This is an optimization exercise on Yosys and OpenROAD, whose aim is small area, not a production implementation. Only simulation tests tie the RTL to the original design; equivalence was not proved. Not every run is shown, and edits may drop behaviour that the tests do not exercise.

File: flow/design.v
module fetch (clock, reset, pc_out, rw, stall, address, access_size, i_mem_enable, pc_effective, do_branch);
input wire clock;
input wire reset;
input wire stall;
input wire [31:0] pc_effective;
input wire do_branch;
output reg [31:0] pc_out;
output reg rw;
output reg [31:0] address;
output reg [1:0] access_size;
output reg i_mem_enable;
reg [31:0] pc;
parameter base_addr = 32'h80020000;
parameter word_size = 2'b00;     
always @(*)
begin
    case(stall)
        1'b0: i_mem_enable <= 1;
        1'b1: i_mem_enable <= 0;
    endcase
    access_size <= word_size;
    rw <= 1;
    address <= pc;
end
always @(posedge clock)
begin
    if (reset) begin
        pc <= base_addr;
        pc_out <= 32'h0;
    end else
    case(stall)
        1'b0: begin
            case(do_branch)
                1'b0: begin
                    pc <= pc + 32'h4;
                    pc_out <= pc;
                end
                1'b1: begin
                    pc <= pc_effective;
                    pc_out <= 32'h0;
                end
                default: begin
                    pc <= pc + 32'h4;
                    pc_out <= pc;
                end
            endcase
        end
        1'b1: begin
            case(do_branch)
                1'b0: begin
                    pc <= pc;
                    pc_out <= pc;
                end
                1'b1: begin 
                    pc <= pc_effective;
                    pc_out <= 32'h0;
                end
            endcase
        end
    endcase
end
endmodule
module regfile(clock, s1, s2, d, rs, rt, rd, rwe);
input wire clock;
input wire [4:0] s1;
input wire [4:0] s2;
input wire [4:0] d;
input wire [31:0] rd;
input wire rwe;
output [31:0] rs;
output [31:0] rt;
reg [31:0] REGFILE [31:0];
assign rs = (s1 != 0) ? ((rwe == 1 && d == s1) ? rd : REGFILE[s1]) : 0;
assign rt = (s2 != 0) ? ((rwe == 1 && d == s2) ? rd : REGFILE[s2]) : 0;
always @(posedge clock)
begin
    if (rwe == 1) begin
        REGFILE[d] <= rd;
    end
end
endmodule
module decode(clock, pc, insn, rA, rB, br, jp, aluinb, aluop, dmwe, rwe, rdst, rwd, dm_byte, dm_half, rd, d, rwe_wb);
parameter ADD           = 6'b100000; 
parameter ADDU          = 6'b100001; 
parameter SUB           = 6'b100010; 
parameter SUBU          = 6'b100011;    
parameter MULT          = 6'b011000;    
parameter MULTU         = 6'b011001;        
parameter DIV           = 6'b011010;        
parameter DIVU          = 6'b011011;        
parameter MFHI          = 6'b010000;        
parameter MFLO          = 6'b010010;        
parameter SLT           = 6'b101010; 
parameter SLTU          = 6'b101011; 
parameter SLL           = 6'b000000; 
parameter SLLV          = 6'b000100; 
parameter SRL           = 6'b000010; 
parameter SRLV          = 6'b000110; 
parameter SRA           = 6'b000011; 
parameter SRAV          = 6'b000111; 
parameter AND           = 6'b100100; 
parameter OR            = 6'b100101; 
parameter XOR           = 6'b100110; 
parameter NOR           = 6'b100111; 
parameter JALR          = 6'b001001;        
parameter JR            = 6'b001000;
parameter MUL_OP        = 6'b011100;     
parameter MUL_FUNC      = 6'b000010;     
parameter ADDI          = 6'b001000; 
parameter ADDIU         = 6'b001001; 
parameter SLTI          = 6'b001010; 
parameter SLTIU         = 6'b001011; 
parameter ANDI          = 6'b001100; 
parameter ORI           = 6'b001101; 
parameter XORI          = 6'b001110; 
parameter LW            = 6'b100011; 
parameter LH            = 6'b100001;
parameter LHU           = 6'b100101;
parameter SW            = 6'b101011; 
parameter SH            = 6'b101001;
parameter LB            = 6'b100000; 
parameter LUI           = 6'b001111; 
parameter SB            = 6'b101000; 
parameter LBU           = 6'b100100; 
parameter BEQ           = 6'b000100; 
parameter BNE           = 6'b000101; 
parameter BGTZ          = 6'b000111; 
parameter BLEZ          = 6'b000110; 
parameter BLTZ          = 6'b00000; 
parameter BGEZ          = 6'b00001; 
parameter J             = 6'b000010;
parameter JAL           = 6'b000011;
parameter NOP           = 6'b000000;
parameter RTYPE         = 6'b000000;
parameter ADD_OP        = 6'b000000;
parameter SUB_OP        = 6'b000001;
parameter MULT_OP       = 6'b000010;
parameter DIV_OP        = 6'b000011;
parameter MFHI_OP       = 6'b000100;
parameter MFLO_OP       = 6'b000101;
parameter SLT_OP        = 6'b000110;
parameter SLL_OP        = 6'b000111;
parameter SLLV_OP       = 6'b001000;
parameter SRL_OP        = 6'b001001;
parameter SRLV_OP       = 6'b001010;
parameter SRA_OP        = 6'b001011;
parameter SRAV_OP       = 6'b001100;
parameter AND_OP        = 6'b001101;
parameter OR_OP         = 6'b001110;
parameter XOR_OP        = 6'b001111;
parameter NOR_OP        = 6'b010000;
parameter JALR_OP       = 6'b010001;
parameter JR_OP         = 6'b010010;
parameter LW_OP         = 6'b010011;
parameter SW_OP         = 6'b010100;
parameter LB_OP         = 6'b010101;
parameter LUI_OP        = 6'b010110;
parameter SB_OP         = 6'b010111;
parameter LBU_OP        = 6'b011000;
parameter BEQ_OP        = 6'b011001;
parameter BNE_OP        = 6'b011010;
parameter BGTZ_OP       = 6'b011011;
parameter BLEZ_OP       = 6'b011100;
parameter BLTZ_OP       = 6'b011101;
parameter BGEZ_OP       = 6'b011110;
parameter J_OP          = 6'b011111;
parameter JAL_OP        = 6'b100000;
parameter NOP_OP        = 6'b100001;
parameter MUL_PSEUDO_OP = 6'b100010;
parameter LH_OP         = 6'b100011;
parameter SH_OP         = 6'b100100;
parameter LHU_OP        = 6'b100101;
input clock;
input wire [31:0] pc;        
input wire [31:0] insn;      
input wire [31:0] rd;        
input wire [4:0] d;          
input wire rwe_wb;
output [31:0] rA;            
output [31:0] rB;            
output reg br;               
output reg jp;               
output reg aluinb;           
output reg [5:0] aluop;      
output reg dmwe;             
output reg rwe;              
output reg rdst;             
output reg rwd;              
output reg dm_byte;          
output reg dm_half;          
reg [4:0] s1;
reg [4:0] s2;
regfile R0 (
    .clock(clock),
    .s1(s1),
    .s2(s2),
    .d(d),
    .rs(rA),
    .rt(rB),
    .rd(rd),
    .rwe(rwe_wb)
);
always @(*)
begin : DECODE
    br = 0;
    jp = 0;
    aluinb = 0;
    aluop = NOP_OP;
    rwe = 0;
    rdst = 1;
    rwd = 0;
    dmwe = 0;
    dm_byte = 0;
    dm_half = 0;
    s1 = 5'h0;
    s2 = 5'h0;
    if (insn == 32'h0) begin
        br = 0;
        jp = 0;
        aluinb = 0;
        aluop = NOP_OP;
        rwe = 0;
        rdst = 1;
        rwd = 0;
        dmwe = 0;
        dm_byte = 0;
        dm_half = 0;
        s1 = 5'h0;
        s2 = 5'h0;
    end else if (insn[31:26] == RTYPE || insn[31:26] == MUL_OP) begin
        case(insn[5:0])
            ADD: begin
                br = 0;
                jp = 0;
                aluinb = 0;
                aluop = ADD_OP;
                dmwe = 0;
                rwe = 1;
                rdst = 1;
                rwd = 0;
                dm_byte = 0;
                dm_half = 0;
                s1 = insn[25:21];   
                s2 = insn[20:16];
            end
            ADDU: begin
                br = 0;
                jp = 0;
                aluinb = 0;
                aluop = ADD_OP;
                dmwe = 0;
                rwe = 1;
                rdst = 1;
                rwd = 0;
                dm_byte = 0;
                dm_half = 0;
                s1 = insn[25:21];   
                s2 = insn[20:16];   
            end
            SUB: begin
                br = 0;
                jp = 0;
                aluinb = 0;
                aluop = SUB_OP;
                dmwe = 0;
                rwe = 1;
                rdst = 1;
                rwd = 0;
                dm_byte = 0;
                dm_half = 0;
                s1 = insn[25:21];   
                s2 = insn[20:16];   
            end
            SUBU: begin
                br = 0;
                jp = 0;
                aluinb = 0;
                aluop = SUB_OP;
                dmwe = 0;
                rwe = 1;
                rdst = 1;
                rwd = 0;
                dm_byte = 0;
                dm_half = 0;
                s1 = insn[25:21];   
                s2 = insn[20:16];   
            end
            MUL_FUNC: begin
                br = 0;
                jp = 0;
                aluinb = 0;
                aluop = MUL_PSEUDO_OP;
                dmwe = 0;
                rwe = 1;
                rdst = 1;
                rwd = 0;
                dm_byte = 0;
                dm_half = 0;
                s1 = insn[25:21];   
                s2 = insn[20:16];   
            end
            MULT: begin
                br = 0;
                jp = 0;
                aluinb = 0;
                aluop = MULT_OP;
                dmwe = 0;
                rwe = 0;
                rdst = 1'b0;
                rwd = 1'b0;
                dm_byte = 0;
                dm_half = 0;
                s1 = insn[25:21];   
                s2 = insn[20:16];   
            end
            MULTU: begin
                br = 0;
                jp = 0;
                aluinb = 0;
                aluop = MULT_OP;
                dmwe = 0;
                rwe = 0;
                rdst = 1'b0;
                rwd = 1'b0;
                dm_byte = 0;
                dm_half = 0;
                s1 = insn[25:21];   
                s2 = insn[20:16];   
            end
            DIV: begin
                br = 0;
                jp = 0;
                aluinb = 0;
                aluop = DIV_OP;
                dmwe = 0;
                rwe = 0;
                rdst = 1'b0;
                rwd = 1'b0;
                dm_byte = 0;
                dm_half = 0;
                s1 = insn[25:21];   
                s2 = insn[20:16];   
            end
            DIVU: begin
                br = 0;
                jp = 0;
                aluinb = 0;
                aluop = DIV_OP;
                dmwe = 0;
                rwe = 0;
                rdst = 1'b0;
                rwd = 1'b0;
                dm_byte = 0;
                dm_half = 0;
                s1 = insn[25:21];   
                s2 = insn[20:16];   
            end
            MFHI: begin
                br = 0;
                jp = 0;
                aluinb = 0;
                aluop = MFHI_OP;
                dmwe = 0;
                rwe = 1;
                rdst = 1;
                rwd = 0;        
                dm_byte = 0;
                dm_half = 0;
                s1 = 5'h0;   
                s2 = 5'h0;   
            end
            MFLO: begin
                br = 0;
                jp = 0;
                aluinb = 0;
                aluop = MFLO_OP;
                dmwe = 0;
                rwe = 1;
                rdst = 1;
                rwd = 0;        
                dm_byte = 0;
                dm_half = 0;
                s1 = 5'h0;   
                s2 = 5'h0;   
            end
            SLT: begin
                br = 0;
                jp = 0;
                aluinb = 0;
                aluop = SLT_OP;
                dmwe = 0;
                rwe = 1;
                rdst = 1;
                rwd = 0;
                dm_byte = 0;
                dm_half = 0;
                s1 = insn[25:21];   
                s2 = insn[20:16];   
            end
            SLTU: begin
                br = 0;
                jp = 0;
                aluinb = 0;
                aluop = SLT_OP;
                dmwe = 0;
                rwe = 1;
                rdst = 1;
                rwd = 0;
                dm_byte = 0;
                dm_half = 0;
                s1 = insn[25:21];   
                s2 = insn[20:16];   
            end
            SLL: begin
                br = 0;
                jp = 0;
                aluinb = 0;
                aluop = SLL_OP;
                dmwe = 0;
                rwe = 1;
                rdst = 1;
                rwd = 0;
                dm_byte = 0;
                dm_half = 0;
                s1 = 5'h0;      
                s2 = insn[20:16];   
            end
            SLLV: begin
                br = 0;
                jp = 0;
                aluinb = 0;
                aluop = SLLV_OP;
                dmwe = 0;
                rwe = 1;
                rdst = 1;
                rwd = 0;
                dm_byte = 0;
                dm_half = 0;
                s1 = insn[25:21];   
                s2 = insn[20:16];   
            end
            SRL: begin
                br = 0;
                jp = 0;
                aluinb = 0;
                aluop = SRL_OP;
                dmwe = 0;
                rwe = 1;
                rdst = 1;
                rwd = 0;
                dm_byte = 0;
                dm_half = 0;
                s1 = 5'h0;          
                s2 = insn[20:16];   
            end
            SRLV: begin
                br = 0;
                jp = 0;
                aluinb = 0;
                aluop = SRLV_OP;
                dmwe = 0;
                rwe = 1;
                rdst = 1;
                rwd = 0;
                dm_byte = 0;
                dm_half = 0;
                s1 = insn[25:21];   
                s2 = insn[20:16];   
            end
            SRA: begin
                br = 0;
                jp = 0;
                aluinb = 0;
                aluop = SRA_OP;
                dmwe = 0;
                rwe = 1;
                rdst = 1;
                rwd = 0;
                dm_byte = 0;
                dm_half = 0;
                s1 = 5'h0;          
                s2 = insn[20:16];   
            end
            SRAV: begin
                br = 0;
                jp = 0;
                aluinb = 0;
                aluop = SRAV_OP;
                dmwe = 0;
                rwe = 1;
                rdst = 1;
                rwd = 0;
                dm_byte = 0;
                dm_half = 0;
                s1 = insn[25:21];
                s2 = insn[20:16];
            end
            AND: begin
                br = 0;
                jp = 0;
                aluinb = 0;
                aluop = AND_OP;
                dmwe = 0;
                rwe = 1;
                rdst = 1;
                rwd = 0;
                dm_byte = 0;
                dm_half = 0;
                s1 = insn[25:21];
                s2 = insn[20:16];
            end
            OR: begin
                br = 0;
                jp = 0;
                aluinb = 0;
                aluop = OR_OP;
                dmwe = 0;
                rwe = 1;
                rdst = 1;
                rwd = 0;
                dm_byte = 0;
                dm_half = 0;
                s1 = insn[25:21];
                s2 = insn[20:16];
            end
            NOR: begin
                br = 0;
                jp = 0;
                aluinb = 0;
                aluop = NOR_OP;
                dmwe = 0;
                rwe = 1;
                rdst = 1;
                rwd = 0;
                dm_byte = 0;
                dm_half = 0;
                s1 = insn[25:21];
                s2 = insn[20:16];
            end
            JALR: begin
                br = 0;
                jp = 1;
                aluinb = 0;
                aluop = JALR_OP;
                dmwe = 0;
                rwe = 1;
                rdst = 1;
                rwd = 0;
                dm_byte = 0;
                dm_half = 0;
                s1 = insn[25:21];
                s2 = 5'h0;
            end
            JR: begin
                br = 0;
                jp = 1;
                aluinb = 0;
                aluop = JR_OP;  
                dmwe = 0;
                rwe = 0;
                rdst = 1;
                rwd = 0;
                dm_byte = 0;
                dm_half = 0;
                s1 = insn[25:21];
                s2 = 5'h0;
            end
        endcase
    end else if (insn[31:26] != RTYPE && insn[31:27] != 5'b00001 && insn[31:26] != 6'b000001) begin
        case (insn[31:26])
            ADDI: begin
                br = 0;
                jp = 0;
                aluinb = 1;
                aluop = ADD_OP;
                dmwe = 0;
                rwe = 1;
                rdst = 0;
                rwd = 0;
                dm_byte = 0;
                dm_half = 0;
                s1 = insn[25:21];
                s2 = insn[20:16];
            end
            ADDIU: begin
                br = 0;
                jp = 0;
                aluinb = 1;
                aluop = ADD_OP;
                dmwe = 0;
                rwe = 1;
                rdst = 0;
                rwd = 0;
                dm_byte = 0;
                dm_half = 0;
                s1 = insn[25:21];
                s2 = insn[20:16];
            end
            SLTI: begin
                br = 0;
                jp = 0;
                aluinb = 1;
                aluop = SLT_OP;
                dmwe = 0;
                rwe = 1;
                rdst = 0;
                rwd = 0;
                dm_byte = 0;
                dm_half = 0;
                s1 = insn[25:21];
                s2 = insn[20:16];
            end
            SLTIU: begin
                br = 0;
                jp = 0;
                aluinb = 1;
                aluop = SLT_OP;
                dmwe = 0;
                rwe = 1;
                rdst = 0;
                rwd = 0;
                dm_byte = 0;
                dm_half = 0;
                s1 = insn[25:21];
                s2 = insn[20:16];
            end
            ANDI: begin
                br = 0;
                jp = 0;
                aluinb = 1;
                aluop = AND_OP;
                dmwe = 0;
                rwe = 1;
                rdst = 0;
                rwd = 0;
                dm_byte = 0;
                dm_half = 0;
                s1 = insn[25:21];
                s2 = insn[20:16];
            end
            ORI: begin
                br = 0;
                jp = 0;
                aluinb = 1;
                aluop = OR_OP;
                dmwe = 0;
                rwe = 1;
                rdst = 0;
                rwd = 0;
                dm_byte = 0;
                dm_half = 0;
                s1 = insn[25:21];
                s2 = insn[20:16];
            end
            XORI: begin
                br = 0;
                jp = 0;
                aluinb = 1;
                aluop = XOR_OP;
                dmwe = 0;
                rwe = 1;
                rdst = 0;
                rwd = 0;
                dm_byte = 0;
                dm_half = 0;
                s1 = insn[25:21];
                s2 = insn[20:16];
            end
            LW: begin
                br = 0;
                jp = 0;
                aluinb = 1;
                aluop = LW_OP;
                dmwe = 0;
                rwe = 1;
                rdst = 0;
                rwd = 1;
                dm_byte = 0;
                dm_half = 0;
                s1 = insn[25:21];
                s2 = insn[20:16];
            end
            LH: begin
                br = 0;
                jp = 0;
                aluinb = 1;
                aluop = LH_OP;
                dmwe = 0;
                rwe = 1;
                rdst = 0;
                rwd = 1;
                dm_byte = 0;
                dm_half = 1;
                s1 = insn[25:21];
                s2 = insn[20:16];
            end
            LHU: begin
                br = 0;
                jp = 0;
                aluinb = 1;
                aluop = LH_OP;
                dmwe = 0;
                rwe = 1;
                rdst = 0;
                rwd = 1;
                dm_byte = 0;
                dm_half = 1;
                s1 = insn[25:21];
                s2 = insn[20:16];
            end
            SW: begin
                br = 0;
                jp = 0;
                aluinb = 1;
                aluop = SW_OP;
                dmwe = 1;
                rwe = 0;
                dm_byte = 0;
                dm_half = 0;
                s1 = insn[25:21];
                s2 = insn[20:16];
            end
            SH: begin
                br = 0;
                jp = 0;
                aluinb = 1;
                aluop = SH_OP;
                dmwe = 1;
                rwe = 0;
                dm_byte = 0;
                dm_half = 1;
                s1 = insn[25:21];
                s2 = insn[20:16];
            end
            LB: begin
                br = 0;
                jp = 0;
                aluinb = 1;
                aluop = LB_OP;
                dmwe = 0;
                rwe = 1;
                rdst = 0;
                rwd = 1;
                dm_byte = 1;
                dm_half = 0;
                s1 = insn[25:21];
                s2 = insn[20:16];
            end
            LUI: begin
                br = 0;
                jp = 0;
                aluinb = 1;
                aluop = LUI_OP;
                dmwe = 0;
                rwe = 1;
                rdst = 0;
                rwd = 0;
                dm_byte = 0;
                dm_half = 0;
                s1 = 5'h0;
                s2 = insn[20:16];
            end
            SB: begin
                br = 0;
                jp = 0;
                aluinb = 1;
                aluop = SB_OP;
                dmwe = 1;
                rwe = 0;
                dm_byte = 1;
                dm_half = 0;
                s1 = insn[25:21];
                s2 = insn[20:16];
            end
            LBU: begin
                br = 0;
                jp = 0;
                aluinb = 1;
                aluop = LBU_OP;
                dmwe = 0;
                rwe = 1;
                rdst = 0;
                rwd = 1;
                dm_byte = 1;
                dm_half = 0;
                s1 = insn[25:21];
                s2 = insn[20:16];
            end
            BEQ: begin
                br = 1;
                jp = 0;
                aluinb = 0;
                aluop = BEQ_OP;
                dmwe = 0;
                rwe = 0;
                dm_byte = 0;
                dm_half = 0;
                s1 = insn[25:21];
                s2 = insn[20:16];
            end
            BNE: begin
                br = 1;
                jp = 0;
                aluinb = 0;
                aluop = BNE_OP;
                dmwe = 0;
                rwe = 0;
                dm_byte = 0;
                dm_half = 0;
                s1 = insn[25:21];
                s2 = insn[20:16];
            end
            BGTZ: begin
                br = 1;
                jp = 0;
                aluinb = 0;
                aluop = BGTZ_OP;
                dmwe = 0;
                rwe = 0;
                dm_byte = 0;
                dm_half = 0;
                s1 = insn[25:21];
                s2 = 5'h0;
            end
            BLEZ: begin
                br = 1;
                jp = 0;
                aluinb = 0;
                aluop = BLEZ_OP;
                dmwe = 0;
                rwe = 0;
                dm_byte = 0;
                dm_half = 0;
                s1 = insn[25:21];
                s2 = 5'h0;
            end
        endcase
    end else if (insn[31:6] == 6'b000001) begin
        case (insn[20:16])
            BLTZ: begin
                br = 1;
                jp = 0;
                aluinb = 0;
                aluop = BLTZ_OP;
                dmwe = 0;
                rwe = 0;
                dm_byte = 0;
                dm_half = 0;
                s1 = insn[25:21];
                s2 = 5'h0;
            end
            BGEZ: begin
                br = 1;
                jp = 0;
                aluinb = 0;
                aluop = BGEZ_OP;
                dmwe = 0;
                rwe = 0;
                dm_byte = 0;
                dm_half = 0;
                s1 = insn[25:21];
                s2 = 5'h0;
            end
        endcase
    end else if (insn[31:27] == 5'b00001) begin
        case (insn[31:26])
            J: begin
                br = 0;
                jp = 1;
                aluinb = 0;
                aluop = J_OP;
                dmwe = 0;
                rwe = 0;
                dm_byte = 0;
                dm_half = 0;
            end
            JAL: begin
                br = 0;
                jp = 1;
                aluinb = 0;
                aluop = JAL_OP;
                dmwe = 0;
                rwe = 1;
                rwd = 0;
                dm_byte = 0;
                dm_half = 0;
            end
        endcase
    end
end
endmodule
module execute (clock, pc, rA, rB, insn, aluOut, rBOut, br, jp, aluinb, aluop, dmwe, rwe, rdst, rwd, dm_byte, dm_half, pc_effective, do_branch, mx_bypass, do_mx_bypass_a, wx_bypass, do_wx_bypass_a, mx_bypass_b, do_mx_bypass_b, wx_bypass_b, do_wx_bypass_b);
parameter ADD_OP        = 6'b000000;
parameter SUB_OP        = 6'b000001;
parameter MULT_OP       = 6'b000010;
parameter DIV_OP        = 6'b000011;
parameter MFHI_OP       = 6'b000100;
parameter MFLO_OP       = 6'b000101;
parameter SLT_OP        = 6'b000110;
parameter SLL_OP        = 6'b000111;
parameter SLLV_OP       = 6'b001000;
parameter SRL_OP        = 6'b001001;
parameter SRLV_OP       = 6'b001010;
parameter SRA_OP        = 6'b001011;
parameter SRAV_OP       = 6'b001100;
parameter AND_OP        = 6'b001101;
parameter OR_OP         = 6'b001110;
parameter XOR_OP        = 6'b001111;
parameter NOR_OP        = 6'b010000;
parameter JALR_OP       = 6'b010001;
parameter JR_OP         = 6'b010010;
parameter LW_OP         = 6'b010011;
parameter SW_OP         = 6'b010100;
parameter LB_OP         = 6'b010101;
parameter LUI_OP        = 6'b010110;
parameter SB_OP         = 6'b010111;
parameter LBU_OP        = 6'b011000;
parameter BEQ_OP        = 6'b011001;
parameter BNE_OP        = 6'b011010;
parameter BGTZ_OP       = 6'b011011;
parameter BLEZ_OP       = 6'b011100;
parameter BLTZ_OP       = 6'b011101;
parameter BGEZ_OP       = 6'b011110;
parameter J_OP          = 6'b011111;
parameter JAL_OP        = 6'b100000;
parameter NOP_OP        = 6'b100001;
parameter MUL_PSEUDO_OP = 6'b100010;
parameter LH_OP         = 6'b100011;
parameter SH_OP         = 6'b100100;
parameter LHU_OP        = 6'b100101;
input wire clock;
input wire [31:0] pc;
input wire [31:0] insn;
input wire [31:0] rA;
input wire [31:0] rB;
input wire [31:0] mx_bypass;
input wire do_mx_bypass_a;
input wire [31:0] wx_bypass;
input wire do_wx_bypass_a;
input wire [31:0] mx_bypass_b;
input wire do_mx_bypass_b;
input wire [31:0] wx_bypass_b;
input wire do_wx_bypass_b;
input wire br;
input wire jp;
input wire aluinb;
input wire [5:0] aluop;
input wire dmwe;
input wire rwe;
input wire rdst;
input wire rwd;
input wire dm_byte;
input wire dm_half;
output reg [31:0] aluOut;
output wire [31:0] rBOut;
output [31:0] pc_effective;
output do_branch;
reg branch_output;
reg [31:0] branch_effective_address;
reg [31:0] jump_effective_address;
reg [31:0] hi;
reg [31:0] lo;
reg [31:0] rA_REG, rB_REG;
reg [63:0] temp;
wire [25:0] imm;
assign rBOut = rB_REG;
assign pc_effective = (jp) ? jump_effective_address : (br ? branch_effective_address : 32'h0);
assign do_branch = (branch_output && br) | jp;
assign imm = insn[25:0];
always @ (posedge clock)
begin
    case(aluop)
        DIV_OP: begin
            hi <= temp[63:32];
            lo <= temp[31:0];
        end
        MULT_OP: begin
            hi <= temp[63:32];
            lo <= temp[31:0];
        end
        default: begin
            hi <= hi;
            lo <= lo;
        end
    endcase
end
always @(*)
begin : EXECUTE
    aluOut = 32'h0;
    temp = 64'h0;
    jump_effective_address = 32'h0;
    branch_effective_address = 32'h0;
    branch_output = 1'b0;
    if (do_wx_bypass_a == 1) begin
        rA_REG = wx_bypass;
    end else if (do_mx_bypass_a == 1) begin
        rA_REG = mx_bypass;
    end else begin
        rA_REG = rA;
    end
    if (do_wx_bypass_b == 1) begin
        rB_REG = wx_bypass_b;
    end else if (do_mx_bypass_b == 1) begin
        rB_REG = mx_bypass_b;
    end else begin
        rB_REG = rB;
    end
    case (aluop)
        ADD_OP: begin
            case (aluinb)
                1'b0: aluOut = rA_REG + rB_REG;
                1'b1: aluOut = rA_REG + { { 16{ imm[15] } }, imm[15:0] };
            endcase
        end
        SUB_OP: begin
            case (aluinb)
                1'b0: aluOut = rA_REG - rB_REG;
                1'b1: aluOut = rA_REG - { { 16{ imm[15] } }, imm[15:0] };
            endcase
        end
        MUL_PSEUDO_OP: begin
            temp = rA_REG * rB_REG;
            aluOut = temp[31:0];
        end
        MULT_OP: begin
            temp = rA_REG * rB_REG;
        end
        DIV_OP: begin
            temp[31:0] = (rB_REG == 32'h0) ? 32'hffffffff : rA_REG / rB_REG;
            temp[63:32] = (rB_REG == 32'h0) ? rA_REG : rA_REG % rB_REG;
        end
        MFHI_OP: begin
            aluOut = hi;
        end
        MFLO_OP: begin
            aluOut = lo;
        end
        SLT_OP: begin
            case (aluinb)
                1'b0: aluOut = (rA_REG < rB_REG) ? 32'h1 : 32'h0;
                1'b1: aluOut = (rA_REG < { { 16{ imm[15] } }, imm[15:0] }) ? 32'h1 : 32'h0;
            endcase
        end
        SLL_OP: begin
            aluOut = rB_REG << insn[10:6];
        end
        SLLV_OP: begin
            aluOut = rB_REG << rA_REG;
        end
        SRL_OP: begin
            aluOut = rB_REG >> insn[10:6];
        end
        SRLV_OP: begin
            aluOut = rB_REG >> rA_REG;
        end
        SRA_OP: begin   
            aluOut = rB_REG >>> insn[10:6];
        end
        SRAV_OP: begin  
            aluOut = rB_REG >>> rA_REG;
        end
        AND_OP: begin
            case (aluinb)
                1'b0: aluOut = rA_REG & rB_REG;
                1'b1: aluOut = rA_REG & { { 16{ 1'b0 } }, imm[15:0] };
            endcase
        end
        OR_OP: begin
            case (aluinb)
                1'b0: aluOut = rA_REG | rB_REG;
                1'b1: aluOut = rA_REG | { { 16{ 1'b0 } }, imm[15:0] };
            endcase
        end
        XOR_OP: begin
            case (aluinb)
                1'b0: aluOut = rA_REG ^ rB_REG;
                1'b1: aluOut = rA_REG ^ { { 16{ 1'b0 } }, imm[15:0] };
            endcase
        end
        NOR_OP: begin
            aluOut = ~(rA_REG | rB_REG);
        end
        J_OP: begin
            jump_effective_address = {pc[31:28], imm[25:0], 2'b00};
        end
        JAL_OP: begin
            jump_effective_address = {pc[31:28], imm[25:0], 2'b00};
            aluOut = pc + 32'h8;
        end
        JALR_OP: begin
            jump_effective_address = rA_REG;
            aluOut = pc + 32'h8;
        end
        JR_OP: begin
            jump_effective_address = rA_REG;
        end
        LW_OP: begin
            aluOut = rA_REG + { { 16{ imm[15] } }, imm[15:0] };
        end
        LH_OP: begin
            aluOut = rA_REG + { { 16{ imm[15] } }, imm[15:0] };
        end
        LB_OP: begin
            aluOut = rA_REG + { { 16{ imm[15] } }, imm[15:0] };
        end
        LUI_OP: begin
            aluOut = imm[15:0] << 16;
        end
        SW_OP: begin
            aluOut = rA_REG + { { 16{ imm[15] } }, imm[15:0] };
        end
        SH_OP: begin
            aluOut = rA_REG + { { 16{ imm[15] } }, imm[15:0] };
        end
        SB_OP: begin
            aluOut = rA_REG + { { 16{ imm[15] } }, imm[15:0] };
        end
        LBU_OP: begin
            aluOut = rA_REG + { { 16{ imm[15] } }, imm[15:0] };
        end
        BEQ_OP: begin
            if (rA_REG == rB_REG) begin
                branch_effective_address = pc + {{14{imm[15]}}, imm[15:0], 2'b00} + 32'h4;
                branch_output = 1;              
            end else begin
                branch_output = 0;
            end
        end
        BNE_OP: begin
            if (rA_REG != rB_REG) begin
                branch_effective_address = pc + {{14{imm[15]}}, imm[15:0], 2'b00} + 32'h4;
                branch_output = 1;
            end else begin
                branch_output = 0;
            end
        end
        BGTZ_OP: begin
            if (rA_REG > 32'h0) begin
                branch_effective_address = pc + {{14{imm[15]}}, imm[15:0], 2'b00} + 32'h4;
                branch_output = 1;
            end else begin
                branch_output = 0;
            end
        end
        BLEZ_OP: begin
            if (rA_REG <= 32'h0) begin
                branch_effective_address = pc + {{14{imm[15]}}, imm[15:0], 2'b00} + 32'h4;
                branch_output = 1;
            end else begin
                branch_output = 0;
            end
        end
        BLTZ_OP: begin
            if (rA_REG < 32'h0) begin
                branch_effective_address = pc + {{14{imm[15]}}, imm[15:0], 2'b00} + 32'h4;
                branch_output = 1;
            end else begin
                branch_output = 0;
            end
        end
        BGEZ_OP: begin
            if (rA_REG >= 32'h0) begin
                branch_effective_address = pc + {{14{imm[15]}}, imm[15:0], 2'b00} + 32'h4;
                branch_output = 1;
            end else begin
                branch_output = 0;
            end
        end
    endcase
end
endmodule
module writeback(o, d, dataout, insn, br, jp, aluinb, aluop, dmwe, rwe, rdst, rwd, dm_byte, dm_half, insn_to_d, rwe_wb);
parameter JAL_OP    = 6'b100000;
parameter JALR_OP   = 6'b010001;
parameter LB_OP     = 6'b010101;
parameter LBU_OP    = 6'b011000;
parameter LH_OP     = 6'b100011;
parameter SH_OP     = 6'b100100;
parameter LHU_OP    = 6'b100101;
input wire [31:0] o;  
input wire [31:0] d;  
input wire [31:0] insn;
input wire br;
input wire jp;
input wire aluinb;
input wire [5:0] aluop;
input wire dmwe;
input wire rwe;
input wire rdst;
input wire rwd;
input wire dm_byte;
input wire dm_half;
output reg [31:0] dataout;
output reg [4:0] insn_to_d;  
output reg rwe_wb;
always @(*)
begin : WRITEBACK
    case (rwd)
        1'b0: dataout <= o;  
        1'b1: dataout <= d;  
    endcase
    case (rdst)
        1'b0: insn_to_d <= insn[20:16];  
        1'b1: insn_to_d <= insn[15:11];  
    endcase
    case(aluop)
        LB_OP: dataout <= { { 24{ d[31] } }, d[31:24] };
        LBU_OP: dataout <= { { 24{ 1'b0 } }, d[31:24] };
        LH_OP: dataout <= { { 16{ d[31] } }, d[31:16] };
        LHU_OP: dataout <= { { 16{ 1'b0 } }, d[31:16] };
        JAL_OP: insn_to_d <= 5'h1F;
        JALR_OP: insn_to_d <= 5'h1F;
    endcase 
    rwe_wb <= rwe;
end
endmodule
module mips_cpu (
    input  wire        clock,
    input  wire        reset,
    output wire [31:0] imem_addr,
    output wire        imem_en,
    input  wire [31:0] imem_rdata,
    output wire [31:0] dmem_addr,
    output wire [31:0] dmem_wdata,
    output wire        dmem_we,
    output wire        dmem_byte,
    output wire        dmem_half,
    input  wire [31:0] dmem_rdata,
    output wire        wb_we,
    output wire [4:0]  wb_rd,
    output wire [31:0] wb_data
);
parameter base_addr = 32'h80020000;
parameter LW        = 6'b100011; 
parameter SW        = 6'b101011; 
parameter LB        = 6'b100000; 
parameter LUI       = 6'b001111; 
parameter SB        = 6'b101000; 
parameter LBU       = 6'b100100; 
parameter NOP_OP    = 6'b100001;
parameter MULT_OP   = 6'b000010;
parameter DIV_OP    = 6'b000011;
wire [31:0] i_address;
wire [1:0] i_access_size;
wire i_rw;
wire i_mem_enable;
wire stall;
wire [31:0] pc_FD;
reg  [31:0] i_data_out;
reg [31:0] pc_DX;
reg [31:0] IR_DX;
reg [31:0] rA_DX;
reg [31:0] rB_DX;
reg br_DX;
reg jp_DX;
reg aluinb_DX;
reg [5:0] aluop_DX;
reg dmwe_DX;
reg rwe_DX;
reg rdst_DX;
reg rwd_DX;
reg dm_byte_DX;
reg dm_half_DX;
reg [31:0] IR_XM;
reg [31:0] aluOut_XM;
reg [31:0] rBOut_XM;
reg [5:0] aluop_XM;
reg dmwe_XM;
reg rwe_XM;
reg rdst_XM;
reg rwd_XM;
reg dm_byte_XM;
reg dm_half_XM;
reg [31:0] IR_MW;
reg [31:0] o_MW;
reg br_MW;
reg jp_MW;
reg aluinb_MW;
reg [5:0] aluop_MW;
reg dmwe_MW;
reg rwe_MW;
reg rdst_MW;
reg rwd_MW;
reg dm_byte_MW;
reg dm_half_MW;
wire [31:0] rA;
wire [31:0] rB;
wire br;
wire jp;
wire aluinb;
wire [5:0] aluop;
wire dmwe;
wire rwe;
wire rdst;
wire rwd;
wire dm_byte;
wire dm_half;
wire [31:0] aluOut;
wire [31:0] rBOut;
wire [31:0] pc_effective;
wire do_branch;
reg  [31:0] d_data_out;
wire [4:0] insn_to_d;
wire [31:0] dataout;
wire rwe_wb;
wire [4:0] rd_XM, rd_MW, rd_DX;
wire do_mx_bypass_a;
wire do_wx_bypass_a;
wire do_wm_bypass;
wire do_mx_bypass_b;
wire do_wx_bypass_b;
wire do_load_use_stall;
fetch #(.base_addr(base_addr)) F0 (
    .clock(clock),
    .reset(reset),
    .pc_out(pc_FD),
    .rw(i_rw),
    .stall(stall),
    .address(i_address),
    .access_size(i_access_size),
    .i_mem_enable(i_mem_enable),
    .pc_effective(pc_effective),
    .do_branch(do_branch)
);
always @(posedge clock) begin
    if (reset)
        i_data_out <= 32'h0;
    else if (i_mem_enable) begin
        if (do_branch)
            i_data_out <= 32'h0;
        else
            i_data_out <= imem_rdata;
    end
end
assign imem_addr = i_address;
assign imem_en   = i_mem_enable;
decode D0 (
    .clock(clock),
    .pc(pc_FD),
    .insn(i_data_out),
    .rA(rA),
    .rB(rB),
    .br(br),
    .jp(jp),
    .aluinb(aluinb),
    .aluop(aluop),
    .dmwe(dmwe),
    .rwe(rwe),
    .rdst(rdst),
    .rwd(rwd),
    .dm_byte(dm_byte),
    .dm_half(dm_half),
    .rd(dataout),
    .d(insn_to_d),
    .rwe_wb(rwe_wb)
);
execute E0 (
    .clock(clock),
    .pc(pc_DX),
    .rA(rA_DX),
    .rB(rB_DX),
    .insn(IR_DX),
    .br(br_DX),
    .jp(jp_DX),
    .aluinb(aluinb_DX),
    .aluop(aluop_DX),
    .dmwe(dmwe_DX),
    .rwe(rwe_DX),
    .rdst(rdst_DX),
    .rwd(rwd_DX),
    .dm_byte(dm_byte_DX),
    .dm_half(dm_half_DX),
    .aluOut(aluOut),
    .rBOut(rBOut),
    .pc_effective(pc_effective),
    .do_branch(do_branch),
    .mx_bypass(aluOut_XM),
    .do_mx_bypass_a(do_mx_bypass_a),
    .wx_bypass(dataout),
    .do_wx_bypass_a(do_wx_bypass_a),
    .mx_bypass_b(aluOut_XM),
    .do_mx_bypass_b(do_mx_bypass_b),
    .wx_bypass_b(dataout),
    .do_wx_bypass_b(do_wx_bypass_b)
);
assign dmem_addr  = aluOut_XM;
assign dmem_wdata = do_wm_bypass ? dataout : rBOut_XM;
assign dmem_we    = dmwe_XM;
assign dmem_byte  = dm_byte_XM;
assign dmem_half  = dm_half_XM;
always @(posedge clock) begin
    if (reset)
        d_data_out <= 32'h0;
    else if (!dmwe_XM)
        d_data_out <= dmem_rdata;
end
writeback W0 (
    .o(o_MW),
    .d(d_data_out),
    .dataout(dataout),
    .insn(IR_MW),
    .br(br_MW),
    .jp(jp_MW),
    .aluinb(aluinb_MW),
    .aluop(aluop_MW),
    .dmwe(dmwe_MW),
    .rwe(rwe_MW),
    .rdst(rdst_MW),
    .rwd(rwd_MW),
    .dm_byte(dm_byte_MW),
    .dm_half(dm_half_MW),
    .insn_to_d(insn_to_d),
    .rwe_wb(rwe_wb)
);
assign wb_we   = rwe_wb;
assign wb_rd   = insn_to_d;
assign wb_data = dataout;
assign rd_DX = (rdst_DX) ? IR_DX[15:11] : IR_DX[20:16];  
assign rd_XM = (rdst_XM) ? IR_XM[15:11] : IR_XM[20:16];  
assign rd_MW = (rdst_MW) ? IR_MW[15:11] : IR_MW[20:16];  
assign do_mx_bypass_a = rwe_XM & (IR_DX[25:21] == rd_XM);       
assign do_mx_bypass_b = rwe_XM & (rdst_DX | aluop_DX == DIV_OP || aluop_DX == MULT_OP | br_DX) & (IR_DX[20:16] == rd_XM);     
assign do_wx_bypass_a = rwe_MW & (IR_DX[25:21] == rd_MW) & ~do_mx_bypass_a;     
assign do_wx_bypass_b = rwe_MW &  (rdst_DX | aluop_DX == DIV_OP || aluop_DX == MULT_OP | br_DX) & (IR_DX[20:16] == rd_MW) & ~do_mx_bypass_b;
assign do_wm_bypass = rwe_MW & dmwe_XM & (IR_XM[20:16] == rd_MW);
assign do_load_use_stall =  (IR_DX[31:26] == LW | IR_DX[31:26] == LB | IR_DX[31:26] == LBU) & ((i_data_out[25:21] == rd_DX) | ((i_data_out[20:16] == rd_DX)) & (i_data_out[31:26] != SW & i_data_out[31:26] != SB));
assign stall = do_load_use_stall;
always @(posedge clock) begin
    if (reset) begin
        pc_DX       <= 32'h0;
        IR_DX       <= 32'h0;
        rA_DX       <= 32'h0;
        rB_DX       <= 32'h0;
        br_DX       <= 1'h0;
        jp_DX       <= 1'h0;
        aluinb_DX   <= 1'h0;
        aluop_DX    <= NOP_OP;
        dmwe_DX     <= 1'h0;
        rwe_DX      <= 1'h0;
        rdst_DX     <= 1'h0;
        rwd_DX      <= 1'h0;
        dm_byte_DX  <= 1'h0;
        dm_half_DX  <= 1'h0;
        IR_XM       <= 32'h0;
        aluOut_XM   <= 32'h0;
        rBOut_XM    <= 32'h0;
        aluop_XM    <= NOP_OP;
        dmwe_XM     <= 1'h0;
        rwe_XM      <= 1'h0;
        rdst_XM     <= 1'h0;
        rwd_XM      <= 1'h0;
        dm_byte_XM  <= 1'h0;
        dm_half_XM  <= 1'h0;
        IR_MW       <= 32'h0;
        o_MW        <= 32'h0;
        br_MW       <= 1'h0;
        jp_MW       <= 1'h0;
        aluinb_MW   <= 1'h0;
        aluop_MW    <= NOP_OP;
        dmwe_MW     <= 1'h0;
        rwe_MW      <= 1'h0;
        rdst_MW     <= 1'h0;
        rwd_MW      <= 1'h0;
        dm_byte_MW  <= 1'h0;
        dm_half_MW  <= 1'h0;
    end else begin
        pc_DX       <= (stall | do_branch) ? 32'h0 : pc_FD;
        IR_DX       <= (stall | do_branch) ? 32'h0 : i_data_out;
        rA_DX       <= (stall | do_branch) ? 32'h0 : rA;
        rB_DX       <= (stall | do_branch) ? 32'h0 : rB;
        br_DX       <= (stall | do_branch) ? 1'h0 : br;
        jp_DX       <= (stall | do_branch) ? 1'h0 : jp;
        aluinb_DX   <= (stall | do_branch) ? 1'h0 : aluinb;
        aluop_DX    <= (stall | do_branch) ? NOP_OP : aluop;
        dmwe_DX     <= (stall | do_branch) ? 1'h0 : dmwe;
        rwe_DX      <= (stall | do_branch) ? 1'h0 : rwe;
        rdst_DX     <= (stall | do_branch) ? 1'h0 : rdst;
        rwd_DX      <= (stall | do_branch) ? 1'h0 : rwd;
        dm_byte_DX  <= (stall | do_branch) ? 1'h0 : dm_byte;
        dm_half_DX  <= (stall | do_branch) ? 1'h0 : dm_half;
        IR_XM       <= IR_DX;
        aluOut_XM   <= aluOut;
        rBOut_XM    <= rBOut;
        aluop_XM    <= aluop_DX;
        dmwe_XM     <= dmwe_DX;
        rwe_XM      <= rwe_DX;
        rdst_XM     <= rdst_DX;
        rwd_XM      <= rwd_DX;
        dm_byte_XM  <= dm_byte_DX;
        dm_half_XM  <= dm_half_DX;
        IR_MW       <= IR_XM;
        o_MW        <= aluOut_XM;
        br_MW       <= 1'h0;
        jp_MW       <= 1'h0;
        aluinb_MW   <= 1'h0;
        aluop_MW    <= aluop_XM;
        dmwe_MW     <= 1'h0;
        rwe_MW      <= rwe_XM;
        rdst_MW     <= rdst_XM;
        rwd_MW      <= rwd_XM;
        dm_byte_MW  <= dm_byte_XM;
        dm_half_MW  <= dm_half_XM;
    end
end
endmodule
File: flow/run.sh
#!/bin/bash
# synth_recipe.tcl (not shown) runs the flow's synth.tcl, then flattens the netlist and writes it again
# the make line also repeats each setting of config.mk as NAME=value (left out here)
make -C /OpenROAD-flow-scripts/flow DESIGN_CONFIG=/design/flow/config.mk WORK_HOME=/design/flow/orfs CLKGATE_MAP_FILE= SYNTH_SCRIPT=/design/flow/synth_recipe.tcl finish
File: flow/config.mk
export PLATFORM = sky130hd
export DESIGN_NAME = mips_cpu
export DESIGN_NICKNAME = mips_cpu
export VERILOG_FILES = /design/flow/design.v
export SDC_FILE = /design/flow/constraint.sdc
export NUM_CORES = 4
export LEC_CHECK = 0
export CAP_MARGIN = 20
export CORE_MARGIN = 2
export CORE_UTILIZATION = 40
export SLEW_MARGIN = 20
File: flow/constraint.sdc
create_clock -name core_clock -period 90.0 [get_ports {clock}]
set_input_delay 18.0000 -clock core_clock [delete_from_list [all_inputs] [get_ports {clock}]]
set_output_delay 18.0000 -clock core_clock [all_outputs]
set_load 0.01 [all_outputs]
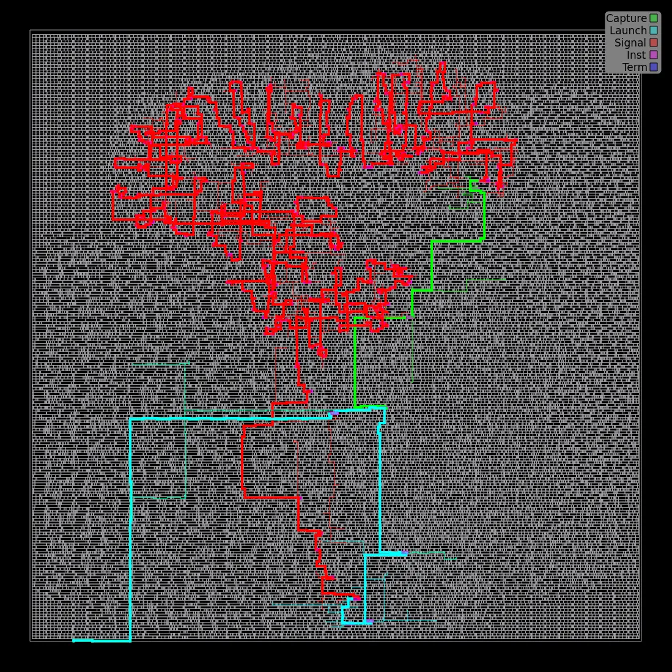
run_1/critical_path.png
Layout Utilization: 44.8%
Setup TNS: 0 ns
crit path time final: 84.84 ns
Final Non-Filler Cells: 22200

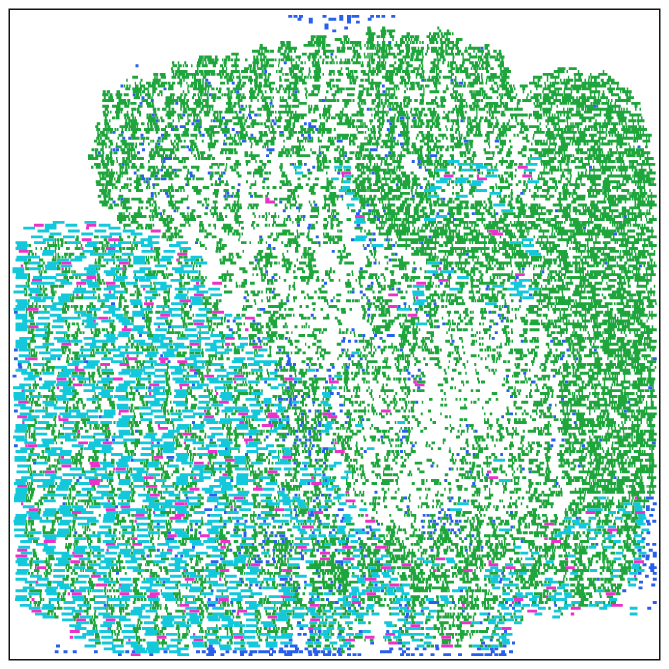
run_1/class_map.png
- blue: remaining buffers and delay cells (cells 859; share of their area 4.6%)
- magenta: clock drivers and dummy loads (cells 300; share of their area 3.5%)
- cyan: registers (cells 1496; share of their area 26%)
- green: remaining logic cells (cells 14683; share of their area 66%)
core area: 363000 µm²
Final Cell Area: 163000 µm²
Seq/total area: 25.1%
FP Rows: 221

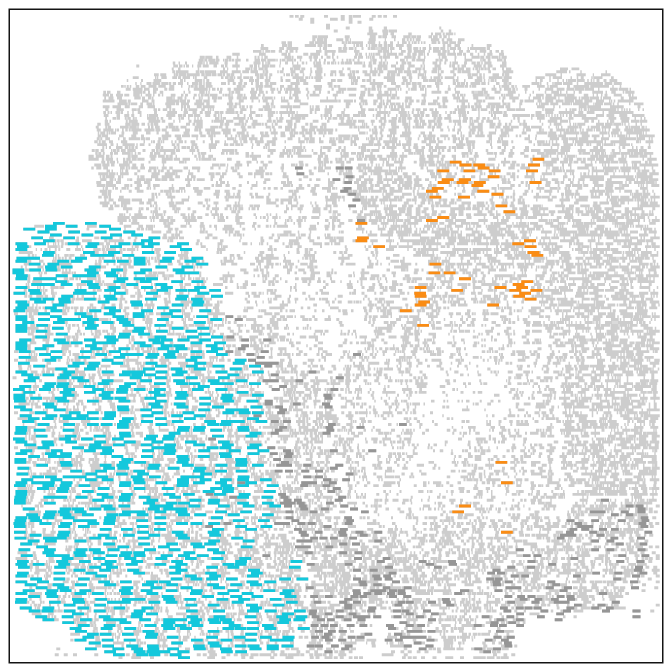
run_1/blocks.png
- cyan: `D0` (placed flops 1024)
- orange: `E0` (placed flops 64)
- not coloured: 408
Die ar.: 370000 µm²

==> metrics.cfg, run 1 <==
[final_layout]
area_dominant_class=multi-input gates
fin_nets=19200
antenna-diode-count=75
buf_share_pct=4.43
final_cell_mix=nand2_1, nor2_1, inv_1
final_common_cell=nand2_1
final_layout_size_suffix_gt1_share_pct=8.49
largest_reg_flops=1024
num-nonclk-inverters=1277
regMostFlops=D0.R0.REGFILE
nMultiInputCombCells=13400
n_all_buffers=859
clock_buffers=221

[timing]
setup_slack_ns=5.16
max_slew_margin_pct=8.82
post-route-period-util_pct=94.3
tightest_slew_ns=1.36
maxSlewViolCount=0
whs_ns=0.402
hold_viol=0

[routing]
vias=146000
wirelength_met1_mm=286
wl_met2_mm=325
routed.top_layer=met5
wl_per_cell_um=35.3
viasPerCell=6.56
dr_wl_met3_mm=90.5
ant_nets=0

[die]
fp.dieH_um=608
nWellTaps=4794
die_x_um=608

[global_route]
antenna_found_initial=114
grt_pass1_vias=137000
grt.total_usage_pct=41.0
grt_max_degree=175
grt_overflow_total=0

[setup_path]
crit_path_end=E0.hi[11]$_DFFE_PP_
r2r-end=E0.hi[11]$_DFFE_PP_
critPathMostFrequentCell=o21a_1
crit_path_start_kind=register
worstPathArrival_ns=85.41
worst-path-buf-inv=29
critical_path.slowest_cell=o21ai_0
cp_max_fo=50
r2r_setup_slack_ns=5.16
cpPeakStageDelay_ns=0.57
r2r_cells=376
path_delay_family=compound AO/OA/AOI/OAI gates
reg2reg_from=rwd_MW$_SDFF_PP0_

[run_status]
outcome=finished clean

[place]
dp_hpwl_mm=557
port_buffers=203
routabilityCongestion=1.09
dp_slack_ns=-0.333
dp.cells=21800

[synthesis]
synth.most_common_cell=nand2_1
synth_cell_types=119
yosys_most_used_dff=edfxtp_1
ys_ff_latch=1496
syn_nets=19300
yosysSeqAreaShare_pct=27.9
synthTopCellsByCount=nand2_1, nor2_1, inv_1
syn-cell-area_um2=146000
avgSynthCellArea_um2=8.44
synth_edf_count=1088
synthTopCellsByArea=edfxtp_1, fa_1, ha_1
syn-instance-count=17300
yosysTopAreaCellShare_pct=22.4
synth_top_cell_by_area=edfxtp_1

[clock_tree]
clk_path_buf_depth=4
cts_tree=done
hold_buffers=0
cts.sinks=1496
cts-root-buf=clkbuf_16
htreeDepth=4

[min_path]
hold_path_depth=1
min_to=pc_DX[8]$_SDFF_PP0_
hp-class=reg -> reg
hold_start=F0.pc_out[8]$_SDFF_PP0_

==> run 1: timing repair <==
item | CTS | global route
setup endpoints to repair | 33 | 34
resized for setup | 5 | 129
gates cloned | 0 | 1
pin swaps | 0 | 16
setup buffers | 0 | 42
==> run 1: per-layer routing <==
metal / vias up / track usage [%]
met4: 44 / 35.6
li1: 61400 / -
met5: - / 0.504
met1: 71300 / 49.8
met3: 2785 / 11.4
met2: 10200 / 59.7
==> run 1: per-stage QoR <==
stage               setup TNS [ns]  utilization [%]  cell area, µm²
finish                           0             44.8          163000
global route               -0.0419             44.8          163000
CTS                              0             44.5          162000
detailed placement           -3.92             43.0          156000
global placement                 0             42.9          156000
floorplan                        0                -          146000
==> run 1: cell families after synthesis <==
group                      count (synthesis)  synth area share, %
DFF                                     1496                 27.9
muxes                                    355                 2.57
buffers and inverters                   2407                 6.24
AOI/OAI and AO/OA                       4560                 20.7
xor gates and xnor gates                 594                 3.56
and+or+nand+nor                         5965                 17.8
adders and majority gates               1931                 21.2
==> run 2: a larger rewrite; changed files in full <==
removed: flow/run.sh
==> flow/design.v <==
module mips_rca #(parameter W = 32) (
    input  wire [W-1:0] a,
    input  wire [W-1:0] b,
    input  wire         ci,
    output wire [W-1:0] s,
    output wire         co
);
wire [W:0] c;
assign c[0] = ci;
genvar k;
generate
    for (k = 0; k < W; k = k + 1) begin : bit_
        assign s[k]   = a[k] ^ b[k] ^ c[k];
        assign c[k+1] = (a[k] & b[k]) | (a[k] & c[k]) | (b[k] & c[k]);
    end
endgenerate
assign co = c[W];
endmodule
module mips_regfile (
    input  wire        clock,
    input  wire [31:1] sa,
    input  wire [31:1] sb,
    output wire [31:0] qa,
    output wire [31:0] qb,
    input  wire        we,
    input  wire [4:0]  wa,
    input  wire [31:0] wd
);
reg [31:0] r [1:31];
integer k;
always @(posedge clock) begin
    for (k = 1; k < 32; k = k + 1)
        if (we && wa == k) r[k] <= wd;
end
reg [31:0] ma, mb;
always @(*) begin
    ma = 32'h0;
    mb = 32'h0;
    for (k = 1; k < 32; k = k + 1) begin
        ma = ma | ({32{sa[k]}} & r[k]);
        mb = mb | ({32{sb[k]}} & r[k]);
    end
end
assign qa = ma;
assign qb = mb;
endmodule
module mips_mul32 (
    input  wire [31:0] a,
    input  wire [31:0] b,
    output wire [63:0] p
);
wire [31:0] s [0:31];
wire [31:0] c [0:31];
genvar i, j;
generate
    for (j = 0; j < 32; j = j + 1) begin : r0
        assign s[0][j] = a[j] & b[0];
        assign c[0][j] = 1'b0;
    end
    for (i = 1; i < 32; i = i + 1) begin : row
        for (j = 0; j < 32; j = j + 1) begin : col
            wire x = a[j] & b[i];
            wire y = (j < 31) ? s[i-1][j+1] : 1'b0;
            wire z = c[i-1][j];
            assign s[i][j] = x ^ y ^ z;
            assign c[i][j] = (x & y) | (x & z) | (y & z);
        end
    end
    for (i = 0; i < 32; i = i + 1) begin : lo
        assign p[i] = s[i][0];
    end
endgenerate
wire [32:0] rc;
assign rc[0] = 1'b0;
generate
    for (j = 0; j < 32; j = j + 1) begin : fin
        wire y = (j < 31) ? s[31][j+1] : 1'b0;
        assign p[32+j] = y ^ c[31][j] ^ rc[j];
        assign rc[j+1] = (y & c[31][j]) | (rc[j] & (y ^ c[31][j]));
    end
endgenerate
endmodule
module mips_div_row #(parameter J = 0, parameter FAST = 0) (
    input  wire [31:0] r_in,
    input  wire [31:0] d,
    input  wire        hz,
    output wire [31:0] r_out,
    output wire        q
);
localparam N = 32 - J;
wire [N-1:0] x = r_in[31:J];
wire [N-1:0] y = ~d[N-1:0];
wire [N-1:0] t;
wire         co;
generate
    if (FAST) begin : fast
        wire [N:0] s = {1'b0, x} + {1'b0, y} + {{N{1'b0}}, 1'b1};
        assign t  = s[N-1:0];
        assign co = s[N];
    end else begin : ripple
        wire [N:0] c;
        assign c[0] = 1'b1;
        genvar k;
        for (k = 0; k < N; k = k + 1) begin : b_
            assign t[k]   = x[k] ^ y[k] ^ c[k];
            assign c[k+1] = (x[k] & y[k]) | (x[k] & c[k]) | (y[k] & c[k]);
        end
        assign co = c[N];
    end
endgenerate
assign q = hz & co;
generate
    if (J > 0) begin : low
        assign r_out[J-1:0] = r_in[J-1:0];
    end
endgenerate
assign r_out[31:J] = q ? t : x;
endmodule
module mips_div_blk (
    input  wire [31:0] r_in,
    input  wire [47:0] d,
    output wire [15:0] q,
    output wire [31:0] r
);
wire [31:0] rr [0:16];
wire [15:0] hz;
wire [16:0] z;
assign z[0] = ~|d[47:32];
genvar j;
generate
    for (j = 1; j <= 16; j = j + 1) begin : hz_
        assign z[j] = z[j-1] & ~d[32-j];
    end
    for (j = 0; j < 16; j = j + 1) begin : hzo
        assign hz[j] = z[j];
    end
    assign rr[16] = r_in;
    for (j = 0; j < 16; j = j + 1) begin : row
        mips_div_row #(.J(j), .FAST(j < 13)) R (.r_in(rr[j+1]), .d(d[31:0]), .hz(hz[j]), .r_out(rr[j]), .q(q[j]));
    end
endgenerate
assign r = rr[0];
endmodule
module mips_cpu (
    input  wire        clock,
    input  wire        reset,
    output wire [31:0] imem_addr,
    output wire        imem_en,
    input  wire [31:0] imem_rdata,
    output wire [31:0] dmem_addr,
    output wire [31:0] dmem_wdata,
    output wire        dmem_we,
    output wire        dmem_byte,
    output wire        dmem_half,
    input  wire [31:0] dmem_rdata,
    output wire        wb_we,
    output wire [4:0]  wb_rd,
    output wire [31:0] wb_data
);
reg  [31:0] pc;         
reg  [31:0] ir_d;       
reg         v_d;        
reg         sf_d;       
reg  [31:0] ir_x;       
reg         v_x;
reg         sf_x;
reg  [31:0] alu_m;      
reg  [31:0] sd_m;       
reg  [4:0]  rd_m;       
reg         rwe_m, dmwe_m, byte_m, half_m;
reg         ld_m, lb_m, lbu_m, lh_m, link_m;
reg  [31:0] data_w;
reg  [4:0]  rd_w;
reg         rwe_w, link_w;
wire        stall;
wire        do_branch;
wire [31:0] br_target;
wire [4:0]  wa_w = link_w ? 5'd31 : rd_w;
assign wb_we   = rwe_w;
assign wb_rd   = wa_w;
assign wb_data = data_w;
wire [31:0] pc4;
wire        pc4_co;
assign pc4[1:0] = pc[1:0];
mips_rca #(30) PCINC (.a(pc[31:2]), .b(30'h0), .ci(1'b1), .s(pc4[31:2]), .co(pc4_co));
assign imem_addr = pc;
assign imem_en   = ~stall;
always @(posedge clock) begin
    if (reset) begin
        pc   <= 32'h80020000;
        v_d  <= 1'b0;
        sf_d <= 1'b0;
    end else begin
        if (do_branch)   pc <= br_target;
        else if (!stall) pc <= pc4;
        if (!stall) begin
            ir_d <= imem_rdata;
            v_d  <= ~do_branch;
        end
        sf_d <= stall;
    end
end
wire [5:0] op_d = ir_d[31:26];
wire [5:0] op_x = ir_x[31:26];
wire ld_stall_x = v_x & (op_x == 6'b100011 | op_x == 6'b100000 | op_x == 6'b100100);
assign stall = ld_stall_x & ((ir_d[25:21] == ir_x[20:16]) |
               ((ir_d[20:16] == ir_x[20:16]) & (op_d != 6'b101011) & (op_d != 6'b101000)));
reg  [31:1] sel_a, sel_b;
integer n;
always @(posedge clock) begin
    for (n = 1; n < 32; n = n + 1) begin
        sel_a[n] <= (ir_d[25:21] == n);
        sel_b[n] <= (ir_d[20:16] == n);
    end
end
always @(posedge clock) begin
    if (reset) begin
        v_x <= 1'b0;
    end else begin
        v_x <= v_d & ~stall & ~do_branch;
    end
    ir_x <= ir_d;
    sf_x <= sf_d;
end
wire [5:0] fn = ir_x[5:0];
wire isz  = (ir_x == 32'h0);
wire rty  = ~isz & (op_x == 6'b000000 | op_x == 6'b011100);
wire ity  = ~isz & (op_x != 6'b000000) & (op_x != 6'b011100) & (op_x[5:1] != 5'b00001) & (op_x != 6'b000001);
wire jty  = ~isz & (op_x[5:1] == 5'b00001);
wire r_add  = rty & (fn == 6'h20 | fn == 6'h21);
wire r_sub  = rty & (fn == 6'h22 | fn == 6'h23);
wire r_mul  = rty & (fn == 6'h02);
wire r_mult = rty & (fn == 6'h18 | fn == 6'h19);
wire r_div  = rty & (fn == 6'h1A | fn == 6'h1B);
wire r_mfhi = rty & (fn == 6'h10);
wire r_mflo = rty & (fn == 6'h12);
wire r_slt  = rty & (fn == 6'h2A | fn == 6'h2B);
wire r_sll  = rty & (fn == 6'h00);
wire r_sllv = rty & (fn == 6'h04);
wire r_srlv = rty & (fn == 6'h06);
wire r_sra  = rty & (fn == 6'h03);
wire r_srav = rty & (fn == 6'h07);
wire r_and  = rty & (fn == 6'h24);
wire r_or   = rty & (fn == 6'h25);
wire r_nor  = rty & (fn == 6'h27);
wire r_jalr = rty & (fn == 6'h09);
wire r_jr   = rty & (fn == 6'h08);
wire i_addi = ity & (op_x == 6'h08 | op_x == 6'h09);
wire i_slti = ity & (op_x == 6'h0A | op_x == 6'h0B);
wire i_andi = ity & (op_x == 6'h0C);
wire i_ori  = ity & (op_x == 6'h0D);
wire i_xori = ity & (op_x == 6'h0E);
wire i_lui  = ity & (op_x == 6'h0F);
wire i_lw   = ity & (op_x == 6'h23);
wire i_lh   = ity & (op_x == 6'h21 | op_x == 6'h25);
wire i_lb   = ity & (op_x == 6'h20);
wire i_lbu  = ity & (op_x == 6'h24);
wire i_sw   = ity & (op_x == 6'h2B);
wire i_sh   = ity & (op_x == 6'h29);
wire i_sb   = ity & (op_x == 6'h28);
wire i_beq  = ity & (op_x == 6'h04);
wire i_bne  = ity & (op_x == 6'h05);
wire i_bgtz = ity & (op_x == 6'h07);
wire i_blez = ity & (op_x == 6'h06);
wire j_j    = jty & ~op_x[0];
wire j_jal  = jty &  op_x[0];
wire x_load  = i_lw | i_lh | i_lb | i_lbu;
wire x_store = i_sw | i_sh | i_sb;
wire x_ialu  = i_addi | i_slti | i_andi | i_ori | i_xori | i_lui;
wire x_rwe   = r_add | r_sub | r_mul | r_mfhi | r_mflo | r_slt | r_sll | r_sllv |
               r_srlv | r_sra | r_srav | r_and | r_or | r_nor | r_jalr |
               x_ialu | x_load | j_jal;
wire x_rdst0 = x_ialu | x_load;      
wire x_link  = r_jalr | j_jal;
wire x_br    = i_beq | i_bne | i_bgtz | i_blez;
wire x_jp    = r_jalr | r_jr | j_j | j_jal;
wire x_md    = r_mult | r_div;
wire [31:0] ra_x, rb_x;
mips_regfile RF (
    .clock(clock),
    .sa(sel_a), .sb(sel_b),
    .qa(ra_x), .qb(rb_x),
    .we(rwe_w), .wa(wa_w), .wd(data_w)
);
wire mx_a = rwe_m & (ir_x[25:21] == rd_m);
wire wx_a = rwe_w & (ir_x[25:21] == rd_w);
wire mx_b = rwe_m & (ir_x[20:16] == rd_m);
wire wx_b = rwe_w & (ir_x[20:16] == rd_w);
wire [31:0] A = mx_a ? alu_m : (wx_a ? data_w : ra_x);
wire [31:0] B = mx_b ? alu_m : (wx_b ? data_w : rb_x);
wire [15:0] imm = ir_x[15:0];
wire [31:0] simm = {{16{imm[15]}}, imm};
wire [31:0] zimm = {16'h0, imm};
wire use_imm_s = i_addi | i_slti | x_load | x_store;
wire do_sub    = r_sub | r_slt | i_slti | x_br;
wire [31:0] opb_s = use_imm_s ? simm : ((i_bgtz | i_blez) ? 32'h0 : B);
wire [31:0] opb_a = do_sub ? ~opb_s : opb_s;
wire [32:0] sum;
mips_rca #(32) ALU (.a(A), .b(opb_a), .ci(do_sub), .s(sum[31:0]), .co(sum[32]));
wire lt  = ~sum[32];
wire zero = (sum[31:0] == 32'h0);
wire sh_var   = r_sllv | r_srlv | r_srav;
wire sh_right = r_sra | r_srlv | r_srav;
wire sh_any   = r_sll | r_sllv | sh_right;
wire [4:0] amt = sh_var ? A[4:0] : ir_x[10:6];
wire big = sh_var & (|A[31:5]);
wire [4:0] amt2 = sh_right ? (5'd0 - amt) : amt;
wire [31:0] pow = big ? 32'h0 : (32'h1 << amt2);
wire [31:0] my = sh_any ? pow : A;
wire [63:0] prod;
mips_mul32 MUL (.a(B), .b(my), .p(prod));
wire take_hi = sh_right & (amt != 5'd0);
reg  [31:0] hs, ls;
reg  [15:0] qs;
reg         dflag;
wire [31:0] dv_r;
wire [15:0] dv_q;
wire [31:0] dv_in = r_div ? A : hs;
wire [47:0] dv_d  = r_div ? {B, 16'h0} : {16'h0, ls};
mips_div_blk DV (.r_in(dv_in), .d(dv_d), .q(dv_q), .r(dv_r));
wire [31:0] hi_v = dflag ? dv_r : hs;
wire [31:0] lo_v = dflag ? {qs, dv_q} : ls;
always @(posedge clock) begin
    if (v_x & r_mult) begin
        hs    <= prod[63:32];
        ls    <= prod[31:0];
        dflag <= 1'b0;
    end else if (v_x & r_div) begin
        hs    <= dv_r;
        ls    <= B;
        qs    <= dv_q;
        dflag <= 1'b1;
    end
end
wire [31:0] pc_x;
wire        pcx_co, bt_co;
assign pc_x[1:0] = pc[1:0];
mips_rca #(30) PCX (.a(pc[31:2]), .b({29'h1fffffff, sf_x}), .ci(1'b0), .s(pc_x[31:2]), .co(pcx_co));
wire [31:0] link   = sf_x ? pc4 : pc;
wire [31:0] b_tgt;
assign b_tgt[1:0] = pc[1:0];
mips_rca #(30) BT (.a(pc_x[31:2]), .b({{14{imm[15]}}, imm}), .ci(1'b1), .s(b_tgt[31:2]), .co(bt_co));
wire [31:0] j_tgt  = {pc_x[31:28], ir_x[25:0], 2'b00};
wire taken = (i_beq & zero) | (i_bne & ~zero) | (i_bgtz & ~zero) | (i_blez & zero);
assign do_branch = v_x & (taken | x_jp);
assign br_target = (r_jr | r_jalr) ? A : ((j_j | j_jal) ? j_tgt : b_tgt);
wire [31:0] opl = (i_andi | i_ori | i_xori) ? zimm : B;
reg  [31:0] res;
always @(*) begin
    res = sum[31:0];
    if (r_slt | i_slti)        res = {31'h0, lt};
    if (r_and | i_andi)        res = A & opl;
    if (r_or | i_ori)          res = A | opl;
    if (i_xori)                res = A ^ opl;
    if (r_nor)                 res = ~(A | opl);
    if (i_lui)                 res = {imm, 16'h0};
    if (r_mul | sh_any)        res = take_hi ? prod[63:32] : prod[31:0];
    if (r_mfhi)                res = hi_v;
    if (r_mflo)                res = lo_v;
    if (x_link)                res = link;
end
always @(posedge clock) begin
    if (reset) begin
        rwe_m  <= 1'b0;
        dmwe_m <= 1'b0;
    end else begin
        rwe_m  <= v_x & x_rwe;
        dmwe_m <= v_x & x_store;
    end
    alu_m  <= res;
    sd_m   <= B;
    rd_m   <= (x_rdst0 | x_store) ? ir_x[20:16] : ir_x[15:11];
    byte_m <= i_lb | i_lbu | i_sb;
    half_m <= i_lh | i_sh;
    ld_m   <= i_lw;
    lb_m   <= i_lb;
    lbu_m  <= i_lbu;
    lh_m   <= i_lh;
    link_m <= x_link;
end
wire wm = rwe_w & dmwe_m & (rd_m == rd_w);
assign dmem_addr  = alu_m;
assign dmem_wdata = wm ? data_w : sd_m;
assign dmem_we    = dmwe_m;
assign dmem_byte  = byte_m;
assign dmem_half  = half_m;
reg [31:0] ldv;
always @(*) begin
    ldv = alu_m;
    if (ld_m)  ldv = dmem_rdata;
    if (lb_m)  ldv = {{24{dmem_rdata[31]}}, dmem_rdata[31:24]};
    if (lbu_m) ldv = {24'h0, dmem_rdata[31:24]};
    if (lh_m)  ldv = {{16{dmem_rdata[31]}}, dmem_rdata[31:16]};
end
always @(posedge clock) begin
    if (reset) rwe_w <= 1'b0;
    else       rwe_w <= rwe_m;
    data_w <= ldv;
    rd_w   <= rd_m;
    link_w <= link_m;
end
endmodule
==> flow/flow/run.sh <==
#!/bin/bash
set -euo pipefail
export CTS_ARGS="-sink_clustering_enable -repair_clock_nets -sink_clustering_size 14 -sink_clustering_max_diameter 45 -buf_list sky130_fd_sc_hd__clkbuf_8 -dont_use_dummy_load"
export BUFFER_PORTS_ARGS="-buffer_cell sky130_fd_sc_hd__buf_1"
bash standard.sh > flow_make.log 2>&1
==> flow/standard.sh <==
#!/bin/bash
# synth_recipe.tcl (not shown) runs the flow's synth.tcl, then flattens the netlist and writes it again
# the make line also repeats each setting of config.mk as NAME=value (left out here)
make -C /OpenROAD-flow-scripts/flow DESIGN_CONFIG=/design/flow/config.mk WORK_HOME=/design/flow/orfs CLKGATE_MAP_FILE= SYNTH_SCRIPT=/design/flow/synth_recipe.tcl "${@:-finish}"
==> flow/config.mk <==
export PLATFORM = sky130hd
export DESIGN_NAME = mips_cpu
export DESIGN_NICKNAME = mips_cpu
export VERILOG_FILES = /design/flow/design.v
export SDC_FILE = /design/flow/constraint.sdc
export NUM_CORES = 4
export LEC_CHECK = 0
export CAP_MARGIN = 20
export CELL_PAD_IN_SITES_DETAIL_PLACEMENT = 1
export CELL_PAD_IN_SITES_GLOBAL_PLACEMENT = 2
export CORE_MARGIN = 2
export CORE_UTILIZATION = 35
export CTS_BUF_LIST = sky130_fd_sc_hd__clkbuf_8
export CTS_CLUSTER_DIAMETER = 45
export CTS_CLUSTER_SIZE = 14
export PLACE_DENSITY = 0.5
export SLEW_MARGIN = 20
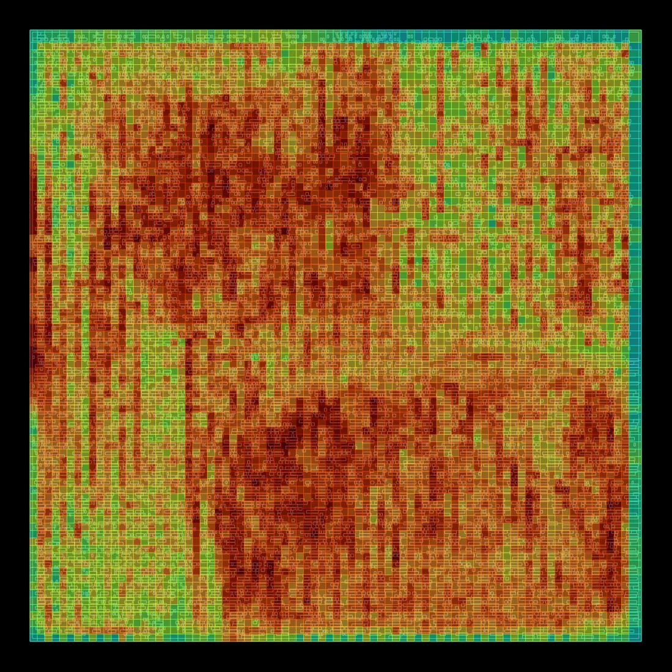
run_2/congestion_map.png
grt met1 use: 54.1%
gr usage total: 41.2%
GR peak layer: met2

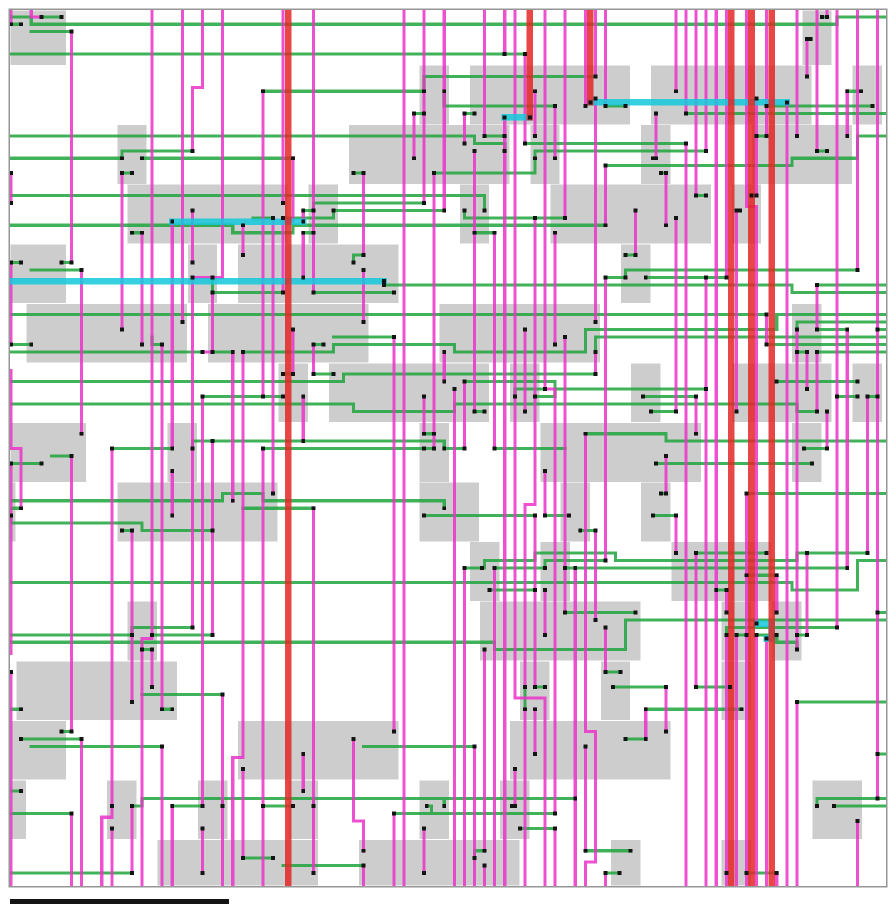
run_2/closeup.png
The bar under the picture is 10 µm long. Region (123, 123) to (163, 163) µm. Cells in grey, sequential cells in the stronger grey; small squares are vias.
- magenta: M2
- cyan: M3
- red: M4
- green: M1
- most frequent: nor2_1 (21), fa_1 (18), inv_1 (13)
- sequential cells in the window: 0
- cells with their middle in the window: 59

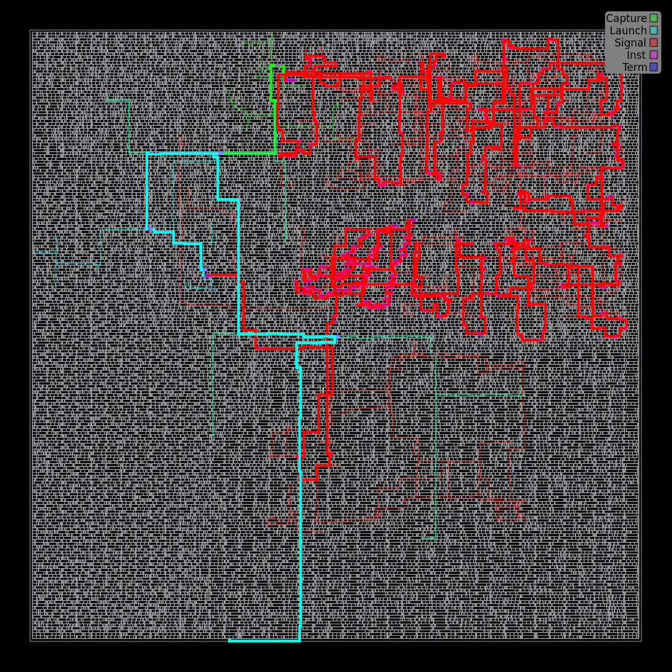
run_2/critical_path.png
Final Non-Filler Cells: 15500
final setup margin: 10.93 ns

==> metrics.cfg, run 2 <==
[run_status]
outcome=finished clean

[clock_tree]
cts.sinks=1352
clk_path_buf_depth=4
cts-root-buf=clkbuf_8
cts_resized=0
hold_buffers=0
htreeDepth=4
postCtsSetupRepairBufs=0

[synthesis]
synth_top_family_by_area=adder cells
synth_cell_types=118
synth_compound_gate_area_share_pct=18.6
synth_mux_area_share_pct=2.26
synth.most_common_cell=nor2_1
yosysSeqAreaShare_pct=33.9
synthTopCellsByCount=nor2_1, edfxtp_1, fa_1
synth_edf_count=1104
synth_top_cell_by_area=edfxtp_1
yosysTopAreaCellShare_pct=29.5
ys_ff_latch=1352
syn-cell-area_um2=112000
syn-instance-count=11100
yosys_most_used_dff=edfxtp_1
avgSynthCellArea_um2=10.1
synthAdderAreaFrac_pct=24.8
synth_xor_area_share_pct=2.51
synth-simple-area-share_pct=13.5

[timing]
max_slew_margin_pct=14.3
post-route-period-util_pct=87.9
hold_viol=0
min_period_ns=79.07

[final_layout]
final_layout_size_suffix_gt1_share_pct=9.94
fin_nets=13000
final_core_util_pct=38.7
final_cell_mix=nor2_1, edfxtp_1, fa_1

[place]
dp_hpwl_mm=486
dp.cells=15300
port_buffers=203
routabilityCongestion=1.03
dpl_cell_area_um2=120000
dp_slack_ns=11.38

[die]
rows=208
core_um2=320000
die_x_um=571

[global_route]
grt_overflow_total=0
grt_max_degree=65
antenna_found_initial=81
gr-usage-met2_pct=61.6
use_met3_pct=8.91
grt_pass1_vias=104000

[min_path]
hp-class=reg -> reg
hold_start=sf_d$_SDFF_PP0_

[routing]
wl_met2_mm=292
wl_per_cell_um=44.0
wirelength_met1_mm=267
dr_wl_met3_mm=70.8

[setup_path]
critical_path.slowest_cell=o31ai_1
cpPeakStageDelay_ns=0.95
worstPathArrival_ns=80.02
critPathMostFrequentCell=fa_1
cp_max_fo=45
reg2reg_from=ir_x[22]$_DFF_P_
crit_path_start_kind=register

[run 2: logic make-up after synthesis]
family                     Yosys count
AOI/OAI and AO/OA                 2935
xor gates and xnor gates           322
adders and majority gates         1580
buffers and inverters             1276
DFF                               1352
muxes                              244
and+or+nand+nor                   3383
[run 2: critical path, delay by kind of cell (launching register included)]
family                     cells  cell delay (ns)
AOI/OAI and AO/OA             98            28.26
xor gates and xnor gates       1             0.12
adders and majority gates     65            24.72
buffers and inverters         36            10.52
DFF                            1             0.57
muxes                          4             1.54
and+or+nand+nor               50            12.72
[run 2: layout make-up]
cell class | count | area (µm²) | share of cell area (%)
inverter | 570 | 2140 | 1.73
tap | 4200 | 5260 | 4.25
clock buffer | 239 | 3290 | 2.66
antenna | 30 | 75.1 | 0.0607
multi-input combinational | 8464 | 70300 | 56.8
timing repair buffer | 678 | 4450 | 3.60
sequential | 1352 | 38200 | 30.9
[run 2: final timing paths]
check	endpoint	slack, ns	depth (start not counted)
max reg2reg	hs[5]$_DFFE_PP_	10.93	254
max	hs[5]$_DFFE_PP_	10.93	254
min reg2reg	sf_x$_DFF_P_	0.33	0
min	sf_x$_DFF_P_	0.33	0
==> run 2 -> run 3 <==
==> flow/run.sh (new file) <==
#!/bin/bash
# synth_recipe.tcl (not shown) runs the flow's synth.tcl, then flattens the netlist and writes it again
# the make line also repeats each setting of config.mk as NAME=value (left out here)
make -C /OpenROAD-flow-scripts/flow DESIGN_CONFIG=/design/flow/config.mk WORK_HOME=/design/flow/orfs CLKGATE_MAP_FILE= SYNTH_SCRIPT=/design/flow/synth_recipe.tcl finish
--- a/flow/config.mk
+++ b/flow/config.mk
@@ -10,8 +10,5 @@
 export CELL_PAD_IN_SITES_GLOBAL_PLACEMENT = 2
 export CORE_MARGIN = 2
 export CORE_UTILIZATION = 35
-export CTS_BUF_LIST = sky130_fd_sc_hd__clkbuf_8
-export CTS_CLUSTER_DIAMETER = 45
-export CTS_CLUSTER_SIZE = 14
 export PLACE_DENSITY = 0.5
 export SLEW_MARGIN = 20
removed: flow/flow/run.sh
removed: flow/standard.sh
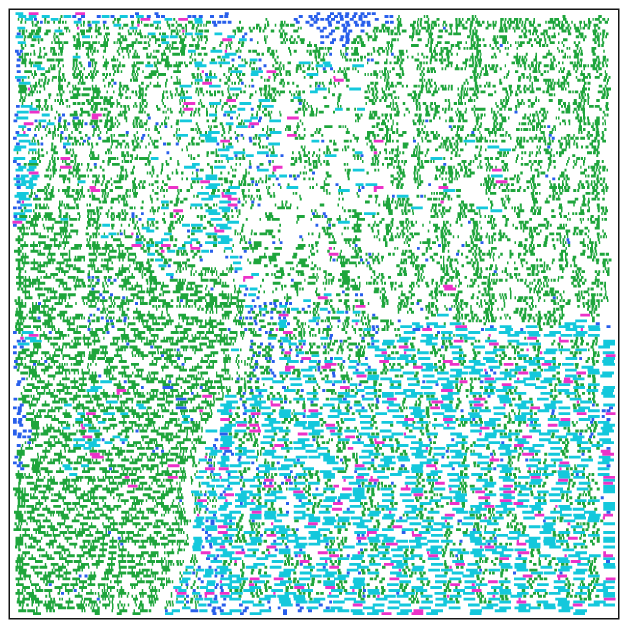
run_3/class_map.png
- magenta: clock drivers and dummy loads (cells 310; share of their area 4.7%)
- blue: remaining buffers and delay cells (cells 679; share of their area 4.7%)
- green: remaining logic cells (cells 9034; share of their area 59%)
- cyan: registers (cells 1352; share of their area 31%)

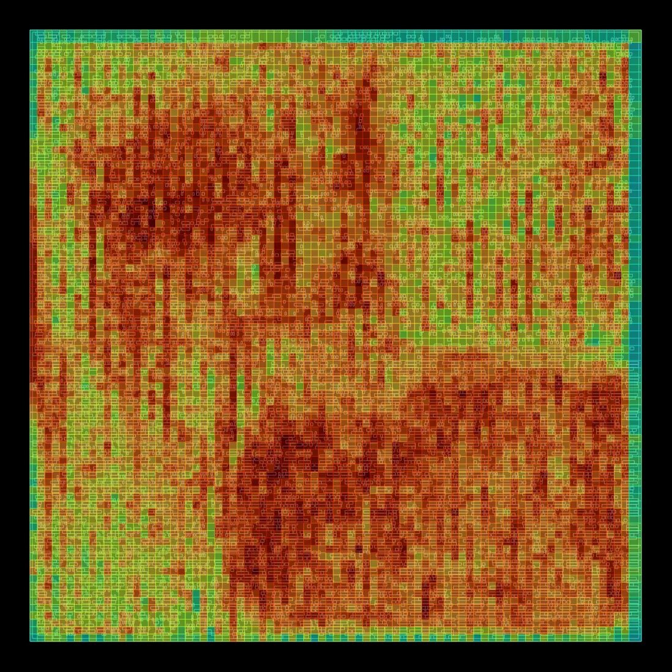
run_3/congestion_map.png
grt met1 use: 55.5%
gr usage total: 41.9%
grt met3 use: 9.46%
met2 Use GR: 62.5%
routed len/inst: 44.5 µm

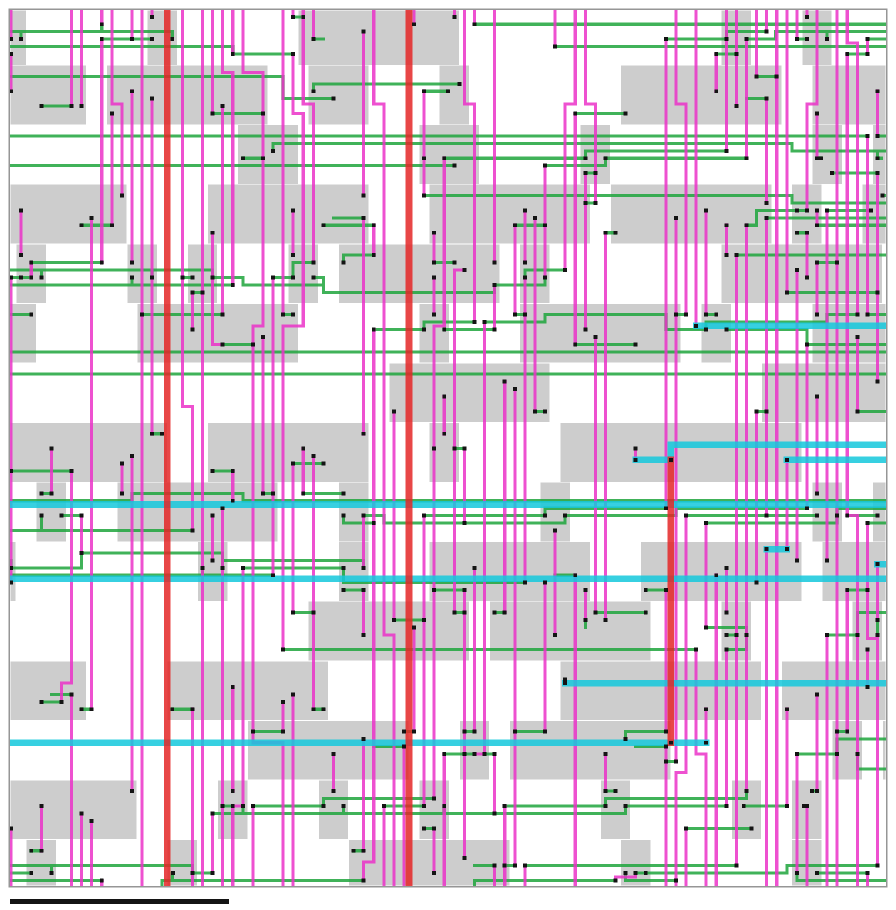
run_3/closeup.png
The bar under the picture is 10 µm long. Region (123, 123) to (163, 163) µm. Cells in grey, sequential cells in the stronger grey; small squares are vias.
- green: M1
- magenta: M2
- cyan: M3
- red: M4
- cells with their middle in the window: 69
- most frequent: nor2_1 (31), fa_1 (26), inv_1 (5)
- sequential cells in the window: 0

==> metrics.cfg, run 3 <==
[synthesis]
avgSynthCellArea_um2=10.1
synthAdderAreaFrac_pct=24.8
synth.most_common_cell=nor2_1
synth_compound_gate_area_share_pct=18.6
yosysTopAreaCellShare_pct=29.5
synth_mux_area_share_pct=2.26
syn-instance-count=11100
yosys_most_used_dff=edfxtp_1
syn-cell-area_um2=112000
syn_nets=12700
synthTopCellsByCount=nor2_1, edfxtp_1, fa_1
synth_top_cell_by_area=edfxtp_1
synth_top_family_by_area=adder cells
synth_edf_count=1104
ys_ff_latch=1352
synth_cell_types=118
synth_xor_area_share_pct=2.51
synthTopCellsByArea=edfxtp_1, fa_1, ha_1
yosysSeqAreaShare_pct=33.9

[global_route]
grt_overflow_total=0
antenna_found_initial=100
grt_max_degree=65

[timing]
hold_viol=0
setup_violations=0
post-route-period-util_pct=88.4
whs_ns=0.315
maxSlewViolCount=0
tns_ns=0
setup_slack_ns=10.45
min_period_ns=79.55

[setup_path]
worst-path-buf-inv=24
crit_path_start_kind=register
cp_max_fo=43
worstPathArrival_ns=80.32
critPathMostFrequentCell=fa_1
critical_path.slowest_cell=o31ai_1
cpPeakStageDelay_ns=1.11
path_delay_family=compound AO/OA/AOI/OAI gates

[routing]
vias=105000
ant_nets=0
viasPerCell=6.71

[final_layout]
seq_area_share_pct=30.0
multi_input_area_um2=70300
clk_share_pct=4.48
antenna-diode-count=40
num-nonclk-inverters=570
multi_input_area_share_pct=55.2
buf_share_pct=4.49
nMultiInputCombCells=8464
final_common_cell=nor2_1
largest_reg_flops=992
final_core_util_pct=39.8
area_dominant_class=multi-input gates
seqCellArea_um2=38200
regMostFlops=RF.r
clock_buffers=213
stdcell_count=15600
final_cell_mix=nor2_1, edfxtp_1, fa_1
final_area_um2=127000
fin_nets=12900
seq_cells=1352

[die]
fp.dieH_um=571
die_x_um=571
ios=204
nWellTaps=4200
die-area_um2=325000
rows=208

[clock_tree]
cts.sinks=1352
cts-root-buf=clkbuf_16
htreeDepth=4
postCtsSetupRepairBufs=0
cts_resized=0
clk_path_buf_depth=4

[place]
routabilityCongestion=1.04
dp.cells=15300
dpl_cell_area_um2=122000
dp_hpwl_mm=498
dp_slack_ns=11.84

[run_status]
outcome=finished clean

[min_path]
hp-class=reg -> reg

==> run 3: cell counts after synthesis <==
No cell type changed its count.
==> run 3: worst paths after layout <==
kind	from	end	slack, ns	depth (start not counted)
max	rd_w[3]$_DFF_P_	alu_m[10]$_DFF_P_	10.45	239
min reg2reg	ir_d[5]$_DFFE_PP_	ir_x[5]$_DFF_P_	0.32	0
max reg2reg	rd_w[3]$_DFF_P_	alu_m[10]$_DFF_P_	10.45	239
min	ir_d[5]$_DFFE_PP_	ir_x[5]$_DFF_P_	0.32	0
==> run 3: worst register-to-register path, delay by kind of cell, from the launching register on <==
| family | cells | cell delay (ns) |
|---|---|---|
| simple gates | 46 | 12.72 |
| xor+xnor | 1 | 0.27 |
| flops | 1 | 0.68 |
| mux | 7 | 2.89 |
| compound gates | 96 | 30.70 |
| buf+inv | 24 | 6.83 |
| fa+ha+maj | 65 | 25.44 |
==> run 3: layer usage <==
layer  GRT usage [%]  up-vias  wire length, µm
met1            55.5    55200           273000
met3            9.46     1640            75100
li1                -    40700                -
met5               0        -              330
met2            62.5     7173           296000
met4            24.7       30            49800
==> run 3 -> run 4 <==
==> flow/flow/run.sh (new file) <==
#!/bin/bash
set -euo pipefail
export CTS_ARGS="-sink_clustering_enable -repair_clock_nets -dont_use_dummy_load"
export BUFFER_PORTS_ARGS="-buffer_cell sky130_fd_sc_hd__buf_1"
bash standard.sh > flow_make.log 2>&1
==> flow/standard.sh (new file) <==
#!/bin/bash
# synth_recipe.tcl (not shown) runs the flow's synth.tcl, then flattens the netlist and writes it again
# the make line also repeats each setting of config.mk as NAME=value (left out here)
make -C /OpenROAD-flow-scripts/flow DESIGN_CONFIG=/design/flow/config.mk WORK_HOME=/design/flow/orfs CLKGATE_MAP_FILE= SYNTH_SCRIPT=/design/flow/synth_recipe.tcl "${@:-finish}"
removed: flow/run.sh
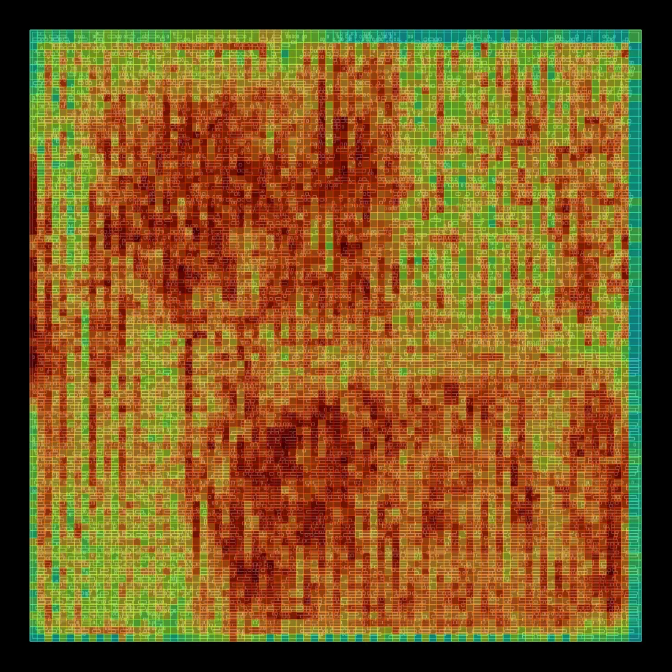
run_4/congestion_map.png
met2 Use GR: 61.2%
gr usage total: 41.1%
grt met3 use: 9.09%

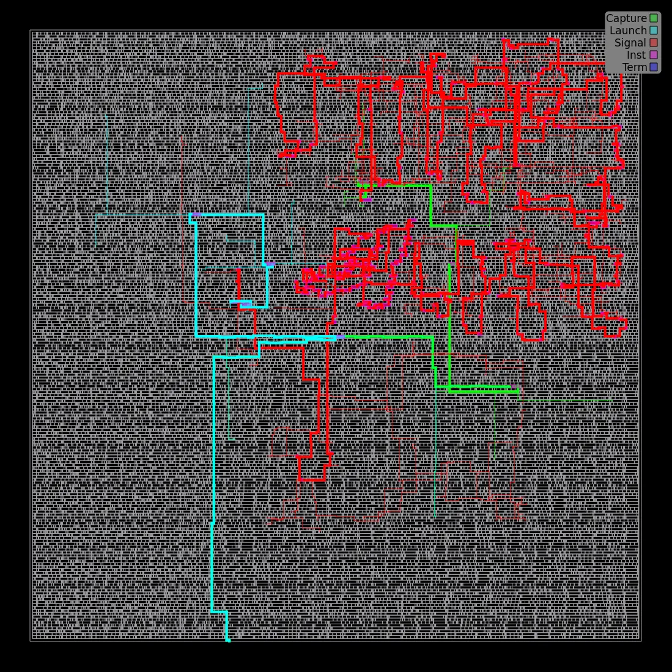
run_4/critical_path.png
Layout Utilization: 39.0%
Final Non-Filler Cells: 15500

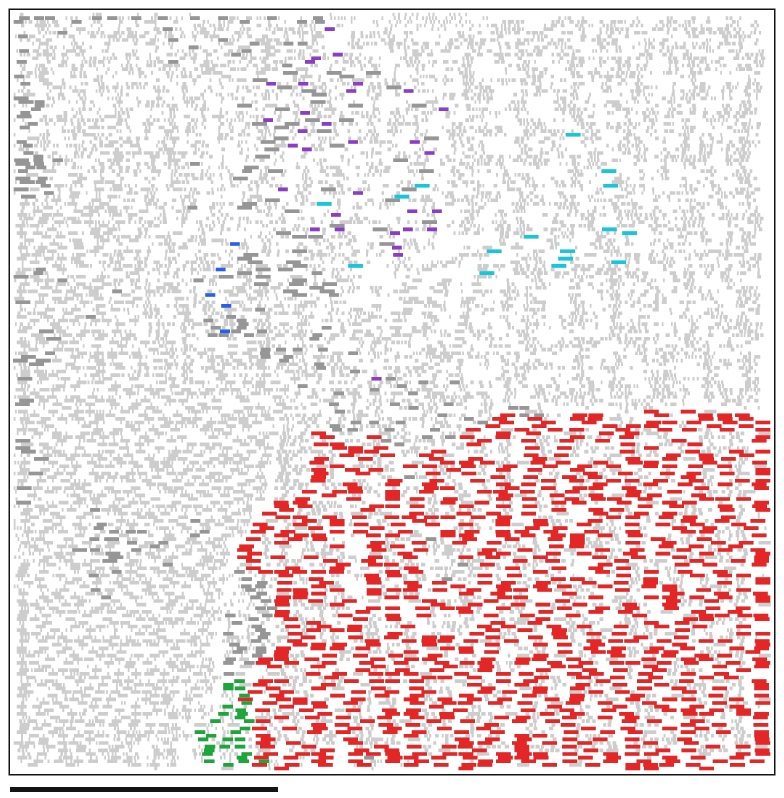
run_4/ff_map.png
The bar under the picture is 200 µm long.
- green: `sel_b` (placed flops 31)
- red: `RF.r` (placed flops 992)
- blue: `rd_m` (placed flops 5)
- purple: `alu_m` (placed flops 32; where top centre)
- cyan: `qs` (placed flops 16)
- not coloured: 276
Seq/total area: 30.6%
FF/Latch Area: 38200 µm²

==> metrics.cfg, run 4 <==
[setup_path]
worstSetupStartpoint=rd_w[2]$_DFF_P_
r2r-end=hs[13]$_DFFE_PP_
worstPathArrival_ns=79.97
critical_path.slowest_cell=o31ai_1
crit_path_start_kind=register
r2r_setup_slack_ns=10.56
r2r_cells=253
worst-path-buf-inv=36
critPathMostFrequentCell=fa_1
cp_max_fo=45
path_delay_family=compound AO/OA/AOI/OAI gates

[timing]
hold_viol=0
maxSlewViolCount=0
min_period_ns=79.44
setup_slack_ns=10.56
tightest_slew_ns=1.35
setup_violations=0

[global_route]
grt_max_degree=65
grt_pass1_vias=104000
grt_overflow_total=0

[synthesis]
synth_cell_types=118
synth_edf_count=1104
synthTopCellsByArea=edfxtp_1, fa_1, ha_1
synth_compound_gate_area_share_pct=18.6
synthAdderAreaFrac_pct=24.8
avgSynthCellArea_um2=10.1
syn-instance-count=11100
synthTopCellsByCount=nor2_1, edfxtp_1, fa_1
synth-simple-area-share_pct=13.5
synth_top_family_by_area=adder cells
yosysSeqAreaShare_pct=33.9
syn_nets=12700
yosys_most_used_dff=edfxtp_1
synth.most_common_cell=nor2_1
synth_top_cell_by_area=edfxtp_1
synth_xor_area_share_pct=2.51
ys_ff_latch=1352

[min_path]
hold_path_depth=0
hold_start=sf_d$_SDFF_PP0_
hp-class=reg -> reg
min_to=sf_x$_DFF_P_

[final_layout]
nMultiInputCombCells=8464
n_all_buffers=678
multi_input_area_share_pct=56.4
largest_reg_flops=992
antenna-diode-count=34
final_layout_size_suffix_gt1_share_pct=9.39
area_dominant_class=multi-input gates
clk_share_pct=3.45
num-nonclk-inverters=570
regMostFlops=RF.r
final_cell_mix=nor2_1, edfxtp_1, fa_1
fin_nets=12900
multi_input_area_um2=70300
final_area_um2=125000
seq_cells=1352
buf_share_pct=3.57

[place]
dp.cells=15300
dpl_cell_area_um2=120000
dp_slack_ns=11.38
dp_hpwl_mm=486
routabilityCongestion=1.03

[run_status]
outcome=finished clean

[clock_tree]
cts_resized=0
htreeDepth=4
postCtsSetupRepairBufs=0
cts-root-buf=clkbuf_16
cts.sinks=1352
cts_tree=done
clk_path_buf_depth=4

[die]
ios=204
nWellTaps=4200
core_um2=320000
rows=208
die-area_um2=325000
fp.dieH_um=571

[routing]
viasPerCell=6.71
wl_per_cell_um=44.1
vias=104000
ant_nets=0

[run 4: cell counts after synthesis]
Identical to the previous run, type by type.
[run 4: layer usage]
| metal | GRT usage, % | vias up | routed length, µm |
|---|---|---|---|
| li1 | - | 40600 | - |
| met1 | 53.9 | 54600 | 268000 |
| met2 | 61.2 | 6869 | 290000 |
| met3 | 9.09 | 1768 | 70400 |
| met4 | 26.5 | 36 | 54200 |
| met5 | 0 | - | 246 |
[run 4: worst register-to-register path: cells and delay by family, from the launching register on]
family          cells  cell delay [ns]
compound gates     98            28.46
fa+ha+maj          65            24.77
flops               1             0.61
buf+inv            36            10.71
mux                 4             1.57
simple gates       49            12.76
xor+xnor            1             0.15
[run 4: worst max-delay path by stage]
stage,to,slack (ns),cells past startpoint
2_1_floorplan,hs[16]$_DFFE_PP_,23.55,269
3_3_place_gp,hs[13]$_DFFE_PP_,13.06,248
3_5_place_dp,hs[13]$_DFFE_PP_,11.38,252
4_1_cts,hs[13]$_DFFE_PP_,11.11,252
5_1_grt,hs[13]$_DFFE_PP_,6.63,255
6_report,hs[13]$_DFFE_PP_,10.56,253

-- re-timing with driven ports --
How much do the figures lean on ideal ports? The routed layouts below were timed once more, with nothing changed but the port constraints.
Step 1 sets driving cells, clkbuf_16 on the clock port and buf_2 on the other inputs (assumed; they add their load-dependent delay and slew).
Step 2 also shifts input and output timing later by t, the mid clock arrival at the registers, as if the neighbouring blocks saw the same clock.
Three values: no drivers, after step 1, after step 2; two values: the first two.
run	t, ns	slack for setup (ns)	worst slew at a driven data input, ns	cell pins on the clock port's net
run 1	0.965	5.159 / 5.159 / 5.159	0.17	1
run 2	1.195	10.934 / 10.934 / 10.934	0.43	1
run 3	0.982	10.451 / 10.451 / 10.451	0.25	1
run 4	0.978	10.559 / 10.559 / 10.559	0.39	1
After both steps setup and hold are still met in every run listed.
